Source: an optimization exercise on an open RTL-to-GDS flow (aim: small area). Production flows keep margins and buffers that such runs may drop.
In this exercise RTL edits were held to simulation tests only and were not proved equivalent to the original.
Some runs may be left out. An edit can pass the tests and still lose a function that they never use.
No driver is modelled on the clock port, so clocking that relies on it looks cheaper here than on a real chip.

==> flow/config.mk <==
export PLATFORM = sky130hd
export DESIGN_NAME = ctrl_microondas
export DESIGN_NICKNAME = ctrl_microondas
export VERILOG_FILES = /design/flow/design.v
export SDC_FILE = /design/flow/constraint.sdc
export NUM_CORES = 4
export LEC_CHECK = 0
export CAP_MARGIN = 20
export CORE_MARGIN = 2
export CORE_UTILIZATION = 40
export SLEW_MARGIN = 20
==> flow/constraint.sdc <==
create_clock -name core_clock -period 10.0 [get_ports {clock}]
set_input_delay 2.0000 -clock core_clock [delete_from_list [all_inputs] [get_ports {clock}]]
set_output_delay 2.0000 -clock core_clock [all_outputs]
set_load 0.01 [all_outputs]
==> flow/design.v <==
module edge_detector
  #(parameter DEBOUNCE = 130000)
(
  input clock, reset, din,
  output reg rising
);
  reg [16:0] contador;
  reg [1:0] EA;
  always @(posedge clock or posedge reset)
  begin
    if (reset == 1'b1) begin
	  EA <= 2'd0;
      rising <= 1'b0;
	  contador <= 17'd0;
    end
    else begin
      case (EA)
        2'd0 : begin
          if (din == 1'b1) begin
            contador <= 17'd0;
			EA <= 2'd1;
			rising <= 1'b1;
          end
        end
        2'd1 : begin
	      EA <= 2'd2;
	      rising <= 1'b0;
        end	
        default : begin
          if (din == 1'b0 && contador > DEBOUNCE) begin  
            EA <= 2'd0;
		  end
		  else begin
		    contador <= contador + 1;
          end
        end
      endcase
    end
  end
endmodule
module dspl_drv_NexysA7 
#(parameter HALF_MS_COUNT = 50000)
(
  input clock, reset,
  input [5:0] d1, d2, d3, d4, d5, d6, d7, d8,
  output reg [7:0] an, dec_cat
);
  reg ck_1KHz;
  reg [2:0] dig_selection;
  reg [4:0] selected_dig;
  reg [31:0] count_50K;
  wire ck_1KHz_rise = (count_50K == HALF_MS_COUNT-1) && (ck_1KHz == 1'b0);
  always @(posedge clock or posedge reset)
  begin
    if (reset == 1'b1) begin
      ck_1KHz   <= 1'b0;
      count_50K <= 32'd0;
    end
    else begin
      if (count_50K == HALF_MS_COUNT-1) begin
        ck_1KHz   <= ~ck_1KHz;
        count_50K <= 32'd0;
      end
      else begin
        count_50K <= count_50K + 1;
      end
    end
  end
  always @(posedge clock or posedge reset)
  begin
    if (reset == 1'b1) begin
      dig_selection <= 3'd0;
      selected_dig  <= 5'd0;
      an            <= 8'b11111111;  
    end
    else if (ck_1KHz_rise) begin
      if (dig_selection == 3'b111) begin
        dig_selection <= 3'd0;
      end
      else begin
        dig_selection <= dig_selection + 1;
      end
      case (dig_selection)
        3'd0 : begin
          selected_dig <= d1[4:0];
          an <= {7'b1111111, ~d1[5]};
        end
        3'd1 : begin
          selected_dig <= d2[4:0];
          an <= {6'b111111, ~d2[5], 1'b1};
        end
        3'd2 : begin
          selected_dig <= d3[4:0];
          an <= {5'b11111, ~d3[5], 2'b11};
        end
        3'd3 : begin
          selected_dig <= d4[4:0];
          an <= {4'b1111, ~d4[5], 3'b111};
        end
        3'd4 : begin
          selected_dig <= d5[4:0];
          an <= {3'b111, ~d5[5], 4'b1111};
        end
        3'd5 : begin
          selected_dig <= d6[4:0];
          an <= {2'b11, ~d6[5], 5'b11111};
        end
        3'd6 : begin
          selected_dig <= d7[4:0];
          an <= {1'b1, ~d7[5], 6'b111111};
        end
        default : begin
          selected_dig <= d8[4:0];
          an <= {~d8[5], 7'b1111111};
        end
      endcase
    end
  end
  always @*
  begin
    case (selected_dig[4:1])
      4'h0 : dec_cat[7:1] = 7'b0000001;
      4'h1 : dec_cat[7:1] = 7'b1001111;
      4'h2 : dec_cat[7:1] = 7'b0010010;
      4'h3 : dec_cat[7:1] = 7'b0000110;
      4'h4 : dec_cat[7:1] = 7'b1001100;
      4'h5 : dec_cat[7:1] = 7'b0100100;
      4'h6 : dec_cat[7:1] = 7'b0100000;
      4'h7 : dec_cat[7:1] = 7'b0001111;
      4'h8 : dec_cat[7:1] = 7'b0000000;
      4'h9 : dec_cat[7:1] = 7'b0000100;
      4'hA : dec_cat[7:1] = 7'b0001000;
      4'hB : dec_cat[7:1] = 7'b1100000;
      4'hC : dec_cat[7:1] = 7'b0110001;
      4'hD : dec_cat[7:1] = 7'b1000010;
      4'hE : dec_cat[7:1] = 7'b0110000;
      default : dec_cat[7:1] = 7'b0111000;
    endcase
    dec_cat[0] = ~selected_dig[0];
  end
endmodule
module timer
  #(parameter HALF_MS_CONT = 50000000,
    parameter HALF_MS_COUNT = 50000,
    parameter DEBOUNCE = 130000)
(
  input start,
  input pause,
  input stop,
  input [6:0] min,  
  input [6:0] sec,  
  input reset,
  input clock,
  output [7:0] an,   
  output [7:0] dec_cat,  
  output done 
);
    wire start_ed;
    wire pause_ed;
    wire stop_ed;
    wire [3:0] uni_min, dez_min, uni_seg, dez_seg;
    reg clk_1;
    reg [31:0] cont_50K;
    wire clk_1_rise = (cont_50K == HALF_MS_CONT-1) && (clk_1 == 1'b0);
    reg [6:0] min_left, sec_left;
    reg [1:0] EA;
  edge_detector #(.DEBOUNCE(DEBOUNCE)) startf (.clock(clock), .reset(reset), .din(start), .rising(start_ed));  
  edge_detector #(.DEBOUNCE(DEBOUNCE)) pausef (.clock(clock), .reset(reset), .din(pause), .rising(pause_ed));
  edge_detector #(.DEBOUNCE(DEBOUNCE)) stopf (.clock(clock), .reset(reset), .din(stop), .rising(stop_ed));
    always @(posedge clock or posedge reset)
    begin
      if (reset == 1'b1) begin  
        clk_1   <= 1'b0;
        cont_50K <= 32'd0;  
      end
      else begin
        if (cont_50K == HALF_MS_CONT-1) begin
          clk_1  <= ~clk_1;  
          cont_50K <= 32'd0;  
       end
      else begin
        if (EA == 2'd1 || EA == 2'd0) begin
        cont_50K <= cont_50K + 1;  
        end
      end
    end
end
always @(posedge clock or posedge reset)
begin
  if (reset == 1) begin
    EA <= 2'd00;  
  end
  else begin
    case (EA)
      2'd0:  
        begin
          if (start_ed == 1) begin  
            EA <= 2'd1;  
          end
        end
      2'd1:  
        begin
          if (stop_ed == 1 || (min_left == 7'd0 && sec_left == 7'd0)) begin  
            EA <= 2'd00;  
          end
          else if (pause_ed == 1) begin  
            EA <= 2'd02;  
          end
        end
      2'd2:  
        begin
          if (pause_ed == 1 || start_ed == 1) begin  
            EA <= 2'd01;  
          end
          else if (stop_ed == 1) begin  
            EA <= 2'd00;  
          end
        end
    endcase
  end
end
assign done = (EA == 2'd0) ? 1'b1 : 1'b0;
assign uni_min = (min_left%10);
assign dez_min = (min_left/10);
assign uni_seg = (sec_left%10);
assign dez_seg = (sec_left/10);
always @(posedge clock or posedge reset) begin
  if(reset)begin    
    min_left <= 7'd0;
    sec_left <= 7'd0;
  end
  else if (clk_1_rise) begin
    if(EA == 2'd0)begin
      if(min > 7'd99)begin
        min_left <= 7'd99;
        sec_left <= 7'd59;
      end
      else begin
        min_left <= min;
      end
      if(sec > 7'd59)begin
       sec_left <= 7'd59;
      end
      else begin
       sec_left <= sec;
      end
    end
    else if(EA == 2'd1)begin
      if(sec_left == 7'd0)begin
          min_left <= min_left - 1;  
          sec_left <= 7'd59;
        end
      else begin
       sec_left <=sec_left - 1;  
      end
    end
  end
end 
  dspl_drv_NexysA7 #(.HALF_MS_COUNT(HALF_MS_COUNT)) driver (.reset(reset), .clock(clock), .d1({1'b1,uni_seg[3:0],1'b0}), .d2({1'b1,dez_seg[3:0],1'b0}), .d3({1'b1,uni_min[3:0],1'b0}), .d4({1'b1,dez_min[3:0],1'b0}), .d5(6'd0), .d6(6'd0), .d7(6'd0), .d8(6'd0), .an(an), .dec_cat(dec_cat));
endmodule                                                  
module ctrl_microondas
(
  input start,
  input stop,
  input pause,
  input porta,
  input mais,
  input menos,
  input potencia,
  input [1:0] min_mode,
  input sec_mode,
  input reset,
  input clock,
  output [7:0] an,
  output [7:0] dec_cat,  
  output [2:0] potencia_rgb
);
  localparam HALF_S_COUNT  = 500;  
  localparam HALF_MS_COUNT = 5;    
  localparam DEBOUNCE      = 13;   
  wire start_ed;
  wire pause_ed;
  wire stop_ed;
  wire mais_ed;
  wire menos_ed;
  wire [7:0]an_s;  
  wire [7:0]dec_cat_timer, dec_cat_pot;
  wire done_ed;
  reg [1:0] EA;
  reg [6:0] min, sec;
  reg [1:0] sel_potencia;
  reg [1:0]porta_pause;
  timer #(.HALF_MS_CONT(HALF_S_COUNT), .HALF_MS_COUNT(HALF_MS_COUNT), .DEBOUNCE(DEBOUNCE)) timepp (.clock(clock), .stop(stop_ed), .pause(porta_pause[0]),.start(start_ed), .reset(reset), .done(done_ed), .min(min), .sec(sec), .an(an_s), .dec_cat(dec_cat_timer));  
  assign an = an_s;
  edge_detector #(.DEBOUNCE(DEBOUNCE)) startf (.clock(clock), .reset(reset), .din(start), .rising(start_ed));  
  edge_detector #(.DEBOUNCE(DEBOUNCE)) pausef (.clock(clock), .reset(reset), .din(pause), .rising(pause_ed));
  edge_detector #(.DEBOUNCE(DEBOUNCE)) stopf (.clock(clock), .reset(reset), .din(stop), .rising(stop_ed));
  edge_detector #(.DEBOUNCE(DEBOUNCE)) menosf (.clock(clock), .reset(reset), .din(menos), .rising(menos_ed));
  edge_detector #(.DEBOUNCE(DEBOUNCE)) maisf (.clock(clock), .reset(reset), .din(mais), .rising(mais_ed));
   always @(posedge clock or posedge reset)begin
   if(reset == 1)begin 
    porta_pause <= 1'b0;
   end 
   else if(pause_ed == 1 || porta == 1)begin  
        porta_pause <= 1'b1;
   end
   else begin
        porta_pause <= 1'b0;
   end
   end
  always @(posedge clock or posedge reset)begin
  if(reset == 1)begin
   EA <= 2'd0;
  end
  else begin
    case(EA)
      2'd0:  
        begin
          if(start_ed == 1)begin  
            EA <= 2'd3;
          end
        end
      2'd1:  
        begin
          if(porta_pause == 1'b1)begin  
            EA <= 2'd2;  
          end
          else if(stop_ed == 1 || done_ed == 1 )begin   
              EA <= 2'd0;  
          end
        end
      2'd2:  
        begin
          if(start_ed == 1 || porta_pause == 1 )begin  
            EA <= 2'd1;  
          end
        end
      2'd3:  
      begin
          if(done_ed == 0)begin  
            EA <= 2'd1;  
          end 
          else begin
            EA <= 2'd3;  
          end
       end
       default: begin
            EA <= 2'd0;  
       end 
    endcase
    end
  end
always@(posedge clock or posedge reset) begin
if(reset == 1)begin  
     min <= 7'd0;
     sec <= 7'd0;
end
else if( EA == 2'd1)begin  
    min <= 7'd0;
     sec <= 7'd0;
end
else begin
if(potencia == 0)begin  
if(min_mode[1])begin  
    if(mais_ed == 1)begin  
        if(min >= 7'd90) begin  
            min <= 7'd99;  
            sec <= 7'd59;  
        end
        else begin 
        min <= min + 7'd10;  
        end
    end
    else if(menos_ed == 1)begin   
      min <= min - 10;  
    end
end 
else if(min_mode[0])begin  
    if(mais_ed == 1)begin  
      min <= min + 1;  
    end
    else if(menos_ed == 1)begin   
        if(min == 7'd0)begin  
        min <= 7'd0;
        end
      min <= min - 1;
    end
end
else if(sec_mode == 1)begin  
  if(mais_ed == 1)begin  
       if(sec >= 7'd59) begin  
          sec <= 7'd59;  
        end
      sec <= sec + 10;  
    end
    else if(menos_ed == 1)begin   
        if(sec == 7'd0)begin  
        sec <= 7'd0;  
        end
      sec <= sec - 10;  
    end
  end
else if(sec_mode == 0)begin  
   if(mais_ed == 1)begin  
      sec <= sec + 1;  
    end
        else if(menos_ed == 1)begin   
         sec <= sec - 1;  
        end
      end
    end
  end
end
assign dec_cat_pot = (sel_potencia == 2'd0) ?  8'b11101111:
                      (sel_potencia == 2'd1) ? 8'b11111101:
                      8'b01111111 ;
always @(posedge clock or posedge reset)begin
    if(reset == 1)begin
      sel_potencia <= 2'd0;  
    end
    else begin
    if(potencia == 1 && EA == 2'd0)begin
      case(sel_potencia)
        2'd0:
          begin
            if(mais_ed == 1)begin
              sel_potencia <= 2'd1;
            end 
            else if(menos_ed == 1)begin
              sel_potencia <= 2'd0; 
            end
          end
        2'd1:
          begin
            if(mais_ed == 1)begin
              sel_potencia <= 2'd2;
            end
            else if(menos_ed == 1)begin
              sel_potencia <= 2'd0;   
            end
          end
        2'd2:
          begin
            if(mais_ed == 1)begin
              sel_potencia <= 2'd2;
            end
            else if(menos_ed == 1)begin
              sel_potencia <= 2'd1; 
            end
          end
        endcase
    end
  end 
end
assign dec_cat = (an_s[5] == 0) ? dec_cat_pot :
                  dec_cat_timer;
assign potencia_rgb = (EA == 2'd0 || EA == 2'd2 || porta_pause == 1'b1) ? 3'b000:  
                      (sel_potencia == 2'd0) ? 3'b001:  
                      (sel_potencia == 2'd1) ? 3'b010:  
                      3'b100;  
endmodule
==> flow/run.sh <==
#!/bin/bash
# synth_recipe.tcl (not shown) runs the flow's synth.tcl, then flattens the netlist and writes it again
# the make line also repeats each setting of config.mk as NAME=value (left out here)
make -C /OpenROAD-flow-scripts/flow DESIGN_CONFIG=/design/flow/config.mk WORK_HOME=/design/flow/orfs CLKGATE_MAP_FILE= SYNTH_SCRIPT=/design/flow/synth_recipe.tcl finish
**Run 1: supply network**

Pins as bars on the die edge. Tap cells in gray.
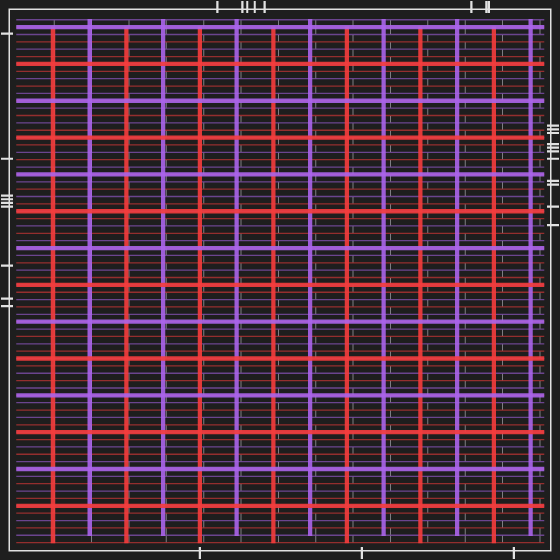
net	color
VDD	purple
VSS	red
met1 rails	72
tap cells	511
signal pins	31
rows	71
Die Ht: 199 um
Core ar.: 0.0377 mm2

**Run 1: wiring by layer**

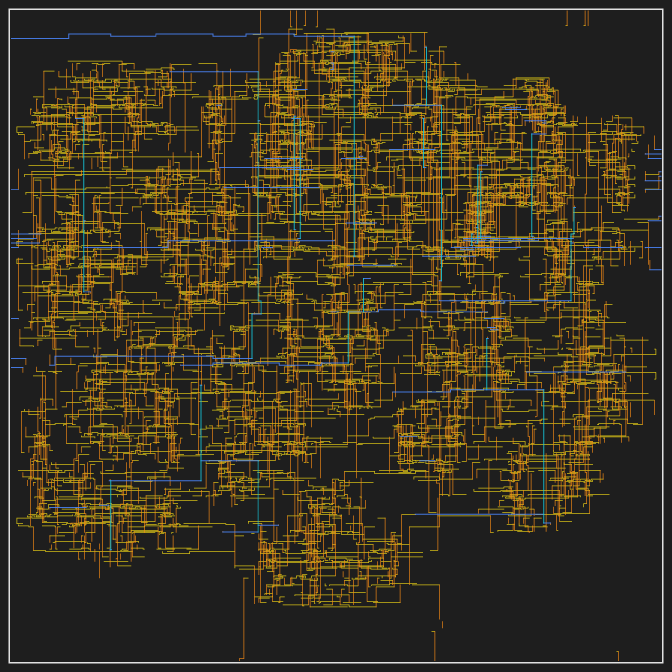
layer	color	wire length
met3	blue	1,020 um
met1	yellow	14,800 um
met2	orange	14,000 um
met4	cyan	630 um
DRT Wirelength: 30,500 um
drt wl/cell: 13.6 um
Total GRT Usage: 16.1%
Via Count: 11.7k

==> impl_metrics.tcl, run 1 <==
set metrics [dict create \
    status "no timing/DRC/antenna violations" \
    period_needed_ns 4.90 \
    hold_violations 0 \
    rsz0062_at_grt "false" \
    layout_worst_path_cycle_share_pct 49.0 \
    synthCells 1691 \
    initial_core_util_pct 40.6 \
    cts.path.max_buffers 3 \
    min_path_type "flop to flop" \
    ctsResizeCount 0 \
    diodes 0 \
    synth_warnings 4 \
    grt_pass1_wl_um 54200 \
    num-fill-cells 3653 \
    reg2regPathDepth 17 \
    critPathRequiredTime_ns 10.46 \
    ys_seq_area_share_pct 44.6 \
    synthFlopType "dfrtp_1" \
    chipWidth_um 199 \
    grt_pass1_vias 11616 \
    ys_top_cells_by_count "dfrtp_1 (268), nor2_1 (246), nand2_1 (119)" \
    grt_max_degree 149 \
    yosysTopAreaCellShare_pct 43.9 \
    setup_viol 0 \
    io_buffer_count 25 \
    crit_end "timepp.driver.selected_dig[3]" \
    slowest_delay_ns 0.54 \
    postCtsSetupRepairBufs 0 \
    detail_route.first_pass.iterations 5 \
    hold_buffers 0 \
    vias_per_cell 5.22 \
    crit_slowest_cell "nor2b_1" \
    hold_depth 1 \
    min_to "stopf.rising" \
    cp_common_cell "ha_1" \
    die-area_mm2 0.0398 \
    area_growth_pct 11.8 \
    drv_cap 0 \
    setup_tns_ns 0 \
    cts_tree "yes" \
    final_common_cell "dfrtp_1" \
    synth_edf_count 0 \
    yosys.area.top_type "dfrtp_1" \
    crit_fanout 8 \
    worst_pin_slew_ns 1.04 \
    final_cells 2233 \
    drtIter0Drc 638 \
    antenna_found_initial 0 \
    gp_congestion 0.840 \
    grt_overflow_total 0 \
    crit_path_end_kind "flop" \
    cts_max_level 1 \
    post-route-util_pct 45.3 \
    ys_top_cells_by_area "dfrtp_1 (44%), nor2_1 (6.0%), xor2_1 (5.8%), xnor2_1 (5.3%), ha_1 (4.6%)" \
    io_pins 31 \
    cp-start-kind "flop" \
    arrival_ns 5.37 \
    fp-row-count 71 \
    cts.clk_slew.worst_paths_ns 0.06 \
    ant_nets 0 \
    async_flop_share_pct 100 \
]
**Run 1: clock wiring as the flow saved it**

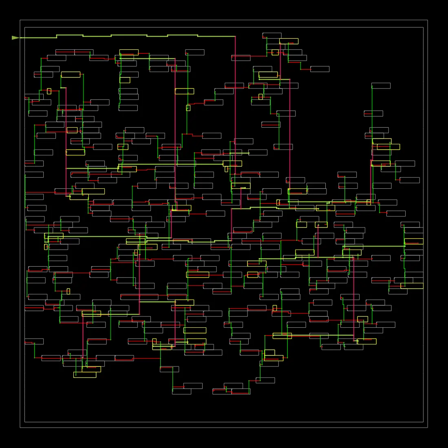
clk latency of the worst-skew pair: 0.58 ns
CTS Buf Count: 30
Clock Skew: 0.0271 ns
Seq cells: 272

**Run 1: the metal 2 layer**

Scale bar: 50 um.
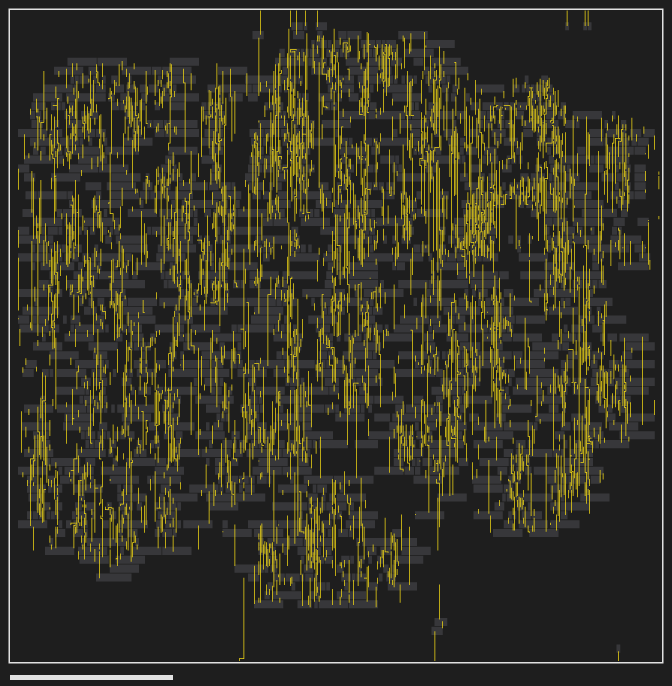
share of all routed wire	46%
longest straight run	72.4 um
met2 GRT Util: 26.9%

==> run 1: layout make-up <==
type                       count  area, um2  share of cell area (%)
timing repair buffer          32        313                    1.83
clock inverter                14        235                    1.38
sequential                   272       6810                    39.9
tap                          511        639                    3.74
clock buffer                  42        866                    5.07
inverter                      84        323                    1.89
multi-input combinational   1278       7890                    46.2
==> run 1: per-layer routing <==
metal / wire length [um] / vias up / track usage (%)
li1: - / 5868 / -
met1: 14800 / 5611 / 21.7
met2: 14000 / 134 / 26.9
met3: 1020 / 53 / 2.67
met4: 629 / 0 / 3.90
met5: 0 / - / 0
==> run 1: sequential cells by signal, indices dropped and copies added (netlist names), 17 cells and up <==
register,cells
maisf.contador,17
startf.contador,17
timepp.driver.count_50K,32
timepp.cont_50K,32
timepp.pausef.contador,17
timepp.startf.contador,17
pausef.contador,17
menosf.contador,17
stopf.contador,17
timepp.stopf.contador,17
==> run 1: through the flow <==
step / hold WS [ns] / worst slack, ns / cell area [um2]
floorplan: 0.418 / 0.511 / 15300
global placement: 0.426 / 5.34 / 16000
detailed placement: 0.430 / 5.14 / 16000
CTS: 0.441 / 5.12 / 17100
global route: 0.463 / 4.73 / 17100
finish: 0.441 / 5.10 / 17100
==> run 1: kinds of logic (layout without fill, tap and decap cells) <==
family / Yosys count / after routing / share of synthesized area, %
AO/OA/AOI/OAI: 277 / 277 / 10.9
XOR/XNOR: 193 / 193 / 11.1
adder cells (fa/ha/maj): 59 / 59 / 4.98
buffers and inverters: 145 / 172 / 3.88
flip-flops: 272 / 272 / 44.6
multiplexers: 22 / 22 / 1.62
other: 1 / 5 / 0.0245
AND/OR/NAND/NOR: 722 / 722 / 23.0
==> run 1: critical path: cells and delay by family, from the launching register on <==
family	cells	cell delay, ns
AO/OA/AOI/OAI	8	1.78
adder cells (fa/ha/maj)	3	0.84
buffers and inverters	1	0.11
flip-flops	1	0.41
multiplexers	2	0.72
AND/OR/NAND/NOR	3	0.96
**Run 1: the metal 3 layer**

Scale bar: 50 um.
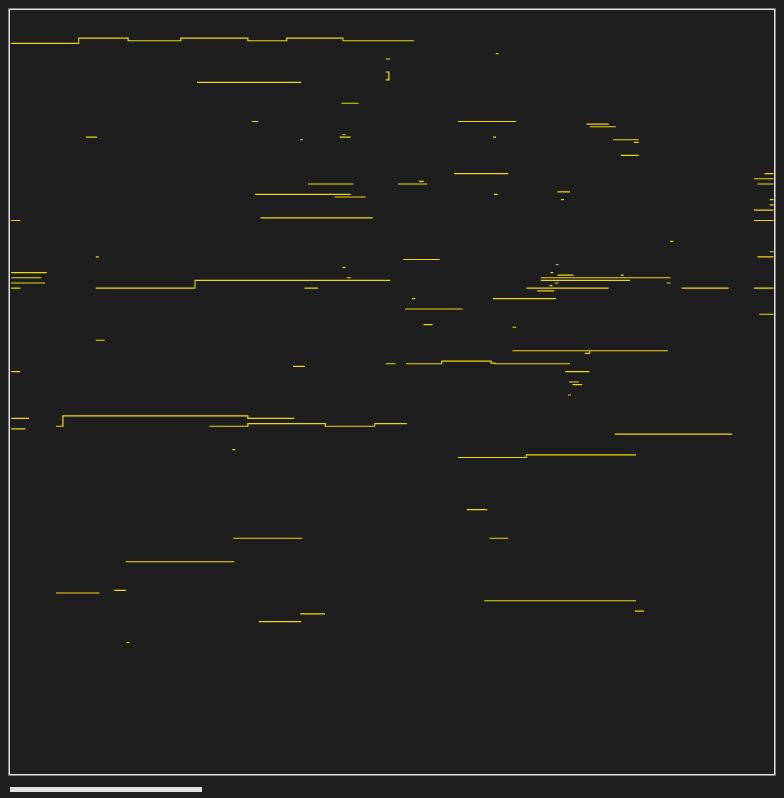

--- run 2 (changed files replaced; the others as in run 1) ---
==> flow/design.v <==
module edge_detector
  #(parameter DEBOUNCE = 13)
(
  input clock, reset, din,
  output rising
);
  reg a, c0;
  reg [16:1] chi;
  wire [16:0] cnt = {chi, c0};
  wire leave = ~din & (cnt > DEBOUNCE);
  assign rising = ~a & c0;
  always @(posedge clock or posedge reset)
    if (reset) begin
      a  <= 1'b0;
      c0 <= 1'b0;
    end
    else begin
      a  <= a ? ~leave : c0;
      c0 <= ~c0 & (a ? ~leave : din);
    end
  wire [16:1] inc = chi + {15'd0, c0};
  always @(posedge clock)
    chi <= a ? inc : 16'd0;
endmodule
module dspl_drv_NexysA7
(
  input clock, reset,
  input [3:0] d1, d2, d3, d4,
  output [7:0] an, dec_cat
);
  reg [3:0] div;           
  reg [2:0] dig_selection;
  reg [3:0] selected_dig;
  wire rise = (div == 4'd4);
  always @(posedge clock or posedge reset)
    if (reset) begin
      div           <= 4'd0;
      dig_selection <= 3'd0;
      selected_dig  <= 4'd0;
    end
    else begin
      div <= (div == 4'd9) ? 4'd0 : div + 4'd1;
      if (rise) begin
        dig_selection <= dig_selection + 3'd1;
        case (dig_selection)
          3'd0: selected_dig <= d1;
          3'd1: selected_dig <= d2;
          3'd2: selected_dig <= d3;
          3'd3: selected_dig <= d4;
          default: selected_dig <= 4'd0;
        endcase
      end
    end
  assign an = {4'b1111,
               dig_selection != 3'd4, dig_selection != 3'd3,
               dig_selection != 3'd2, dig_selection != 3'd1};
  reg [6:0] seg;
  always @*
    case (selected_dig)
      4'h0 : seg = 7'b0000001;
      4'h1 : seg = 7'b1001111;
      4'h2 : seg = 7'b0010010;
      4'h3 : seg = 7'b0000110;
      4'h4 : seg = 7'b1001100;
      4'h5 : seg = 7'b0100100;
      4'h6 : seg = 7'b0100000;
      4'h7 : seg = 7'b0001111;
      4'h8 : seg = 7'b0000000;
      4'h9 : seg = 7'b0000100;
      4'hA : seg = 7'b0001000;
      4'hB : seg = 7'b1100000;
      4'hC : seg = 7'b0110001;
      4'hD : seg = 7'b1000010;
      4'hE : seg = 7'b0110000;
      default : seg = 7'b0111000;
    endcase
  assign dec_cat = {seg, 1'b1};
endmodule
module timer
(
  input start,         
  input pause,         
  input stop,          
  input [6:0] min,
  input [6:0] sec,
  input reset,
  input clock,
  output [7:0] an,
  output [7:0] dec_cat,
  output done
);
  reg clk_1;
  reg [8:0] cont;
  reg [6:0] min_left, sec_left;
  reg [1:0] EA;
  wire wrap = (cont == 9'd499);
  wire tick = wrap & ~clk_1;
  always @(posedge clock or posedge reset)
    if (reset) begin
      clk_1 <= 1'b0;
      cont  <= 9'd0;
    end
    else if (wrap) begin
      clk_1 <= ~clk_1;
      cont  <= 9'd0;
    end
    else if (~EA[1])
      cont <= cont + 9'd1;
  always @(posedge clock or posedge reset)
    if (reset)
      EA <= 2'd0;
    else
      case (EA)
        2'd0: if (start) EA <= 2'd1;
        2'd1: if (stop || (min_left == 7'd0 && sec_left == 7'd0)) EA <= 2'd0;
              else if (pause) EA <= 2'd2;
        default: if (pause || start) EA <= 2'd1;
                 else if (stop) EA <= 2'd0;
      endcase
  assign done = (EA == 2'd0);
  always @(posedge clock or posedge reset)
    if (reset) begin
      min_left <= 7'd0;
      sec_left <= 7'd0;
    end
    else if (tick) begin
      if (EA == 2'd0) begin
        min_left <= (min > 7'd99) ? 7'd99 : min;
        sec_left <= (sec > 7'd59) ? 7'd59 : sec;
      end
      else if (EA == 2'd1) begin
        if (sec_left == 7'd0) begin
          min_left <= min_left - 7'd1;
          sec_left <= 7'd59;
        end
        else
          sec_left <= sec_left - 7'd1;
      end
    end
  wire [6:0] uni_min = min_left % 10;
  wire [6:0] dez_min = min_left / 10;
  wire [6:0] uni_seg = sec_left % 10;
  wire [6:0] dez_seg = sec_left / 10;
  dspl_drv_NexysA7 driver (.reset(reset), .clock(clock),
    .d1(uni_seg[3:0]), .d2(dez_seg[3:0]), .d3(uni_min[3:0]), .d4(dez_min[3:0]),
    .an(an), .dec_cat(dec_cat));
endmodule
module ctrl_microondas
(
  input start,
  input stop,
  input pause,
  input porta,
  input mais,
  input menos,
  input potencia,
  input [1:0] min_mode,
  input sec_mode,
  input reset,
  input clock,
  output [7:0] an,
  output [7:0] dec_cat,
  output [2:0] potencia_rgb
);
  localparam DEBOUNCE = 13;   
  wire start_ed, pause_ed, stop_ed, mais_ed, menos_ed;
  wire t_pause_ed, done_ed;
  reg [1:0] EA;
  reg [6:0] min, sec;
  reg [1:0] sel_potencia;
  reg porta_pause;
  reg t_start_ed, t_stop_ed;    
  edge_detector #(.DEBOUNCE(DEBOUNCE)) startf (.clock(clock), .reset(reset), .din(start), .rising(start_ed));
  edge_detector #(.DEBOUNCE(DEBOUNCE)) pausef (.clock(clock), .reset(reset), .din(pause), .rising(pause_ed));
  edge_detector #(.DEBOUNCE(DEBOUNCE)) stopf (.clock(clock), .reset(reset), .din(stop), .rising(stop_ed));
  edge_detector #(.DEBOUNCE(DEBOUNCE)) menosf (.clock(clock), .reset(reset), .din(menos), .rising(menos_ed));
  edge_detector #(.DEBOUNCE(DEBOUNCE)) maisf (.clock(clock), .reset(reset), .din(mais), .rising(mais_ed));
  edge_detector #(.DEBOUNCE(DEBOUNCE)) tpausef (.clock(clock), .reset(reset), .din(porta_pause), .rising(t_pause_ed));
  timer timepp (.clock(clock), .reset(reset), .start(t_start_ed), .pause(t_pause_ed), .stop(t_stop_ed),
                .min(min), .sec(sec), .done(done_ed), .an(an), .dec_cat(dec_cat));
  always @(posedge clock or posedge reset)
    if (reset) begin
      porta_pause <= 1'b0;
      t_start_ed  <= 1'b0;
      t_stop_ed   <= 1'b0;
    end
    else begin
      porta_pause <= pause_ed | porta;
      t_start_ed  <= start_ed;
      t_stop_ed   <= stop_ed;
    end
  always @(posedge clock or posedge reset)
    if (reset)
      EA <= 2'd0;
    else
      case (EA)
        2'd0: if (start_ed) EA <= 2'd3;
        2'd1: if (porta_pause) EA <= 2'd2;
              else if (stop_ed || done_ed) EA <= 2'd0;
        2'd2: if (start_ed || porta_pause) EA <= 2'd1;
        default: if (!done_ed) EA <= 2'd1;
      endcase
  always @(posedge clock or posedge reset)
    if (reset) begin
      min <= 7'd0;
      sec <= 7'd0;
    end
    else if (EA == 2'd1) begin
      min <= 7'd0;
      sec <= 7'd0;
    end
    else if (!potencia) begin
      if (min_mode[1]) begin
        if (mais_ed) begin
          if (min >= 7'd90) begin
            min <= 7'd99;
            sec <= 7'd59;
          end
          else
            min <= min + 7'd10;
        end
        else if (menos_ed)
          min <= min - 7'd10;
      end
      else if (min_mode[0]) begin
        if (mais_ed) min <= min + 7'd1;
        else if (menos_ed) min <= min - 7'd1;
      end
      else if (sec_mode) begin
        if (mais_ed) sec <= sec + 7'd10;
        else if (menos_ed) sec <= sec - 7'd10;
      end
      else begin
        if (mais_ed) sec <= sec + 7'd1;
        else if (menos_ed) sec <= sec - 7'd1;
      end
    end
  always @(posedge clock or posedge reset)
    if (reset)
      sel_potencia <= 2'd0;
    else if (potencia && EA == 2'd0) begin
      if (mais_ed)
        sel_potencia <= (sel_potencia == 2'd0) ? 2'd1 : 2'd2;
      else if (menos_ed)
        sel_potencia <= (sel_potencia == 2'd2) ? 2'd1 : 2'd0;
    end
  assign potencia_rgb = (EA[0] && !porta_pause) ?
                        {sel_potencia[1], sel_potencia == 2'd1, sel_potencia == 2'd0} : 3'b000;
endmodule
**Run 2: the metal 3 layer**

Scale bar: 50 um.
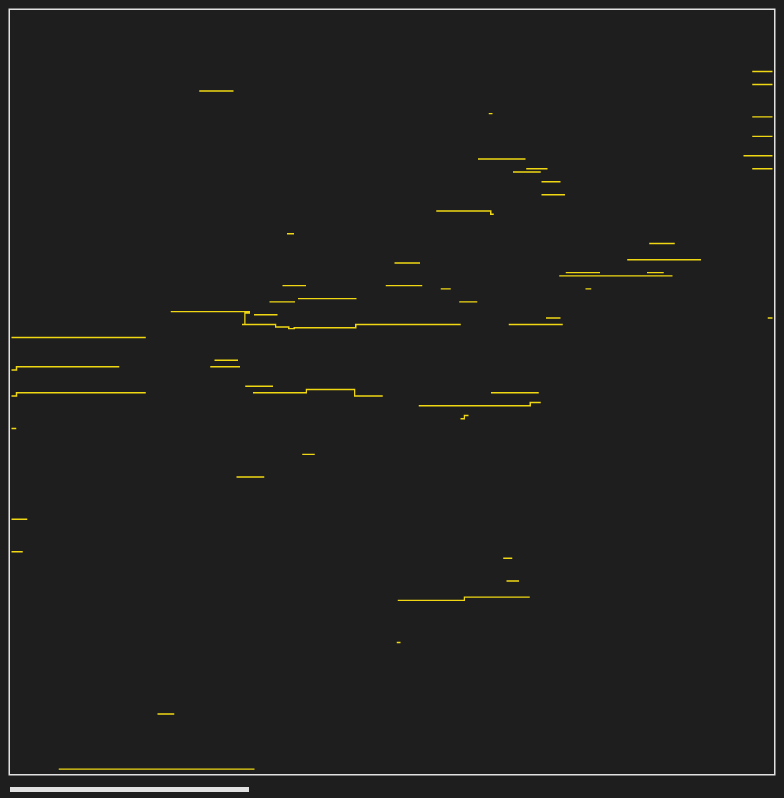
main direction	horizontal
nets with wire on the layer	45
GR Util met3: 2.88%
Via Count: 7,693

**Run 2: supply network**

Pins as bars on the die edge. Tap cells in gray.
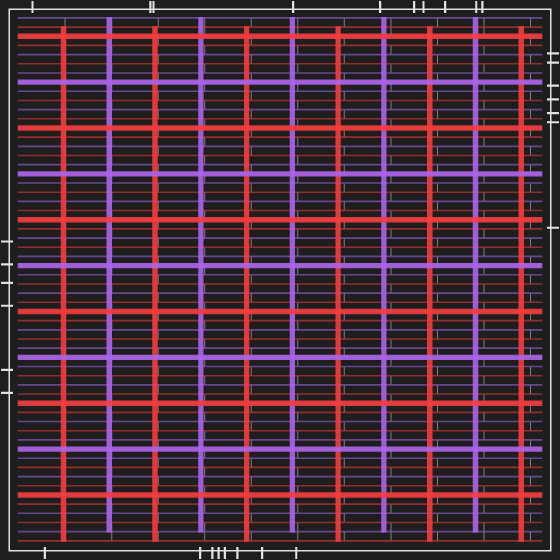
Core ar.: 0.0241 mm2
Die Ht: 160 um
Die Wd: 160 um

**Run 2: clock wiring as the flow saved it**

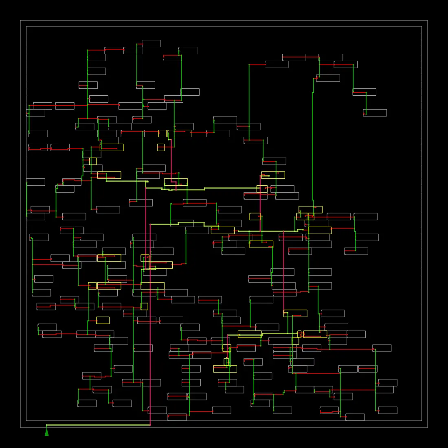
clk latency of the worst-skew pair: 0.43 ns
Clock Skew: 0.0119 ns

==> run 2 against run 1 <==
Compared with the run above: die area decreased by 36%; critical endpoint is now an[1]; routed wire length decreased by 34%; final area fell by 37%; non-clock buffer count fell by 4; hold slack improved by 0.036 ns; utilization is 0.72 points lower; clock skew decreased by 0.015 ns; sequential cell count fell by 106; largest cell class unchanged; via count is 34% lower; first-iteration DRC count down 31%.
==> impl_metrics.tcl, run 2 <==
set metrics [dict create \
    relSlewSlack_pct 36.1 \
    synth_top_family_by_area "simple AND/OR/NAND/NOR gates" \
    synthMuxAreaShare_pct 2.93 \
    numCtsBuffers 17 \
    synthFlopType "dfxtp_1" \
    cts.clk_slew.worst_paths_ns 0.07 \
    grt_overflow_total 0 \
    drc 0 \
    num-fill-cells 2473 \
    initial_core_util_pct 40.4 \
    period_needed_ns 4.43 \
    cts_tree "yes" \
    grt_pass1_vias 7213 \
    drv_cap 0 \
    layout_worst_path_cycle_share_pct 44.3 \
    placed_cells 1428 \
    min_path_type "flop to flop" \
    drive_gt1_share_pct 5.19 \
    die-area_mm2 0.0256 \
    hold_depth 1 \
    cts.path.max_buffers 2 \
    whs_ns 0.477 \
    fin_nets 1187 \
    r2r_slack_ns 5.94 \
    worst_pin_slew_ns 0.958 \
    synth_area_per_cell_um2 8.65 \
    yosysTopAreaCellShare_pct 19.7 \
    diodes 0 \
    final_common_cell "nor2_1" \
    crit_path_end_kind "output pin" \
    status "no timing/DRC/antenna violations" \
    layout_common_cells "nor2_1 (112), dfxtp_1 (96), nand2_1 (86)" \
    rsz0062_at_grt "false" \
    async_flop_share_pct 42.2 \
    grt_max_degree 71 \
    synthCells 1127 \
    totalWireLength_um 20200 \
    track_usage_pct 16.1 \
    critPathRequiredTime_ns 8.00 \
    synth_compound_area_share_pct 14.6 \
    setup_viol 0 \
    timing.rr.start "timepp.driver.dig_selection[0]" \
    post_drt_wl_per_cell_um 13.8 \
    multiInputGateArea_mm2 0.00569 \
    antenna_found_initial 0 \
    cts_max_level 4 \
    fp-row-count 57 \
    ys_top_cells_by_area "dfxtp_1 (20%), dfrtp_1 (18%), ha_1 (6.2%), xnor2_1 (4.9%), nor2_1 (4.3%)" \
    synth_warnings 4 \
    io_buffer_count 25 \
    ctsResizeCount 0 \
    gp_congestion 0.828 \
    yosysUniqueCellTypes 82 \
    postCtsSetupRepairBufs 0 \
    final_cells 1461 \
    hold_start "timepp.cont[8]" \
    synth-simple-area-share_pct 24.6 \
    detail_route.first_pass.iterations 4 \
    synth_area_mm2 0.00975 \
    yosys.area.top_type "dfxtp_1" \
    setup_tns_ns 0 \
    hpwlAfterDp_um 13800 \
    max_freq_ghz 0.226 \
    reg2regPathDepth 14 \
    synthAdderAreaFrac_pct 6.78 \
    ys_seq_area_share_pct 37.7 \
    cts_sinks 166 \
    vias_per_cell 5.27 \
    io_pins 31 \
    arrival_ns 2.43 \
    ys_top_cells_by_count "nor2_1 (112), dfxtp_1 (96), nand2_1 (86)" \
    path_class "flop to output pin" \
    synth_edf_count 0 \
    slew_violations 0 \
    ff_latch_area_mm2 0.00367 \
    crit_fanout 14 \
    hold_buffers 0 \
    synthXorXnorAreaFrac_pct 9.17 \
    drtIter0Drc 438 \
    min_to "timepp.cont[8]" \
    grt_pass1_wl_um 34700 \
    root_buffer "clkbuf_16" \
    yosys.cell_count.top_type "nor2_1" \
    hold_violations 0 \
    area_growth_pct 10.4 \
    r2r_end "timepp.driver.selected_dig[2]" \
    cp-start-kind "flop" \
    synth_seq_cells 166 \
    post-route-util_pct 44.6 \
    ant_nets 0 \
]
run 2: changes by cell type after synthesis, moves of 19 or more:
cell / previous run / this run
and3_1: 45 / 26
dfrtp_1: 268 / 70
inv_1: 82 / 42
o21ai_0: 97 / 64
nor2_1: 246 / 112
nand3_1: 107 / 43
nor4_1: 31 / 12
xnor2_1: 92 / 54
nand2_1: 119 / 86
dfxtp_1: 0 / 96
xor2_1: 101 / 48
and2_1: 6 / 53
a21oi_1: 78 / 43
run 2: worst max-delay path by stage:
stage / from / to / slack (ns) / depth (start not counted)
2_1_floorplan: reset / EA[0] / 6.23 / 1
3_3_place_gp: min_mode[1] / sec[6] / 5.77 / 5
3_5_place_dp: min_mode[1] / sec[6] / 5.70 / 5
4_1_cts: timepp.driver.dig_selection[0] / an[1] / 5.57 / 5
5_1_grt: timepp.driver.dig_selection[0] / an[1] / 5.44 / 5
6_report: timepp.driver.dig_selection[0] / an[1] / 5.57 / 5
run 2: logic make-up (layout without fill, tap and decap cells):
logic type,count (synthesis),count (layout)
fa+ha+maj,51,51
compound gates,218,218
simple gates,465,465
flops,166,166
other cells,1,5
mux,26,26
xor+xnor,102,102
buf+inv,98,104
run 2: metrics by stage:
stage	cell area [um2]	worst slack, ns
after floorplan	9760	6.23
after detailed placement	10200	5.70
after global routing	10800	5.44
after CTS	10700	5.57
after global placement	10200	5.77
final	10800	5.57
run 2: critical path, cell delays in order, from the launching register on:
cell             delay (ns)
dfrtp_1                0.47
inv_1                  0.17
ha_1                   0.28
nor2b_4                0.35
inv_2                  0.20
clkdlybuf4s50_1        0.53
run 2: final cells by class:
class,count,share of cell area [%]
clock buffer,19,4.12
clock inverter,13,1.02
inverter,44,1.55
multi-input combinational,867,52.9
sequential,166,34.2
tap,324,3.77
timing repair buffer,28,2.54
run 2: metal layers:
metal / vias up / global-route usage [%] / wire length (um)
met5: - / 0 / 0
met4: 0 / 4.26 / 216
met3: 15 / 2.88 / 505
met2: 95 / 26.6 / 9290
met1: 3620 / 22.0 / 10100
li1: 3963 / - / -
**Run 2: wiring by layer**

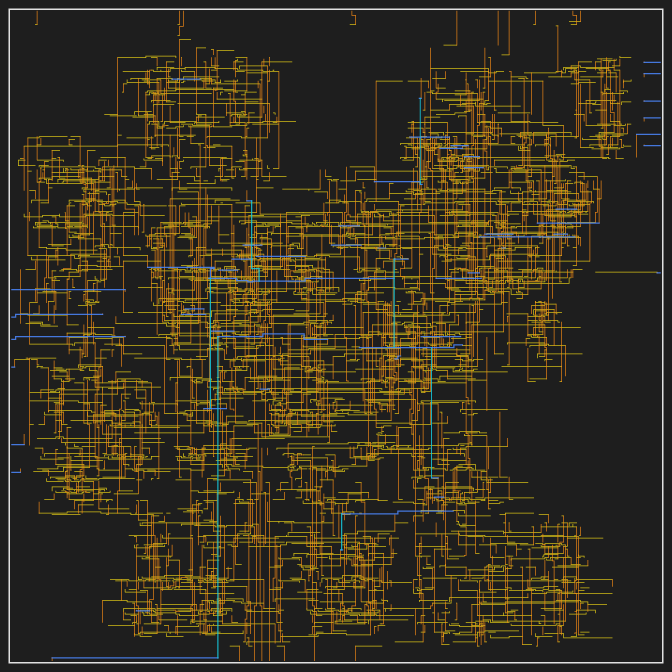

--- run 3 (changed files replaced; the others as in run 2) ---
==> flow/design.v <==
module edge_detector
(
  input clock, reset, din,
  output rising
);
  reg a;
  reg [16:0] Ln;    
  reg old;
  wire [16:0] L = Ln ^ 17'h0aaaa;
  wire lo_zero = ~|L[11:0];
  wire mid_zero = ~|L[15:13];
  wire wrap = lo_zero & mid_zero & ~L[12];              
  wire at13 = lo_zero & mid_zero & L[12] & ~L[16];      
  wire fb = L[16] ^ L[13] ^ wrap;
  wire leave = ~din & old;
  assign rising = ~a & L[0];
  always @(posedge clock or posedge reset)
    if (reset) begin
      a     <= 1'b0;
      Ln[0] <= 1'b0;
    end
    else begin
      a     <= a ? ~leave : L[0];
      Ln[0] <= a ? (fb & ~leave) : (~L[0] & din);
    end
  always @(posedge clock) begin
    Ln[16:1] <= (a ? L[15:0] : 16'd0) ^ 16'h5555;
    old <= a & ~wrap & (old | at13);
  end
endmodule
module dspl_drv_NexysA7
(
  input clock, reset,
  input [6:0] min_left,
  input [5:0] sec_left,
  output [7:0] an, dec_cat
);
  reg [3:0] div;           
  reg [2:0] dig_selection;
  reg [3:0] selected_dig;
  wire rise = (div == 4'd4);
  wire [6:0] val = dig_selection[1] ? min_left : {1'b0, sec_left};
  wire [3:0] tens = val / 7'd10;
  wire [3:0] units = val - tens * 7'd10;
  wire [3:0] digit = dig_selection[2] ? 4'd0 : (dig_selection[0] ? tens : units);
  always @(posedge clock or posedge reset)
    if (reset) begin
      div           <= 4'd0;
      dig_selection <= 3'd0;
      selected_dig  <= 4'd0;
    end
    else begin
      div <= (div == 4'd9) ? 4'd0 : div + 4'd1;
      if (rise) begin
        dig_selection <= dig_selection + 3'd1;
        selected_dig  <= digit;
      end
    end
  assign an = {4'b1111,
               dig_selection != 3'd4, dig_selection != 3'd3,
               dig_selection != 3'd2, dig_selection != 3'd1};
  reg [6:0] seg;
  always @*
    case (selected_dig)
      4'h0 : seg = 7'b0000001;
      4'h1 : seg = 7'b1001111;
      4'h2 : seg = 7'b0010010;
      4'h3 : seg = 7'b0000110;
      4'h4 : seg = 7'b1001100;
      4'h5 : seg = 7'b0100100;
      4'h6 : seg = 7'b0100000;
      4'h7 : seg = 7'b0001111;
      4'h8 : seg = 7'b0000000;
      4'h9 : seg = 7'b0000100;
      4'hA : seg = 7'b0001000;
      4'hB : seg = 7'b1100000;
      4'hC : seg = 7'b0110001;
      4'hD : seg = 7'b1000010;
      4'hE : seg = 7'b0110000;
      default : seg = 7'b0111000;
    endcase
  assign dec_cat = {seg, 1'b1};
endmodule
module timer
(
  input start,         
  input pause,         
  input stop,          
  input [6:0] min,
  input [6:0] sec,
  input reset,
  input clock,
  output [7:0] an,
  output [7:0] dec_cat,
  output done
);
  reg clk_1;
  reg [8:0] cont;
  reg [6:0] min_left;
  reg [5:0] sec_left;    
  reg [1:0] EA;
  wire wrap = (cont == 9'd499);
  wire tick = wrap & ~clk_1;
  always @(posedge clock or posedge reset)
    if (reset) begin
      clk_1 <= 1'b0;
      cont  <= 9'd0;
    end
    else if (wrap) begin
      clk_1 <= ~clk_1;
      cont  <= 9'd0;
    end
    else if (~EA[1])
      cont <= cont + 9'd1;
  wire sec_zero = (sec_left == 6'd0);
  wire min_zero = (min_left == 7'd0);
  always @(posedge clock or posedge reset)
    if (reset)
      EA <= 2'd0;
    else
      case (EA)
        2'd0: if (start) EA <= 2'd1;
        2'd1: if (stop || (min_zero && sec_zero)) EA <= 2'd0;
              else if (pause) EA <= 2'd2;
        default: if (pause || start) EA <= 2'd1;
                 else if (stop) EA <= 2'd0;
      endcase
  assign done = (EA == 2'd0);
  always @(posedge clock or posedge reset)
    if (reset) begin
      min_left <= 7'd0;
      sec_left <= 6'd0;
    end
    else if (tick) begin
      if (EA == 2'd0) begin
        min_left <= (min > 7'd99) ? 7'd99 : min;
        sec_left <= (sec > 7'd59) ? 6'd59 : sec[5:0];
      end
      else if (EA == 2'd1) begin
        if (sec_zero) begin
          min_left <= min_left - 7'd1;
          sec_left <= 6'd59;
        end
        else
          sec_left <= sec_left - 6'd1;
      end
    end
  dspl_drv_NexysA7 driver (.reset(reset), .clock(clock),
    .min_left(min_left), .sec_left(sec_left), .an(an), .dec_cat(dec_cat));
endmodule
module ctrl_microondas
(
  input start,
  input stop,
  input pause,
  input porta,
  input mais,
  input menos,
  input potencia,
  input [1:0] min_mode,
  input sec_mode,
  input reset,
  input clock,
  output [7:0] an,
  output [7:0] dec_cat,
  output [2:0] potencia_rgb
);
  wire start_ed, pause_ed, stop_ed, mais_ed, menos_ed;
  wire t_pause_ed, done_ed;
  reg [1:0] EA;
  reg [1:0] sel_potencia;
  reg porta_pause;
  reg t_start_ed, t_stop_ed;    
  reg [6:0] min, sec;
  edge_detector startf (.clock(clock), .reset(reset), .din(start), .rising(start_ed));
  edge_detector pausef (.clock(clock), .reset(reset), .din(pause), .rising(pause_ed));
  edge_detector stopf (.clock(clock), .reset(reset), .din(stop), .rising(stop_ed));
  edge_detector menosf (.clock(clock), .reset(reset), .din(menos), .rising(menos_ed));
  edge_detector maisf (.clock(clock), .reset(reset), .din(mais), .rising(mais_ed));
  edge_detector tpausef (.clock(clock), .reset(reset), .din(porta_pause), .rising(t_pause_ed));
  timer timepp (.clock(clock), .reset(reset), .start(t_start_ed), .pause(t_pause_ed), .stop(t_stop_ed),
                .min(min), .sec(sec),
                .done(done_ed), .an(an), .dec_cat(dec_cat));
  always @(posedge clock or posedge reset)
    if (reset) begin
      porta_pause <= 1'b0;
      t_start_ed  <= 1'b0;
      t_stop_ed   <= 1'b0;
    end
    else begin
      porta_pause <= pause_ed | porta;
      t_start_ed  <= start_ed;
      t_stop_ed   <= stop_ed;
    end
  always @(posedge clock or posedge reset)
    if (reset)
      EA <= 2'd0;
    else
      case (EA)
        2'd0: if (start_ed) EA <= 2'd3;
        2'd1: if (porta_pause) EA <= 2'd2;
              else if (stop_ed || done_ed) EA <= 2'd0;
        2'd2: if (start_ed || porta_pause) EA <= 2'd1;
        default: if (!done_ed) EA <= 2'd1;
      endcase
  wire sel_min = min_mode[1] | min_mode[0];
  wire ten = min_mode[1] | (~min_mode[0] & sec_mode);
  wire [6:0] op = sel_min ? min : sec;
  wire [6:0] k = ten ? (mais_ed ? 7'd10 : -7'd10) : (mais_ed ? 7'd1 : -7'd1);
  wire [6:0] res = op + k;
  wire go = (mais_ed | menos_ed) & ~potencia;
  wire to99 = min_mode[1] & mais_ed & (min >= 7'd90);
  always @(posedge clock or posedge reset)
    if (reset) begin
      min <= 7'd0;
      sec <= 7'd0;
    end
    else if (EA == 2'd1) begin
      min <= 7'd0;
      sec <= 7'd0;
    end
    else if (go) begin
      if (to99) begin
        min <= 7'd99;
        sec <= 7'd59;
      end
      else if (sel_min)
        min <= res;
      else
        sec <= res;
    end
  always @(posedge clock or posedge reset)
    if (reset)
      sel_potencia <= 2'd0;
    else if (potencia && EA == 2'd0) begin
      if (mais_ed)
        sel_potencia <= (sel_potencia == 2'd0) ? 2'd1 : 2'd2;
      else if (menos_ed)
        sel_potencia <= (sel_potencia == 2'd2) ? 2'd1 : 2'd0;
    end
  assign potencia_rgb = (EA[0] && !porta_pause) ?
                        {sel_potencia[1], sel_potencia == 2'd1, sel_potencia == 2'd0} : 3'b000;
endmodule
==> flow/config.mk <==
export PLATFORM = sky130hd
export DESIGN_NAME = ctrl_microondas
export DESIGN_NICKNAME = ctrl_microondas
export VERILOG_FILES = /design/flow/design.v
export SDC_FILE = /design/flow/constraint.sdc
export NUM_CORES = 4
export LEC_CHECK = 0
export CAP_MARGIN = 20
export CORE_MARGIN = 2
export CORE_UTILIZATION = 40
export CTS_BUF_LIST = sky130_fd_sc_hd__clkbuf_4 sky130_fd_sc_hd__clkbuf_8
export CTS_CLUSTER_DIAMETER = 60
export CTS_CLUSTER_SIZE = 40
export SLEW_MARGIN = 20
**Run 3: wiring by layer**

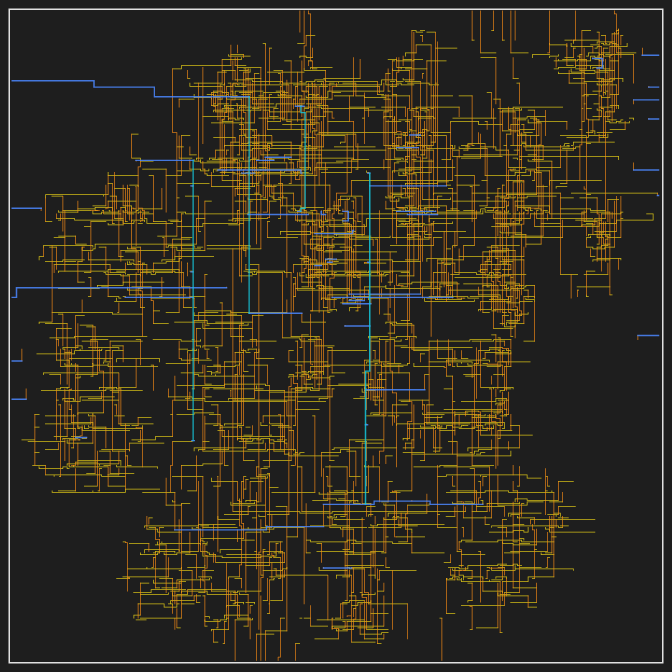
layer	color	wire length
met4	cyan	202 um
met1	yellow	6,530 um
met3	blue	428 um
met2	orange	6,830 um
DRT Wirelength: 14,000 um
drt wl/cell: 13.8 um
Via Count: 5,280

**Run 3: clock wiring as the flow saved it**

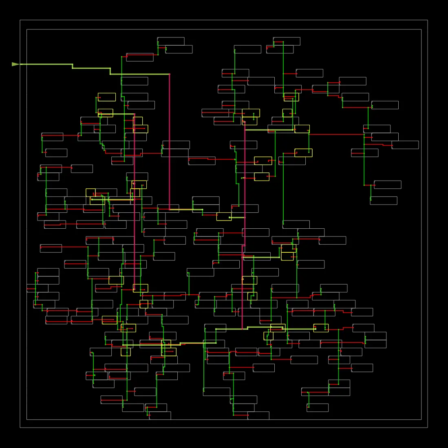
CTS Buf Count: 17
Seq cells: 171
Clock Skew: 0.0114 ns
clk latency of the worst-skew pair: 0.46 ns
CLK BUF: 18

==> run 3 against run 2 <==
Compared with the run above: still clean on timing, DRC and antenna; global-route usage is 1.3 points lower; via count shrank 31%; sequential share of layout area is 12 points higher; setup slack worse by 0.38 ns; cell count decreased by 31%; synthesized cell count fell by 33%.
==> impl_metrics.tcl, run 3 <==
set metrics [dict create \
    async_flop_share_pct 40.4 \
    die-area_mm2 0.0194 \
    crit_path_end_kind "flop" \
    postCtsSetupRepairBufs 0 \
    ys_top_cells_by_count "dfxtp_1 (102), nand2_1 (97), dfrtp_1 (69)" \
    worst_pin_slew_ns 0.946 \
    rsz0062_at_grt "false" \
    layout_common_cells "dfxtp_1 (102), nand2_1 (97), dfrtp_1 (69)" \
    yosysUniqueCellTypes 69 \
    vias_per_cell 5.20 \
    period_needed_ns 4.81 \
    initial_core_util_pct 40.7 \
    setup_tns_ns 0 \
    ctsResizeCount 0 \
    gp_congestion 0.818 \
    drc 0 \
    layout_worst_path_cycle_share_pct 48.1 \
    ys_seq_area_share_pct 51.5 \
    setup_viol 0 \
    grt_pass1_vias 5067 \
    cts_max_level 4 \
    drv_cap 0 \
    post-route-util_pct 45.2 \
    max_freq_ghz 0.208 \
    slew_violations 0 \
    arrival_ns 5.14 \
    hold_buffers 0 \
    yosysTopAreaCellShare_pct 27.9 \
    grt_overflow_total 0 \
    synth_edf_count 0 \
    cts_sinks 171 \
    hpwlAfterDp_um 9810 \
    root_buffer "clkbuf_8" \
    antenna_found_initial 0 \
    setup_ws_ns 5.19 \
    io_buffer_count 25 \
    synthCells 755 \
    yosys.cell_count.top_type "dfxtp_1" \
    grt_max_degree 70 \
    min_path_type "flop to flop" \
    synth_warnings 4 \
    synthFlopType "dfxtp_1" \
    final_common_cell "dfxtp_1" \
    area_growth_pct 11.1 \
    status "no timing/DRC/antenna violations" \
    track_usage_pct 14.8 \
    synth_seq_cells 171 \
    place_ws_ns 4.74 \
    fin_nets 811 \
    fp-row-count 49 \
    relSlewSlack_pct 36.9 \
    cts_tree "yes" \
    crit_fanout 11 \
    diodes 0 \
    drtIter0Drc 400 \
    placed_cells 983 \
    yosys.area.top_type "dfxtp_1" \
    cts.clk_slew.worst_paths_ns 0.09 \
    detail_route.first_pass.iterations 7 \
    critPathRequiredTime_ns 10.32 \
    hold_violations 0 \
    ys_top_cells_by_area "dfxtp_1 (28%), dfrtp_1 (24%), nand2_1 (5.0%), nor2b_1 (4.4%), ha_1 (4.1%)" \
    cts.path.max_buffers 2 \
    path_class "input pin to flop" \
    cp-start-kind "input pin" \
    io_pins 31 \
    grt_pass1_wl_um 23900 \
    final_cells 1015 \
    synth_area_mm2 0.00731 \
    synth_area_per_cell_um2 9.69 \
    ant_nets 0 \
    drive_gt1_share_pct 8.27 \
]
**Run 3: supply network**

Pins as bars on the die edge. Tap cells in gray.
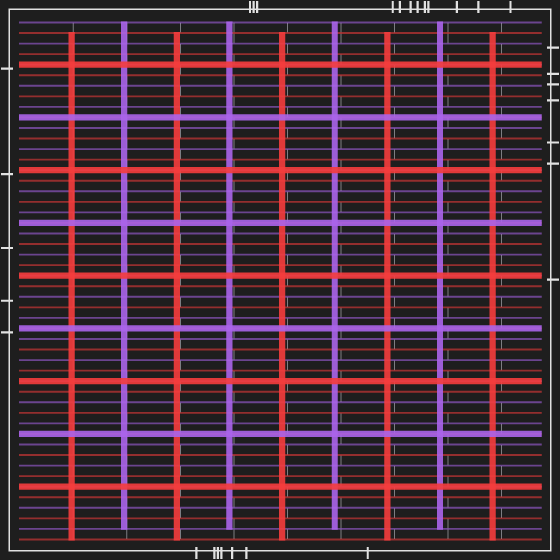
net	color
VDD	purple
VSS	red
tap cells	229
met5 straps	9
rows	49
met4 straps	9
signal pins	31
Die Ht: 139 um
Die Wd: 139 um
Core ar.: 0.0180 mm2

## run 3: final timing paths
check	startpoint	to	slack, ns	cells past startpoint
setup / recovery	min_mode[1]	sec[6]	5.19	11
hold / removal	menosf.Ln[14]	menosf.Ln[15]	0.39	1
setup reg to reg	timepp.driver.dig_selection[1]	timepp.driver.selected_dig[2]	6.18	15
hold reg to reg	menosf.Ln[14]	menosf.Ln[15]	0.39	1
max in group asynchronous	reset	sec[5]	7.24	3
min in group asynchronous	reset	startf.a	2.12	3
## run 3: layout make-up
| class | count | area (um2) |
|---|---|---|
| Timing Repair Buffer | 26 | 258 |
| Inverter | 34 | 128 |
| Clock inverter | 14 | 154 |
| Sequential cell | 171 | 3770 |
| Multi-Input combinational cell | 523 | 3280 |
| Fill cell | 1677 | 9840 |
| Tap cell | 229 | 287 |
| Clock buffer | 18 | 248 |
## run 3: critical path, stage by stage
cell	delay [ns]
clkdlybuf4s50_1	0.45
nor2_1	0.67
mux2_2	0.42
ha_1	0.21
fa_1	0.41
a21o_1	0.18
a21oi_1	0.22
o21ai_0	0.15
xnor2_1	0.23
o22a_1	0.16
nor2_1	0.04
## run 3: logic make-up after synthesis
| logic type | count (synthesis) | synth area share, % |
|---|---|---|
| AOI/OAI and AO/OA | 136 | 12.8 |
| adders and majority gates | 26 | 4.65 |
| other | 1 | 0.0513 |
| DFF | 171 | 51.5 |
| and+or+nand+nor | 310 | 21.1 |
| buffers and inverters | 65 | 3.78 |
| xor gates and xnor gates | 29 | 3.47 |
| muxes | 17 | 2.57 |
## run 3: stage by stage
step           instance area (um2)  hold WS [ns]
6_report                      8130         0.393
5_1_grt                       8130         0.405
4_1_cts                       8130         0.398
3_5_place_dp                  7720         0.372
3_3_place_gp                  7720         0.368
2_1_floorplan                 7330         0.361
## run 3: metal layers
layer,up-vias,GRT usage (%),share of wire [%]
li1,2634,-,-
met1,2548,19.2,47
met2,82,24.3,49
met3,16,3.06,3.1
met4,0,5.90,1.4
met5,-,0,0
**Run 3: the metal 2 layer**

Scale bar: 50 um.
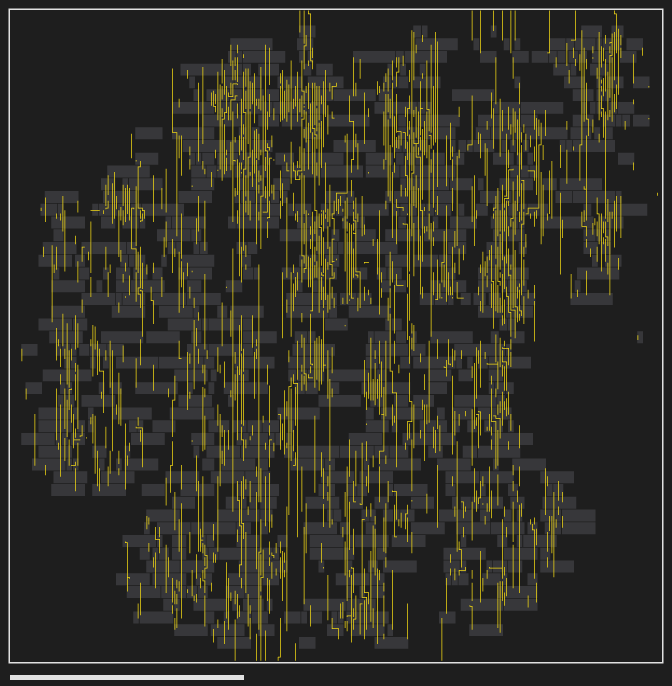

## Run 4: what changed since run 3
==> flow/flow/run.sh (new file) <==
#!/bin/bash
# Own layout flow: the standard ORFS flow with
#  - synthesis: the standard synthesis script, but an area-oriented ABC script
#    for the combinational logic and no separate adder extraction (registers
#    come from the same dfflibmap step, so they keep their names and cells);
#  - port buffers of the smallest buffer cell;
#  - clock tree without dummy loads, from small clock buffers.
# Each tool's full output goes to a log of its own under logs/.
set -euo pipefail
W=$(pwd)
mkdir -p logs
F=$W/flow

# synthesis script: synth_recipe.tcl with synth.tcl's ABC script swapped
sed -e "s|^source \$::env(SCRIPTS_DIR)/synth_preamble.tcl\$|source \$::env(SCRIPTS_DIR)/synth_preamble.tcl\nset abc_args [lreplace \$abc_args 1 1 $F/area.abc]|" \
  "$FLOW_HOME/scripts/synth.tcl" > "$W/synth_own.tcl"
grep -q "area.abc" "$W/synth_own.tcl"
sed -e "s|^source \$::env(SCRIPTS_DIR)/synth.tcl\$|source $W/synth_own.tcl|" "$W/synth_recipe.tcl" > "$W/own_synth.tcl"
grep -q "synth_own.tcl" "$W/own_synth.tcl"

make -C "$FLOW_HOME" DESIGN_CONFIG="$W/config.mk" WORK_HOME="$W/orfs" CLKGATE_MAP_FILE= \
  SYNTH_SCRIPT="$W/own_synth.tcl" ADDER_MAP_FILE= \
  BUFFER_PORTS_ARGS="-buffer_cell sky130_fd_sc_hd__buf_1" \
  CTS_ARGS="$(cat $F/cts_args.txt)" \
  finish > logs/make_finish.log 2>&1

R=$W/orfs/results/sky130hd/ctrl_microondas/base
: # left out here: write the final layout as DEF
==> flow/flow/area.abc (new file) <==
strash
dch -f
map -a
mfs2
strash
dch -f
map -a
topo
==> flow/flow/cts_args.txt (new file) <==
-sink_clustering_enable -repair_clock_nets -dont_use_dummy_load -buf_list {sky130_fd_sc_hd__clkbuf_4 sky130_fd_sc_hd__clkbuf_8}
==> flow/standard.sh (new file) <==
#!/bin/bash
# synth_recipe.tcl (not shown) runs the flow's synth.tcl, then flattens the netlist and writes it again
# the make line also repeats each setting of config.mk as NAME=value (left out here)
make -C /OpenROAD-flow-scripts/flow DESIGN_CONFIG=/design/flow/config.mk WORK_HOME=/design/flow/orfs CLKGATE_MAP_FILE= SYNTH_SCRIPT=/design/flow/synth_recipe.tcl "${@:-finish}"
--- a/flow/config.mk
+++ b/flow/config.mk
@@ -8,7 +8,4 @@
 export CAP_MARGIN = 20
 export CORE_MARGIN = 2
 export CORE_UTILIZATION = 40
-export CTS_BUF_LIST = sky130_fd_sc_hd__clkbuf_4 sky130_fd_sc_hd__clkbuf_8
-export CTS_CLUSTER_DIAMETER = 60
-export CTS_CLUSTER_SIZE = 40
 export SLEW_MARGIN = 20
removed: flow/run.sh
**Run 4: the metal 2 layer**

Scale bar: 50 um.
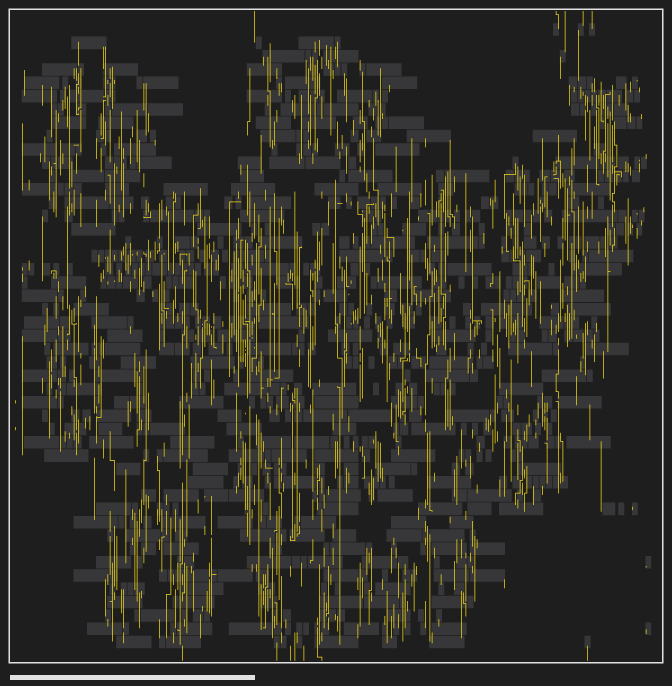
share of all routed wire	44%
main direction	vertical
DRT Wirelength: 12,600 um
met2 GRT Util: 23.2%

**Run 4: wiring by layer**

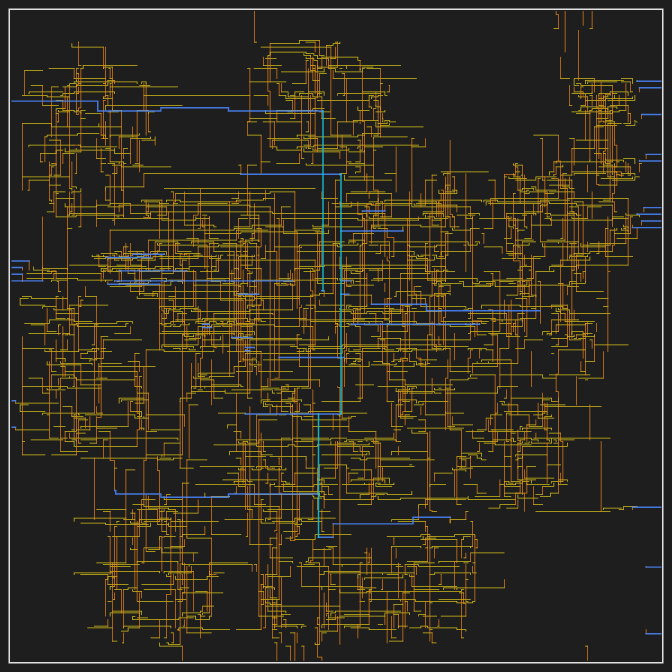
drt wl/cell: 11.8 um
Via Count: 5,036
Total GRT Usage: 15.4%

==> run 4 against run 3 <==
Compared with the run above: still clean; non-clock buffer count unchanged; first-iteration DRC count down 34%; critical path depth up 7; synthesized cell count up 6.2%; utilization down 1.1 points; register-to-register slack better by 0.17 ns; global-route usage up 0.64 points; routed wire length down 10%; largest cell class unchanged.
==> impl_metrics.tcl, run 4 <==
set metrics [dict create \
    cts.path.max_buffers 2 \
    hold_violations 0 \
    cts_tree "yes" \
    crit_slowest_cell "nor2_1" \
    fp-row-count 47 \
    area_growth_pct 8.81 \
    path_delay_family "simple AND/OR/NAND/NOR gates" \
    arrival_ns 4.69 \
    grt_pass1_wl_um 22300 \
    die-area_mm2 0.0177 \
    synth_area_per_cell_um2 8.32 \
    synthFlopType "dfxtp_1" \
    final_common_cell "nor2_1" \
    synth-simple-area-share_pct 21.7 \
    synth_seq_cells 171 \
    synthAdderAreaFrac_pct 0 \
    hold_buffers 0 \
    synthCells 802 \
    ant_nets 0 \
    gr-usage-met3_pct 4.91 \
    setup_viol 0 \
    cp-start-kind "input pin" \
    grt_pass1_vias 4847 \
    setup_tns_ns 0 \
    synth_top_family_by_area "simple AND/OR/NAND/NOR gates" \
    timing.rr.start "maisf.a" \
    grt_max_degree 70 \
    chipWidth_um 133 \
    io_pins 31 \
    grt_overflow_total 0 \
    place_ws_ns 5.23 \
    setup_ws_ns 5.65 \
    synth_warnings 4 \
    ctsResizeCount 0 \
    io_buffer_count 25 \
    die_h_um 133 \
    rsz0062_at_grt "false" \
    ys_top_cells_by_area "dfxtp_1 (31%), dfrtp_1 (26%), nor2_1 (8.0%), nand2_1 (7.4%), o21ai_0 (6.1%)" \
    drv_cap 0 \
    r2r_slack_ns 6.35 \
    max_freq_ghz 0.230 \
    num-fill-cells 1688 \
    drtIter0Drc 263 \
    postCtsSetupRepairBufs 0 \
    fin_nets 858 \
    placed_cells 1047 \
    hold_start "tpausef.Ln[12]" \
    slowest_delay_ns 0.59 \
    ys_top_cells_by_count "nor2_1 (142), nand2_1 (132), dfxtp_1 (102)" \
    crit_path_end_kind "flop" \
    root_buffer "clkbuf_8" \
    cts_max_level 4 \
    synth_area_mm2 0.00668 \
    crit_fanout 14 \
    synth_edf_count 0 \
    hpwlAfterDp_um 9060 \
    numCtsBuffers 17 \
    synthXorXnorAreaFrac_pct 3.28 \
    diodes 0 \
    initial_core_util_pct 40.5 \
    ys_seq_area_share_pct 56.4 \
    path_cells "buf_1 > nor2_1 > a21oi_1 > nor2_1 > clkinv_1 > nor3_1 > nor2_1 > a21oi_1 > nand2_1 > nand2_1 > nand3_1 > nand2_1 > nor2_1 > o21ai_0 > xor2_1 > nand2_1 > nand2_1 > o21ai_0" \
    cts.clk_slew.worst_paths_ns 0.09 \
    gp_congestion 0.875 \
    cp_common_cell "nand2_1" \
    drc 0 \
    min_to "tpausef.Ln[13]" \
    vias_per_cell 4.73 \
    crit_buf_inv 2 \
    yosysUniqueCellTypes 30 \
    yosysTopAreaCellShare_pct 30.6 \
    multiInputGateArea_mm2 0.00251 \
    grt.busiest_layer "met2" \
    core_mm2 0.0165 \
    ff_latch_area_mm2 0.00377 \
    relSlewSlack_pct 32.8 \
    layout_common_cells "nor2_1 (142), nand2_1 (132), dfxtp_1 (102)" \
    grtUsageMet1_pct 21.6 \
    worst_pin_slew_ns 1.00 \
    slew_violations 0 \
    async_flop_share_pct 40.4 \
    final_cells 1064 \
    whs_ns 0.380 \
    yosys.cell_count.top_type "nor2_1" \
    layout_worst_path_cycle_share_pct 43.5 \
    min_path_type "flop to flop" \
    r2r_end "min[6]" \
    synth_compound_area_share_pct 12.2 \
    reg2regPathDepth 17 \
    synthMuxAreaShare_pct 0 \
    yosys.area.top_type "dfxtp_1" \
    detail_route.first_pass.iterations 4 \
    path_class "input pin to flop" \
    status "no timing/DRC/antenna violations" \
    hold_depth 1 \
    critPathRequiredTime_ns 10.33 \
    antenna_found_initial 0 \
    drive_gt1_share_pct 2.96 \
    period_needed_ns 4.35 \
]
**Run 4: clock wiring as the flow saved it**

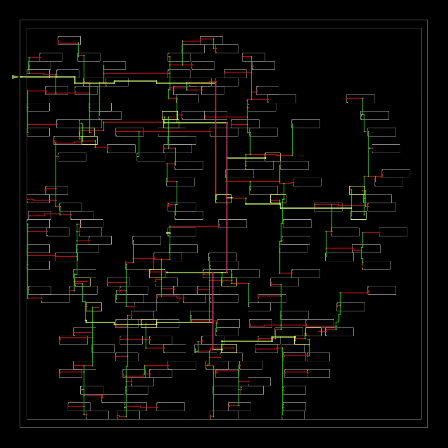
CLK BUF: 17
Clock Skew: 0.0280 ns
Sink Count: 171
clk latency of the worst-skew pair: 0.44 ns

run 4: changes by cell type after synthesis, moves of 21 or more:
cell and delta:
nor2_1 +74, nor2b_1 -52, clkbuf_1 -21, nand2_1 +35, o21ai_0 +51, inv_1 -33, clkinv_1 +101, ha_1 -24
run 4: per-stage QoR:
stage | util (%) | instance area [um2]
2_1_floorplan | - | 6690
3_5_place_dp | 42.7 | 7030
4_1_cts | 44.1 | 7260
6_report | 44.1 | 7260
3_3_place_gp | 42.7 | 7030
5_1_grt | 44.1 | 7260
run 4: how the worst max path moves through the flow:
stage | from | depth (start not counted) | end
2_1_floorplan | min_mode[1] | 17 | min[6]
3_3_place_gp | min_mode[1] | 18 | min[6]
3_5_place_dp | min_mode[1] | 18 | min[6]
4_1_cts | min_mode[1] | 18 | min[6]
5_1_grt | min_mode[1] | 18 | min[6]
6_report | min_mode[1] | 18 | min[6]
run 4: area by class of cell:
type,count,share of cell area [%]
tap,220,3.79
multi-input combinational,529,34.5
timing repair buffer,26,1.40
clock buffer,17,3.22
inverter,101,5.22
sequential,171,51.9
run 4: kinds of logic after synthesis:
family | after synthesis
simple gates | 351
compound gates | 148
xor+xnor | 25
flops | 171
buf+inv | 106
other cells | 1
run 4: layer usage:
| metal | vias up | share of wire [%] |
|---|---|---|
| met5 | - | 0 |
| met1 | 2261 | 52 |
| li1 | 2703 | - |
| met3 | 9 | 3.4 |
| met4 | 0 | 0.88 |
| met2 | 63 | 44 |
**Run 4: the metal 3 layer**

Scale bar: 50 um.
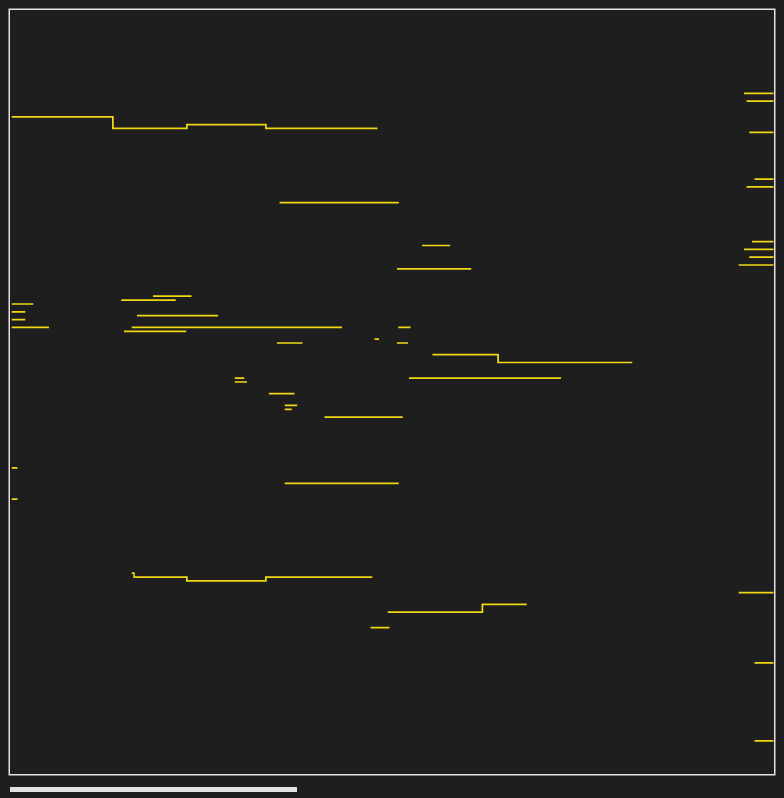

## Run 5: what changed since run 4
--- a/flow/design.v
+++ b/flow/design.v
@@ -38,19 +38,19 @@
   reg [3:0] div;           
   reg [2:0] dig_selection;
   reg [3:0] selected_dig;
-  wire rise = (div == 4'd4);
+  wire rise = &div;
   wire [6:0] val = dig_selection[1] ? min_left : {1'b0, sec_left};
   wire [3:0] tens = val / 7'd10;
   wire [3:0] units = val - tens * 7'd10;
   wire [3:0] digit = dig_selection[2] ? 4'd0 : (dig_selection[0] ? tens : units);
   always @(posedge clock or posedge reset)
     if (reset) begin
-      div           <= 4'd0;
+      div           <= 4'd11;
       dig_selection <= 3'd0;
       selected_dig  <= 4'd0;
     end
     else begin
-      div <= (div == 4'd9) ? 4'd0 : div + 4'd1;
+      div <= rise ? 4'd6 : div + 4'd1;
       if (rise) begin
         dig_selection <= dig_selection + 3'd1;
         selected_dig  <= digit;
@@ -99,19 +99,14 @@
   reg [6:0] min_left;
   reg [5:0] sec_left;    
   reg [1:0] EA;
-  wire wrap = (cont == 9'd499);
+  wire wrap = &cont;
   wire tick = wrap & ~clk_1;
-  always @(posedge clock or posedge reset)
-    if (reset) begin
-      clk_1 <= 1'b0;
-      cont  <= 9'd0;
-    end
-    else if (wrap) begin
-      clk_1 <= ~clk_1;
-      cont  <= 9'd0;
-    end
-    else if (~EA[1])
-      cont <= cont + 9'd1;
+  wire [9:0] half_next = {clk_1, cont} + 10'd1;
+  always @(posedge clock or posedge reset)
+    if (reset)
+      {clk_1, cont} <= 10'd12;
+    else if (wrap | ~EA[1])
+      {clk_1, cont} <= half_next | {6'd0, wrap, wrap, 2'd0};
   wire sec_zero = (sec_left == 6'd0);
   wire min_zero = (min_left == 7'd0);
   always @(posedge clock or posedge reset)
==> flow/flow/area.abc (replaced) <==
strash
dc2
dch -f
amap
mfs2
strash
dc2
dch -f
amap
topo
**Run 5: the metal 3 layer**

Scale bar: 50 um.
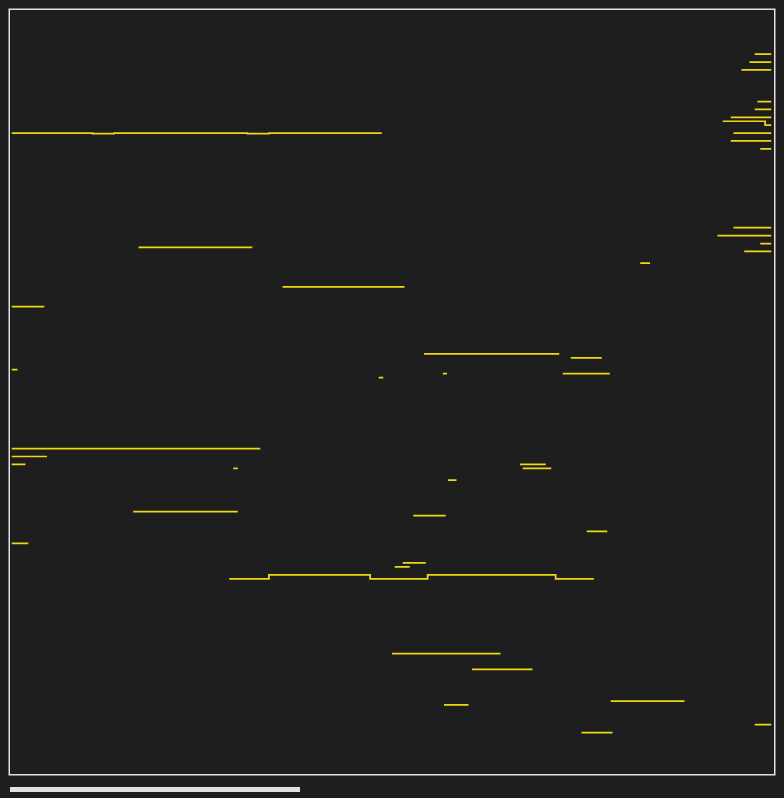
GR Util met3: 4.32%
DRT Wirelength: 12,500 um
Via Count: 4,986

**Run 5: wiring by layer**

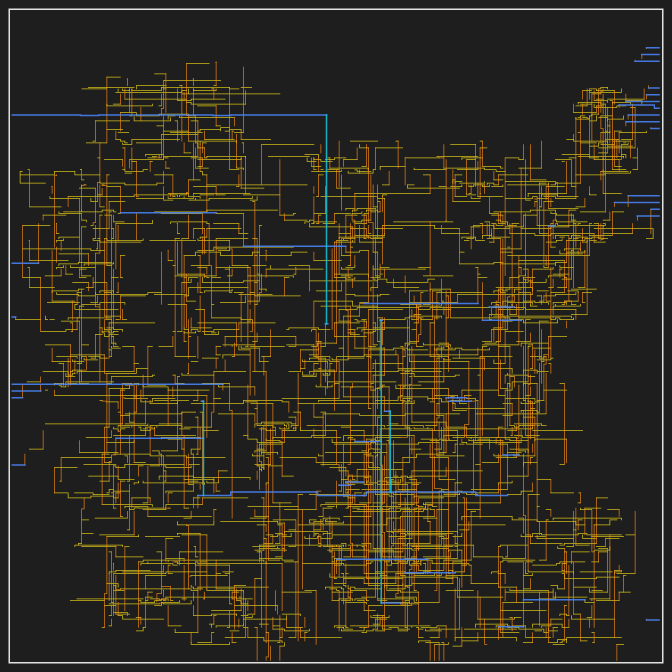
layer	color	wire length
met4	cyan	135 um
met3	blue	427 um
met2	orange	5,570 um
met1	yellow	6,330 um
Total GRT Usage: 15.3%
drt wl/cell: 12.3 um

**Run 5: supply network**

Pins as bars on the die edge. Tap cells in gray.
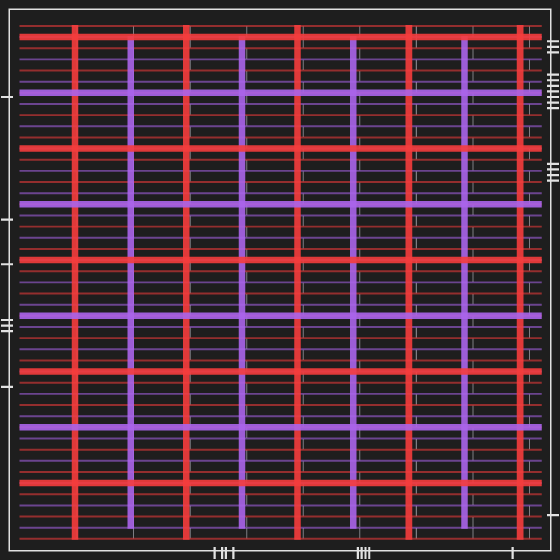
Core ar.: 0.0159 mm2
Die Wd: 132 um

==> run 5 against run 4 <==
Compared with the run above: sequential share of layout area up 1.2 points; critical path depth down 2; routed wire length down 0.81%; first-iteration DRC count down 18%; largest cell class unchanged; setup slack worse by 0.33 ns; clock skew up 0.0024 ns; utilization up 0.51 points.
==> impl_metrics.tcl, run 5 <==
set metrics [dict create \
    ant_nets 0 \
    timing.rr.start "timepp.driver.dig_selection[1]" \
    synth_warnings 4 \
    path_delay_family "compound AO/OA/AOI/OAI gates" \
    worst_pin_slew_ns 0.937 \
    detail_route.first_pass.iterations 4 \
    drv_cap 0 \
    initial_core_util_pct 40.9 \
    hold_buffers 0 \
    yosysUniqueCellTypes 36 \
    ys_seq_area_share_pct 57.9 \
    postCtsSetupRepairBufs 0 \
    yosys.cell_count.top_type "nor2_1" \
    relSlewSlack_pct 36.9 \
    antenna_found_initial 0 \
    io_buffer_count 25 \
    setup_viol 0 \
    synth_edf_count 0 \
    area_growth_pct 9.05 \
    crit_fanout 10 \
    fin_nets 815 \
    final_common_cell "nor2_1" \
    hold_violations 0 \
    path_class "input pin to flop" \
    grt_overflow_total 0 \
    cp_num_cells 16 \
    min_path_type "flop to flop" \
    clock_latency_ns 0.44 \
    slowest_delay_ns 0.46 \
    drive_gt1_share_pct 3.12 \
    grt_pass1_vias 4841 \
    skew_ns 0.0304 \
    cts_tree "yes" \
    numCtsBuffers 17 \
    r2r_end "timepp.driver.selected_dig[2]" \
    cts_sinks 171 \
    synthFlopType "dfxtp_1" \
    r2r_slack_ns 5.39 \
    yosysTopAreaCellShare_pct 31.3 \
    status "no timing/DRC/antenna violations" \
    vias_per_cell 4.90 \
    cts_max_level 4 \
    slew_violations 0 \
    cp_common_cell "o21ai_0" \
    drc 0 \
    postLayoutCellArea_mm2 0.00712 \
    whs_ns 0.371 \
    io_pins 31 \
    die-area_mm2 0.0174 \
    layout_common_cells "nor2_1 (164), dfxtp_1 (102), nand2_1 (95)" \
    reg2regPathDepth 23 \
    hpwlAfterDp_um 9000 \
    grt_pass1_wl_um 22100 \
    cts.clk_slew.worst_paths_ns 0.09 \
    crit_buf_inv 3 \
    synth_area_mm2 0.00653 \
    ctsResizeCount 0 \
    gp_congestion 0.832 \
    root_buffer "clkbuf_8" \
    max_freq_ghz 0.214 \
    crit_end "min[6]" \
    crit_path_start "min_mode[1]" \
    grt_max_degree 70 \
    fp-row-count 46 \
    crit_path_end_kind "flop" \
    drtIter0Drc 215 \
    setup_tns_ns 0 \
    synth_area_per_cell_um2 8.61 \
    cp-start-kind "input pin" \
    place_area_mm2 0.00688 \
    yosys.area.top_type "dfxtp_1" \
    rsz0062_at_grt "false" \
    arrival_ns 4.97 \
    period_needed_ns 4.68 \
    cts.path.max_buffers 2 \
]
-- run 5: cell types whose count changed after synthesis, moves of 4 or more --
| cell | before | now |
|---|---|---|
| o32ai_1 | 1 | 16 |
| o22a_1 | 0 | 4 |
| clkinv_1 | 101 | 88 |
| o22ai_1 | 17 | 33 |
| or2_2 | 4 | 0 |
| o21a_1 | 3 | 7 |
| dfrtp_1 | 69 | 64 |
| dfstp_2 | 0 | 5 |
| nor2_1 | 142 | 164 |
| o21ai_0 | 81 | 49 |
| nand3_1 | 28 | 13 |
| xor2_1 | 22 | 0 |
| nand2_1 | 132 | 95 |
| nor2b_1 | 0 | 8 |
-- run 5: final cells by class --
cell class / count / area, um2
inverter: 88 / 330
timing repair buffer: 27 / 109
sequential: 171 / 3770
fill: 1610 / 8830
clock buffer: 17 / 234
tap: 216 / 270
multi-input combinational: 498 / 2400
-- run 5: worst min path at each step --
| stage | from | to | slack, ns | cells past startpoint |
|---|---|---|---|---|
| floorplan | maisf.Ln[14] | maisf.Ln[15] | 0.37 | 1 |
| global placement | maisf.Ln[14] | maisf.Ln[15] | 0.37 | 1 |
| detailed placement | menosf.Ln[14] | menosf.Ln[15] | 0.37 | 1 |
| CTS | tpausef.Ln[12] | tpausef.Ln[13] | 0.37 | 1 |
| global route | tpausef.Ln[12] | tpausef.Ln[13] | 0.38 | 1 |
| finish | tpausef.Ln[12] | tpausef.Ln[13] | 0.37 | 1 |
-- run 5: routing by layer --
layer	track usage [%]	routed length, um
met1	20.4	6330
met2	24.4	5570
met3	4.32	427
met4	4.53	134
met5	0	0
-- run 5: cell families after synthesis --
| logic type | Yosys count | synth area share, % |
|---|---|---|
| XOR/XNOR | 2 | 0.269 |
| flip-flops | 171 | 57.9 |
| AO/OA/AOI/OAI | 158 | 14.9 |
| AND/OR/NAND/NOR | 333 | 21.3 |
| other | 1 | 0.0575 |
| buffers and inverters | 93 | 5.64 |
-- run 5: per-stage QoR --
stage | utilization, % | setup slack, ns | std cells
floorplan | - | 5.44 | 762
global placement | 43.2 | 5.04 | 1000
detailed placement | 43.2 | 4.96 | 1000
CTS | 44.6 | 5.40 | 1017
global route | 44.6 | 4.74 | 1017
finish | 44.6 | 5.32 | 1017
**Run 5: clock wiring as the flow saved it**

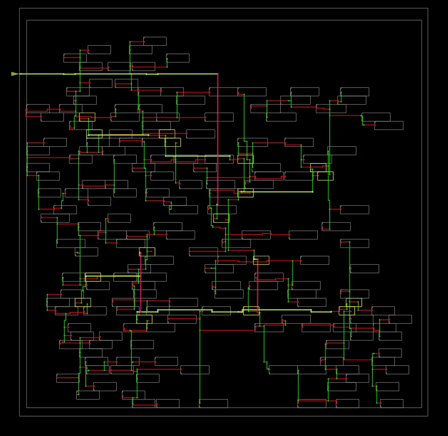

## Run 6: what changed since run 5
--- a/flow/design.v
+++ b/flow/design.v
@@ -1,7 +1,9 @@
 module edge_detector
+  #(parameter DELAYED = 0)    
 (
   input clock, reset, din,
-  output rising
+  output rising,
+  output rising_d      
 );
   reg a;
   reg [16:0] Ln;    
@@ -10,10 +12,12 @@
   wire lo_zero = ~|L[11:0];
   wire mid_zero = ~|L[15:13];
   wire wrap = lo_zero & mid_zero & ~L[12];              
+  wire zero = wrap & ~L[16];
   wire at13 = lo_zero & mid_zero & L[12] & ~L[16];      
   wire fb = L[16] ^ L[13] ^ wrap;
-  wire leave = ~din & old;
+  wire leave = DELAYED ? ~din & old & ~zero : ~din & old;
   assign rising = ~a & L[0];
+  assign rising_d = a & zero & ~old;
   always @(posedge clock or posedge reset)
     if (reset) begin
       a     <= 1'b0;
@@ -25,7 +29,7 @@
     end
   always @(posedge clock) begin
     Ln[16:1] <= (a ? L[15:0] : 16'd0) ^ 16'h5555;
-    old <= a & ~wrap & (old | at13);
+    old <= DELAYED ? a & ((old & ~zero) | at13) : a & ~wrap & (old | at13);
   end
 endmodule
 module dspl_drv_NexysA7
@@ -121,24 +125,18 @@
                  else if (stop) EA <= 2'd0;
       endcase
   assign done = (EA == 2'd0);
+  wire [5:0] sec_dec = sec_zero ? 6'd59 : sec_left - 6'd1;
+  wire [6:0] min_dec = sec_zero ? min_left - 7'd1 : min_left;
+  wire [5:0] sec_ld = (sec > 7'd59) ? 6'd59 : sec[5:0];
+  wire [6:0] min_ld = (min > 7'd99) ? 7'd99 : min;
   always @(posedge clock or posedge reset)
     if (reset) begin
       min_left <= 7'd0;
       sec_left <= 6'd0;
     end
-    else if (tick) begin
-      if (EA == 2'd0) begin
-        min_left <= (min > 7'd99) ? 7'd99 : min;
-        sec_left <= (sec > 7'd59) ? 6'd59 : sec[5:0];
-      end
-      else if (EA == 2'd1) begin
-        if (sec_zero) begin
-          min_left <= min_left - 7'd1;
-          sec_left <= 6'd59;
-        end
-        else
-          sec_left <= sec_left - 6'd1;
-      end
+    else if (tick & ~EA[1]) begin
+      min_left <= EA[0] ? min_dec : min_ld;
+      sec_left <= EA[0] ? sec_dec : sec_ld;
     end
   dspl_drv_NexysA7 driver (.reset(reset), .clock(clock),
     .min_left(min_left), .sec_left(sec_left), .an(an), .dec_cat(dec_cat));
@@ -165,27 +163,23 @@
   reg [1:0] EA;
   reg [1:0] sel_potencia;
   reg porta_pause;
-  reg t_start_ed, t_stop_ed;    
+  wire t_start_ed, t_stop_ed;    
   reg [6:0] min, sec;
-  edge_detector startf (.clock(clock), .reset(reset), .din(start), .rising(start_ed));
-  edge_detector pausef (.clock(clock), .reset(reset), .din(pause), .rising(pause_ed));
-  edge_detector stopf (.clock(clock), .reset(reset), .din(stop), .rising(stop_ed));
-  edge_detector menosf (.clock(clock), .reset(reset), .din(menos), .rising(menos_ed));
-  edge_detector maisf (.clock(clock), .reset(reset), .din(mais), .rising(mais_ed));
-  edge_detector tpausef (.clock(clock), .reset(reset), .din(porta_pause), .rising(t_pause_ed));
+  edge_detector #(.DELAYED(1)) startf (.clock(clock), .reset(reset), .din(start), .rising(start_ed), .rising_d(t_start_ed));
+  edge_detector pausef (.clock(clock), .reset(reset), .din(pause), .rising(pause_ed), .rising_d());
+  edge_detector #(.DELAYED(1)) stopf (.clock(clock), .reset(reset), .din(stop), .rising(stop_ed), .rising_d(t_stop_ed));
+  edge_detector menosf (.clock(clock), .reset(reset), .din(menos), .rising(menos_ed), .rising_d());
+  edge_detector maisf (.clock(clock), .reset(reset), .din(mais), .rising(mais_ed), .rising_d());
+  edge_detector tpausef (.clock(clock), .reset(reset), .din(porta_pause), .rising(t_pause_ed), .rising_d());
   timer timepp (.clock(clock), .reset(reset), .start(t_start_ed), .pause(t_pause_ed), .stop(t_stop_ed),
                 .min(min), .sec(sec),
                 .done(done_ed), .an(an), .dec_cat(dec_cat));
   always @(posedge clock or posedge reset)
     if (reset) begin
       porta_pause <= 1'b0;
-      t_start_ed  <= 1'b0;
-      t_stop_ed   <= 1'b0;
     end
     else begin
       porta_pause <= pause_ed | porta;
-      t_start_ed  <= start_ed;
-      t_stop_ed   <= stop_ed;
     end
   always @(posedge clock or posedge reset)
     if (reset)
--- a/flow/flow/run.sh
+++ b/flow/flow/run.sh
@@ -4,7 +4,8 @@
 #    for the combinational logic and no separate adder extraction (registers
 #    come from the same dfflibmap step, so they keep their names and cells);
 #  - port buffers of the smallest buffer cell;
-#  - clock tree without dummy loads, from small clock buffers.
+#  - a clock tree built by hand (clock_tree.tcl, run before CTS): a root
+#    buffer and one leaf buffer per group of nearby registers.
 # Each tool's full output goes to a log of its own under logs/.
 set -euo pipefail
 W=$(pwd)
@@ -21,6 +22,7 @@
 make -C "$FLOW_HOME" DESIGN_CONFIG="$W/config.mk" WORK_HOME="$W/orfs" CLKGATE_MAP_FILE= \
   SYNTH_SCRIPT="$W/own_synth.tcl" ADDER_MAP_FILE= \
   BUFFER_PORTS_ARGS="-buffer_cell sky130_fd_sc_hd__buf_1" \
+  PRE_CTS_TCL="$F/clock_tree.tcl" \
   CTS_ARGS="$(cat $F/cts_args.txt)" \
   finish > logs/make_finish.log 2>&1
 
==> flow/flow/clock_tree.tcl (new file) <==
# Builds the clock tree by hand before clock_tree_synthesis runs: the
# registers are split into 4 x 3 groups of nearby registers (columns by x,
# then rows by y), and each group gets one clock buffer placed at its
# centre, driven from one root buffer. That root buffer, between the
# port and these buffers is the port's only load; clock_tree_synthesis is
# told to leave these nets alone.
set ngroup_x 4
set ngroup_y 3
set bufcell sky130_fd_sc_hd__clkbuf_8
set rootcell sky130_fd_sc_hd__clkbuf_8
set block [ord::get_db_block]
set clknet [$block findNet clock]
set sinks {}
foreach it [$clknet getITerms] {
  set inst [$it getInst]
  set bb [$inst getBBox]
  lappend sinks [list $it [expr {([$bb xMin] + [$bb xMax]) / 2}] [expr {([$bb yMin] + [$bb yMax]) / 2}]]
}
proc split_list {l n} {
  set out {}
  set len [llength $l]
  for {set i 0} {$i < $n} {incr i} {
    lappend out [lrange $l [expr {$i * $len / $n}] [expr {($i + 1) * $len / $n - 1}]]
  }
  return $out
}
set groups {}
foreach col [split_list [lsort -integer -index 1 $sinks] $ngroup_x] {
  foreach g [split_list [lsort -integer -index 2 $col] $ngroup_y] {
    lappend groups $g
  }
}
set master [[ord::get_db] findMaster $bufcell]
# the root buffer, at the centre of the registers, is the clock port's only load
set sx 0; set sy 0
foreach s $sinks { incr sx [lindex $s 1]; incr sy [lindex $s 2] }
set root [odb::dbInst_create $block [[ord::get_db] findMaster $rootcell] clkbuf_own_root]
set rootnet [odb::dbNet_create $block clknet_own_root]
$rootnet setSigType CLOCK
[$root findITerm A] connect $clknet
[$root findITerm X] connect $rootnet
$root setLocation [expr {$sx / [llength $sinks]}] [expr {$sy / [llength $sinks]}]
$root setPlacementStatus PLACED
set skip [list clock clknet_own_root]
set k 0
foreach g $groups {
  set sx 0; set sy 0
  foreach s $g { incr sx [lindex $s 1]; incr sy [lindex $s 2] }
  set cx [expr {$sx / [llength $g]}]
  set cy [expr {$sy / [llength $g]}]
  set bi [odb::dbInst_create $block $master clkbuf_own_$k]
  set n [odb::dbNet_create $block clknet_own_$k]
  $n setSigType CLOCK
  foreach s $g {
    set it [lindex $s 0]
    $it disconnect
    $it connect $n
  }
  [$bi findITerm A] connect $rootnet
  lappend skip clknet_own_$k
  [$bi findITerm X] connect $n
  $bi setLocation $cx $cy
  $bi setPlacementStatus PLACED
  puts "clock group $k: [llength $g] registers, buffer at $cx $cy"
  incr k
}
# clock_tree_synthesis leaves these nets as they are
set_cts_config -skip_nets $skip
**Run 6: clock wiring as the flow saved it**

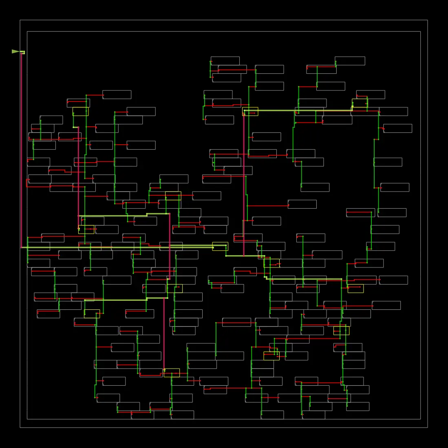
Clock Skew: 0.00989 ns
clk latency of the worst-skew pair: 0.43 ns
Seq cells: 169

**Run 6: the metal 3 layer**

Scale bar: 50 um.
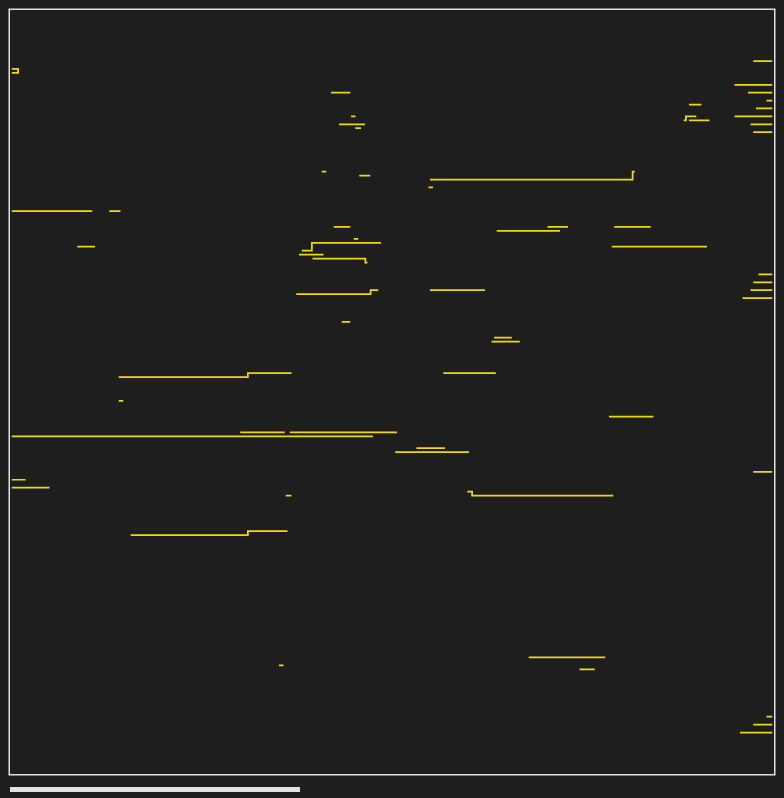
wire length on this layer	456 um
share of all routed wire	3.7%
longest straight run	61.9 um
DRT Wirelength: 12,400 um
Via Count: 5,099
GR Util met3: 1.43%

**Run 6: supply network**

Pins as bars on the die edge. Tap cells in gray.
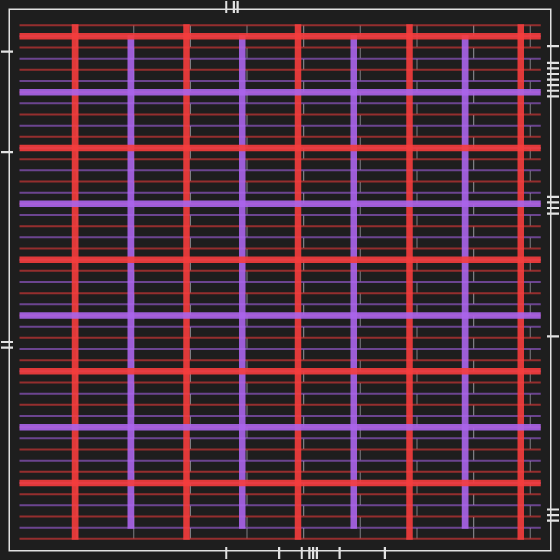
net	color
VSS	red
VDD	purple
met4 straps	9
met5 straps	9
signal pins	31
Core ar.: 0.0159 mm2
Die Ht: 132 um
Die Wd: 132 um

==> run 6 against run 5 <==
Compared with the run above: clock skew down 0.021 ns; hold slack better by 0.013 ns; die area down 0.28%; first-iteration DRC count up 30%; setup slack worse by 0.14 ns; sequential share of layout area down 0.15 points; critical path depth up 3; critical endpoint is now sec[6].
==> impl_metrics.tcl, run 6 <==
set metrics [dict create \
    status "no timing/DRC/antenna violations" \
    cts.clk_slew.worst_paths_ns 0.09 \
    yosys.cell_count.top_type "nor2_1" \
    gp_congestion 0.854 \
    final_common_cell "nor2_1" \
    post_drt_wl_per_cell_um 12.2 \
    slew_violations 0 \
    area_growth_pct 8.23 \
    min_path_type "flop to flop" \
    arrival_ns 5.15 \
    ctsResizeCount 0 \
    drc 0 \
    r2r_end "timepp.driver.selected_dig[2]" \
    yosys.area.top_type "dfxtp_1" \
    drv_cap 0 \
    path_class "input pin to flop" \
    grt_max_degree 68 \
    period_needed_ns 4.81 \
    yosysTopAreaCellShare_pct 31.4 \
    crit_fanout 9 \
    grt_pass1_vias 4874 \
    yosysUniqueCellTypes 42 \
    multiInputGateArea_mm2 0.00244 \
    vias_per_cell 5.02 \
    whs_ns 0.384 \
    hpwlAfterDp_um 8830 \
    place_area_mm2 0.00686 \
    ant_nets 0 \
    grt_pass1_wl_um 22000 \
    synth_area_mm2 0.00651 \
    hold_violations 0 \
    track_usage_pct 14.5 \
    timing.rr.start "timepp.driver.dig_selection[1]" \
    max_freq_ghz 0.208 \
    setup_ws_ns 5.19 \
    setup_viol 0 \
    setup_tns_ns 0 \
    synth_warnings 5 \
    reg2regPathDepth 20 \
    num-fill-cells 1609 \
    fp-row-count 46 \
    cp-start-kind "input pin" \
    synth_area_per_cell_um2 8.56 \
    relSlewSlack_pct 41.5 \
    die-area_mm2 0.0173 \
    crit_path_start "min_mode[1]" \
    ff_latch_area_mm2 0.00372 \
    synth_edf_count 0 \
    postCtsSetupRepairBufs 0 \
    rsz0062_at_grt "false" \
    crit_end "sec[6]" \
    crit_path_end_kind "flop" \
    r2r_slack_ns 6.01 \
    hold_buffers 0 \
    worst_pin_slew_ns 0.877 \
    detail_route.first_pass.iterations 4 \
    io_buffer_count 25 \
    io_pins 31 \
    layout_common_cells "nor2_1 (159), nand2_1 (108), dfxtp_1 (102)" \
    postLayoutCellArea_mm2 0.00704 \
    drive_gt1_share_pct 2.63 \
    initial_core_util_pct 41.0 \
    place_ws_ns 4.78 \
]
==> run 6: final cells by class <==
cell class | count | share of cell area, %
Sequential cell | 169 | 52.9
Tap cell | 216 | 3.84
Timing Repair Buffer | 27 | 1.55
Inverter | 84 | 4.48
Multi-Input combinational cell | 506 | 34.7
Buffer | 13 | 2.54
==> run 6: how the worst min path moves through the flow <==
stage / slack, ns / cells after the start / to / from
2_1_floorplan: 0.35 / 1 / stopf.Ln[15] / stopf.Ln[14]
3_3_place_gp: 0.36 / 1 / stopf.Ln[15] / stopf.Ln[14]
3_5_place_dp: 0.36 / 1 / stopf.Ln[15] / stopf.Ln[14]
4_1_cts: 0.36 / 1 / stopf.Ln[15] / stopf.Ln[14]
5_1_grt: 0.41 / 1 / stopf.Ln[7] / stopf.Ln[6]
6_report: 0.38 / 1 / stopf.Ln[7] / stopf.Ln[6]
==> run 6: critical path: stages <==
cell	delay, ns
buf_1	0.08
nor2_1	0.42
clkinv_1	0.36
o22ai_1	0.28
nand2_1	0.11
o21a_1	0.13
nand2_1	0.10
and3_1	0.19
nor2_1	0.05
nor2_1	0.12
nor2_1	0.07
a21oi_1	0.21
and3_1	0.21
o22ai_1	0.12
o21ai_0	0.16
a21oi_1	0.07
nor2_1	0.12
a21oi_1	0.06
a32o_1	0.27
==> run 6: logic make-up after synthesis <==
family	synth area share, %
AND/OR/NAND/NOR	21.9
flip-flops	57.3
AO/OA/AOI/OAI	15.1
buffers and inverters	5.42
XOR/XNOR	0.269
other	0.0576
==> run 6: routing by layer <==
| metal | vias up | share of wire, % | global-route usage [%] |
|---|---|---|---|
| met3 | 21 | 3.7 | 1.43 |
| met5 | - | 0 | 0 |
| met1 | 2348 | 49 | 20.3 |
| li1 | 2640 | - | - |
| met4 | 0 | 2.1 | 3.44 |
| met2 | 90 | 45 | 24.2 |
==> run 6: metrics by stage <==
stage	utilization (%)	instances
detailed placement	43.2	1002
global route	44.3	1015
global placement	43.2	1002
CTS	44.3	1015
finish	44.3	1015
floorplan	-	764
**Run 6: the metal 2 layer**

Scale bar: 50 um.
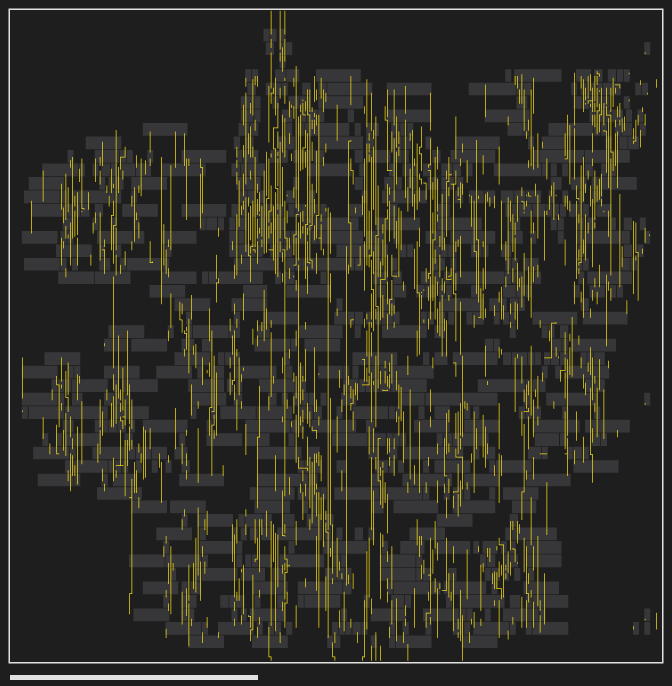

## Run 7: what changed since run 6
==> flow/flow/area.abc (replaced) <==
strash
dc2
dch -f
amap -F 4 -A 8
mfs2
strash
dc2
dch -f
amap -F 4 -A 8
topo
**Run 7: the metal 2 layer**

Scale bar: 50 um.
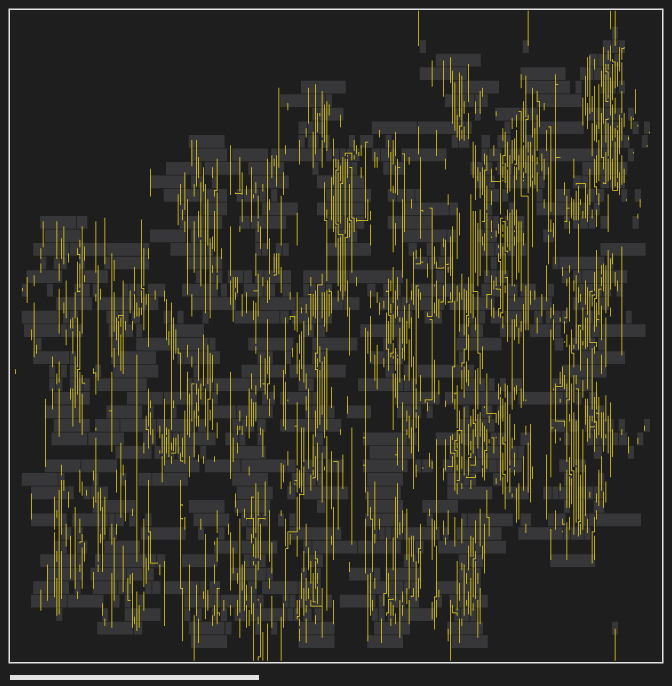
main direction	vertical
wire length on this layer	6,450 um
DRT Wirelength: 13,400 um
Via Count: 5,219

**Run 7: wiring by layer**

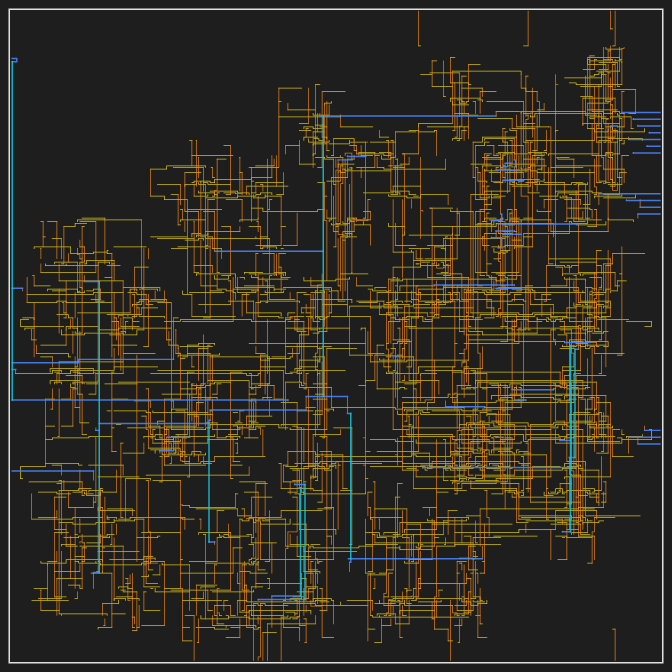
layer	color	wire length
met4	cyan	340 um
met1	yellow	6,110 um
met3	blue	489 um
met2	orange	6,450 um
drt wl/cell: 13.4 um
Total GRT Usage: 15.5%

==> run 7 against run 6 <==
Compared with the run above: final area down 0.71%; critical path depth down 5; cell count down 1.8%; sequential cell count unchanged; sequential share of layout area up 0.38 points; hold slack better by 0.0037 ns; critical path type unchanged; largest cell class unchanged.
==> impl_metrics.tcl, run 7 <==
set metrics [dict create \
    status "no timing/DRC/antenna violations" \
    r2r_end "timepp.driver.selected_dig[3]" \
    grt_pass1_wl_um 23400 \
    drive_gt1_share_pct 2.56 \
    met1Wirelength_um 6110 \
    postLayoutCellArea_mm2 0.00699 \
    grt_overflow_total 0 \
    detail_route.first_pass.iterations 5 \
    synth_area_mm2 0.00646 \
    hold_violations 0 \
    synth_seq_cells 169 \
    rsz0062_at_grt "false" \
    layout_common_cells "nor2_1 (135), dfxtp_1 (102), nand2_1 (89)" \
    drc 0 \
    r2r_slack_ns 5.37 \
    ant_nets 0 \
    synth_warnings 5 \
    synthCells 743 \
    crit_fanout 9 \
    ys_seq_area_share_pct 57.6 \
    period_needed_ns 4.71 \
    slowest_delay_ns 0.43 \
    area_growth_pct 8.17 \
    clock_latency_ns 0.44 \
    layout_worst_path_cycle_share_pct 47.1 \
    diodes 0 \
    hold_depth 1 \
    drv_cap 0 \
    final_cells 997 \
    grt_max_degree 68 \
    critPathRequiredTime_ns 10.30 \
    gp_congestion 0.861 \
    slew_violations 0 \
    antenna_found_initial 0 \
    core_mm2 0.0158 \
    async_flop_share_pct 39.6 \
    yosysTopAreaCellShare_pct 31.6 \
    crit_path_end_kind "flop" \
    setup_viol 0 \
    min_to "startf.Ln[15]" \
    relSlewSlack_pct 33.6 \
    initial_core_util_pct 40.8 \
    arrival_ns 5.01 \
    path_cells "buf_1 > nor2_1 > clkinv_1 > o22ai_1 > o21ai_0 > o21ai_0 > o22ai_1 > o22ai_1 > a21boi_0 > nor2_1 > o221ai_1 > nor2_1 > a21oi_1 > a311oi_1" \
    fp-row-count 46 \
    synth_edf_count 0 \
    yosysUniqueCellTypes 43 \
    fin_nets 795 \
    cts.clk_slew.worst_paths_ns 0.09 \
    die-area_mm2 0.0172 \
    grt_pass1_vias 5149 \
    synthFlopType "dfxtp_1" \
    reg2regPathDepth 23 \
    crit_slowest_cell "nor2_1" \
    num-fill-cells 1571 \
    drtIter0Drc 299 \
    skew_ns 0.0135 \
    crit_buf_inv 2 \
    final_common_cell "nor2_1" \
    path_class "input pin to flop" \
    met2_wirelength_um 6450 \
    vias_per_cell 5.23 \
    timing.rr.start "timepp.driver.dig_selection[1]" \
    worst_pin_slew_ns 0.983 \
    met3WireLength_um 488 \
    ys_top_cells_by_count "nor2_1 (135), dfxtp_1 (102), clkinv_1 (89), nand2_1 (89), o21ai_0 (70)" \
    max_freq_ghz 0.213 \
    placed_cells 984 \
    postCtsSetupRepairBufs 0 \
    min_path_type "flop to flop" \
    ctsResizeCount 0 \
    hold_buffers 0 \
    io_buffer_count 25 \
    hold_start "startf.Ln[14]" \
    hpwlAfterDp_um 9890 \
    yosys.area.top_type "dfxtp_1" \
    io_pins 31 \
    synth_area_per_cell_um2 8.70 \
    routed.top_layer "met4" \
    setup_tns_ns 0 \
    place_area_mm2 0.00681 \
    path_delay_family "compound AO/OA/AOI/OAI gates" \
    ys_top_cells_by_area "dfxtp_1 (32%), dfrtp_1 (24%), nor2_1 (7.8%), o21ai_0 (5.4%), clkinv_1 (5.2%)" \
    cp-start-kind "input pin" \
    yosys.cell_count.top_type "nor2_1" \
]
**Run 7: supply network**

Pins as bars on the die edge. Tap cells in gray.
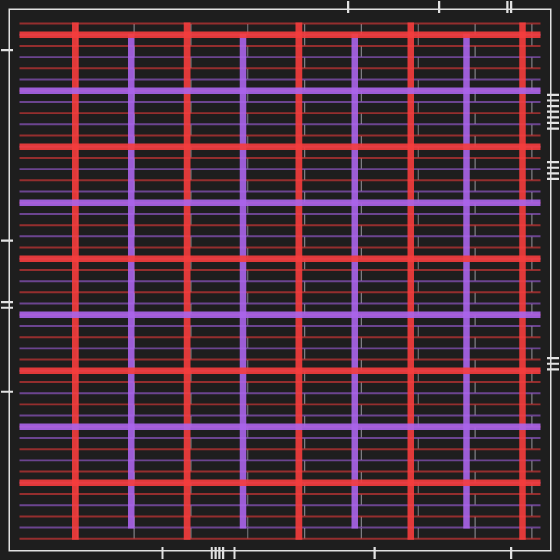
Die Ht: 131 um
Die Wd: 131 um

==> run 7: cell types whose count changed in the layout (fill, tap and decap cells not counted), moves of 4 or more <==
cell,before,now
nor2_1,159,135
nand2_1,108,89
o21ai_0,54,70
a21oi_1,29,37
clkinv_1,83,88
o221ai_1,1,5
o31ai_1,4,0
==> run 7: through the flow <==
step                util, %  hold slack (ns)  worst slack, ns
floorplan                 -            0.353             5.53
global placement       43.0            0.363             5.07
detailed placement     43.0            0.369             4.90
CTS                    44.2            0.370             4.89
global route           44.2            0.398             4.79
finish                 44.2            0.387             5.29
==> run 7: layout make-up <==
cell class	count	area [um2]	area share, %
Tap cell	216	270	3.87
Buffer	13	179	2.56
Timing Repair Buffer	26	101	1.45
Sequential cell	169	3720	53.3
Multi-Input combinational cell	484	2380	34.1
Inverter	89	334	4.78
==> run 7: cell families (layout without fill, tap and decap cells) <==
logic type	after synthesis	count (layout)	synth area share, %
buffers and inverters	94	128	5.75
DFF	169	169	57.6
and+or+nand+nor	289	289	18.7
xor gates and xnor gates	2	2	0.271
other	1	5	0.0580
AOI/OAI and AO/OA	188	188	17.6
==> run 7: how the worst max path moves through the flow <==
stage               cells past startpoint  slack, ns                      startpoint                             to
finish                                 14       5.29                     min_mode[1]                         min[6]
global route                           22       4.79  timepp.driver.dig_selection[1]  timepp.driver.selected_dig[2]
CTS                                    14       4.89                     min_mode[1]                         min[6]
detailed placement                     14       4.90                     min_mode[1]                         min[6]
global placement                       14       5.07                     min_mode[1]                         min[6]
floorplan                              13       5.53                     min_mode[1]                         min[6]
==> run 7: layer usage <==
| metal | global-route usage (%) | vias up |
|---|---|---|
| met5 | 0 | - |
| met2 | 27.3 | 92 |
| met4 | 3.74 | 0 |
| met3 | 1.74 | 22 |
| li1 | - | 2604 |
| met1 | 20.5 | 2501 |
**Run 7: the metal 3 layer**

Scale bar: 50 um.
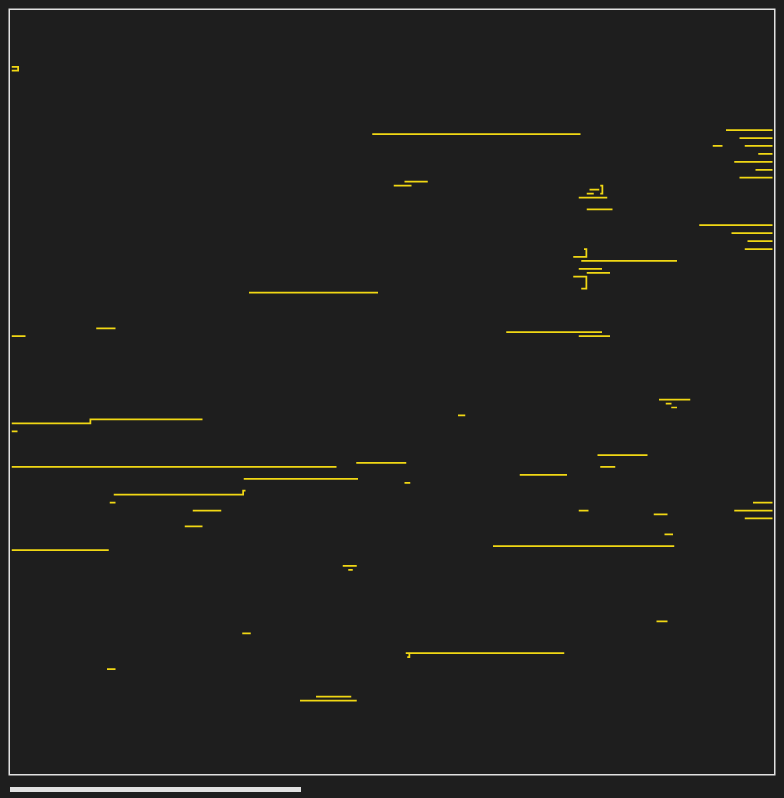

## Run 8: what changed since run 7
--- a/flow/flow/clock_tree.tcl
+++ b/flow/flow/clock_tree.tcl
@@ -1,10 +1,10 @@
 # Builds the clock tree by hand before clock_tree_synthesis runs: the
-# registers are split into 4 x 3 groups of nearby registers (columns by x,
+# registers are split into 3 x 3 groups of nearby registers (columns by x,
 # then rows by y), and each group gets one clock buffer placed at its
 # centre, driven from one root buffer. That root buffer, between the
 # port and these buffers is the port's only load; clock_tree_synthesis is
 # told to leave these nets alone.
-set ngroup_x 4
+set ngroup_x 3
 set ngroup_y 3
 set bufcell sky130_fd_sc_hd__clkbuf_8
 set rootcell sky130_fd_sc_hd__clkbuf_8
**Run 8: the metal 3 layer**

Scale bar: 50 um.
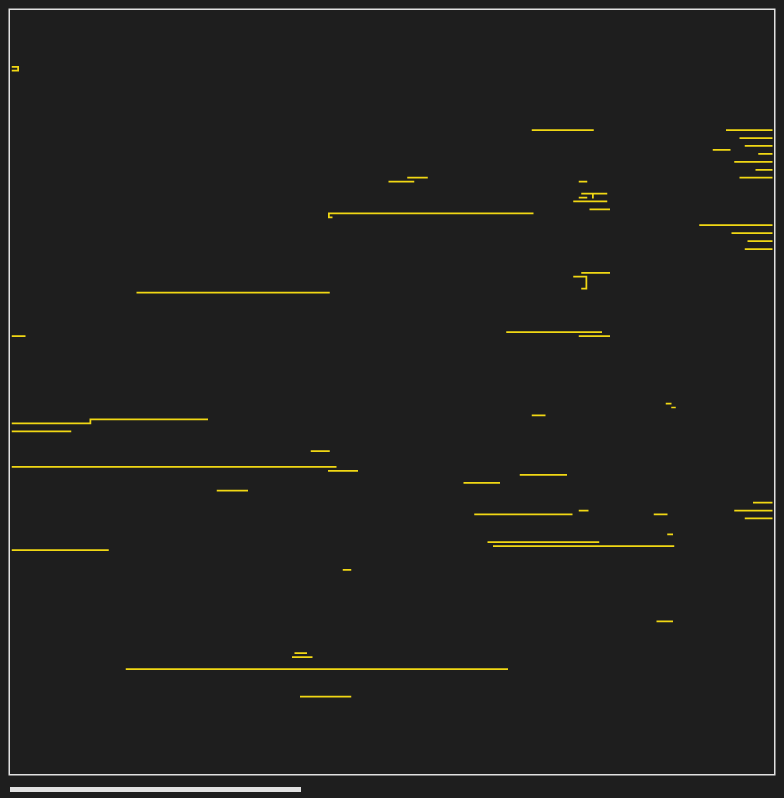
longest straight run	65.3 um
share of all routed wire	3.8%
nets with wire on the layer	42
GR Util met3: 1.85%
Via Count: 5,184
DRT Wirelength: 13,500 um

**Run 8: the metal 2 layer**

Scale bar: 50 um.
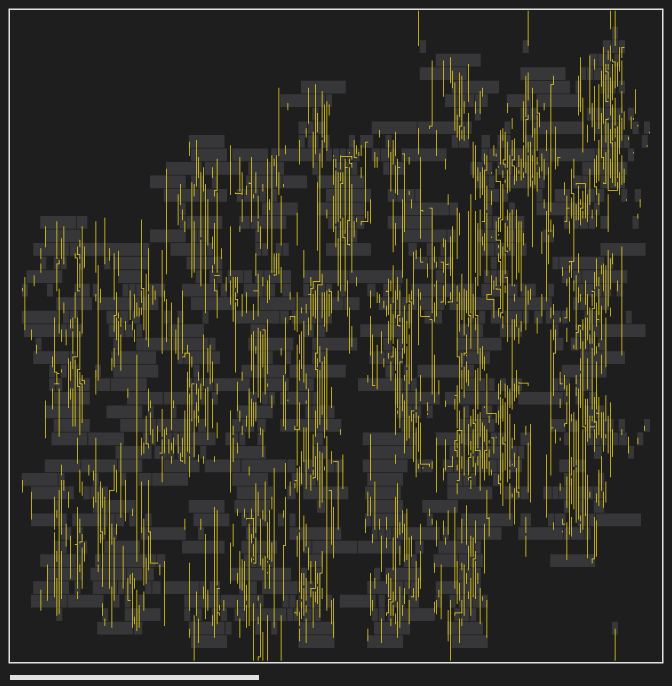
met2 GRT Util: 27.1%

==> run 8 against run 7 <==
Compared with the run above: hold slack gained 0.0055 ns; die area stayed put; cell count down 0.30%; routed wire length is 0.53% higher; critical path depth unchanged; clock skew fell by 0.0020 ns; maximum frequency is 0.35% lower; sequential cell count stayed put; still clean on timing, DRC and antenna; first-iteration DRC count rose by 16%.
==> impl_metrics.tcl, run 8 <==
set metrics [dict create \
    max_freq_ghz 0.212 \
    drtIter0Drc 346 \
    grt_max_degree 68 \
    crit_path_end_kind "flop" \
    diodes 0 \
    io_buffer_count 25 \
    setup_tns_ns 0 \
    hold_buffers 0 \
    path_class "input pin to flop" \
    postCtsSetupRepairBufs 0 \
    cp-start-kind "input pin" \
    ff_latch_area_mm2 0.00372 \
    die_h_um 131 \
    drv_cap 0 \
    drc 0 \
    ctsResizeCount 0 \
    fin_nets 792 \
    hold_start "startf.Ln[14]" \
    synth_edf_count 0 \
    synth_area_per_cell_um2 8.70 \
    slew_violations 0 \
    setup_viol 0 \
    async_flop_share_pct 39.6 \
    area_growth_pct 7.53 \
    layout_worst_path_cycle_share_pct 47.2 \
    relSlewSlack_pct 33.0 \
    ys_seq_area_share_pct 57.6 \
    synth_area_mm2 0.00646 \
    arrival_ns 5.01 \
    track_usage_pct 15.5 \
    yosysTopAreaCellShare_pct 31.6 \
    fp-row-count 46 \
    ant_nets 0 \
    path_delay_family "compound AO/OA/AOI/OAI gates" \
    hpwlAfterDp_um 9890 \
    crit_fanout 9 \
    placed_cells 984 \
    yosysUniqueCellTypes 43 \
    worst_pin_slew_ns 0.992 \
    crit_slowest_cell "nor2_1" \
    rsz0062_at_grt "false" \
    critPathRequiredTime_ns 10.29 \
    grt_pass1_wl_um 23400 \
    initial_core_util_pct 40.8 \
    whs_ns 0.393 \
    synth_warnings 5 \
    post_drt_wl_per_cell_um 13.5 \
    status "no timing/DRC/antenna violations" \
    place_area_mm2 0.00681 \
    synthCells 743 \
]
**Run 8: clock wiring as the flow saved it**

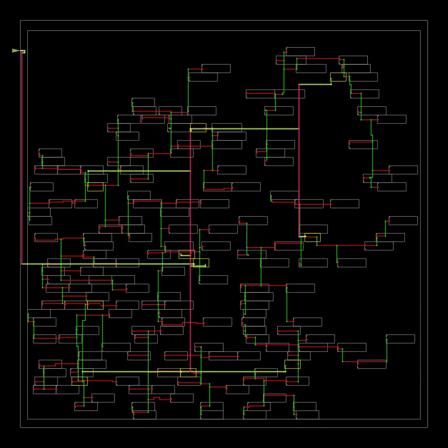
Clock Skew: 0.0115 ns

## run 8: cell counts after synthesis
No cell type changed its count.
## run 8: routing by layer
| metal | wire length, um | global-route usage, % | share of wire, % | vias up |
|---|---|---|---|---|
| li1 | - | - | - | 2601 |
| met1 | 6210 | 20.9 | 46 | 2488 |
| met2 | 6450 | 27.1 | 48 | 76 |
| met3 | 513 | 1.85 | 3.8 | 19 |
| met4 | 279 | 2.96 | 2.1 | 0 |
| met5 | 0 | 0 | 0 | - |
## run 8: logic make-up (layout without fill, tap and decap cells)
logic type	Yosys count	count (layout)	synth area share, %
AOI/OAI and AO/OA	188	188	17.6
xor gates and xnor gates	2	2	0.271
buffers and inverters	94	125	5.75
DFF	169	169	57.6
other	1	5	0.0580
and+or+nand+nor	289	289	18.7
## run 8: path summary, 6_finish.rpt
kind / endpoint / slack, ns / depth (start not counted)
worst max-delay path: min[6] / 5.28 / 14
worst min-delay path: startf.Ln[15] / 0.39 / 1
worst max register to register: timepp.driver.selected_dig[3] / 5.38 / 23
worst min register to register: startf.Ln[15] / 0.39 / 1
max in group asynchronous: timepp.driver.selected_dig[0] / 7.62 / 3
min in group asynchronous: startf.a / 1.81 / 3
## run 8: area by class of cell
| class | instances | area share, % |
|---|---|---|
| buffer | 10 | 1.98 |
| inverter | 89 | 4.81 |
| multi-input combinational | 484 | 34.3 |
| sequential | 169 | 53.6 |
| tap | 216 | 3.89 |
| timing repair buffer | 26 | 1.46 |

==> what the ideal ports hide <==
No port has a modelled driver above. Below, the same layouts with a new extraction and two added sets of constraints.
Step 1: set_driving_cell puts a clkbuf_16 on clock and a buf_2 on each other input, an assumption about the parent block.
Step 2 adds t to the input delays and takes it off the output delays; t is the mean of the earliest and latest rising clock arrival at the registers after step 1. Input paths then give back, and output paths get back, about the clock's delay inside the block.
a / b / c = no drivers / after step 1 / after step 2; a / b = the first two.
run	t, ns	setup slack, ns	worst setup path after step 2	worst data-port slew with drivers (ns)	cell pins on the clock port's net
run 1	0.615	5.096 / 5.096 / 5.096	register to register	0.04	1
run 2	0.473	5.569 / 5.522 / 5.922	input to register	0.06	1
run 3	0.488	5.188 / 5.205 / 4.717	input to register	0.05	1
run 4	0.462	5.648 / 5.663 / 5.202	input to register	0.03	1
run 5	0.460	5.322 / 5.338 / 4.878	input to register	0.03	1
run 6	0.468	5.186 / 5.203 / 4.735	input to register	0.03	1
run 7	0.468	5.295 / 5.308 / 4.841	input to register	0.05	1
run 8	0.447	5.278 / 5.292 / 4.845	input to register	0.05	1
After both steps setup and hold are still met in every run listed. The setup slack of run 3, which loses most, moves by +0.017 ns with the drivers and by -0.471 ns with both steps.
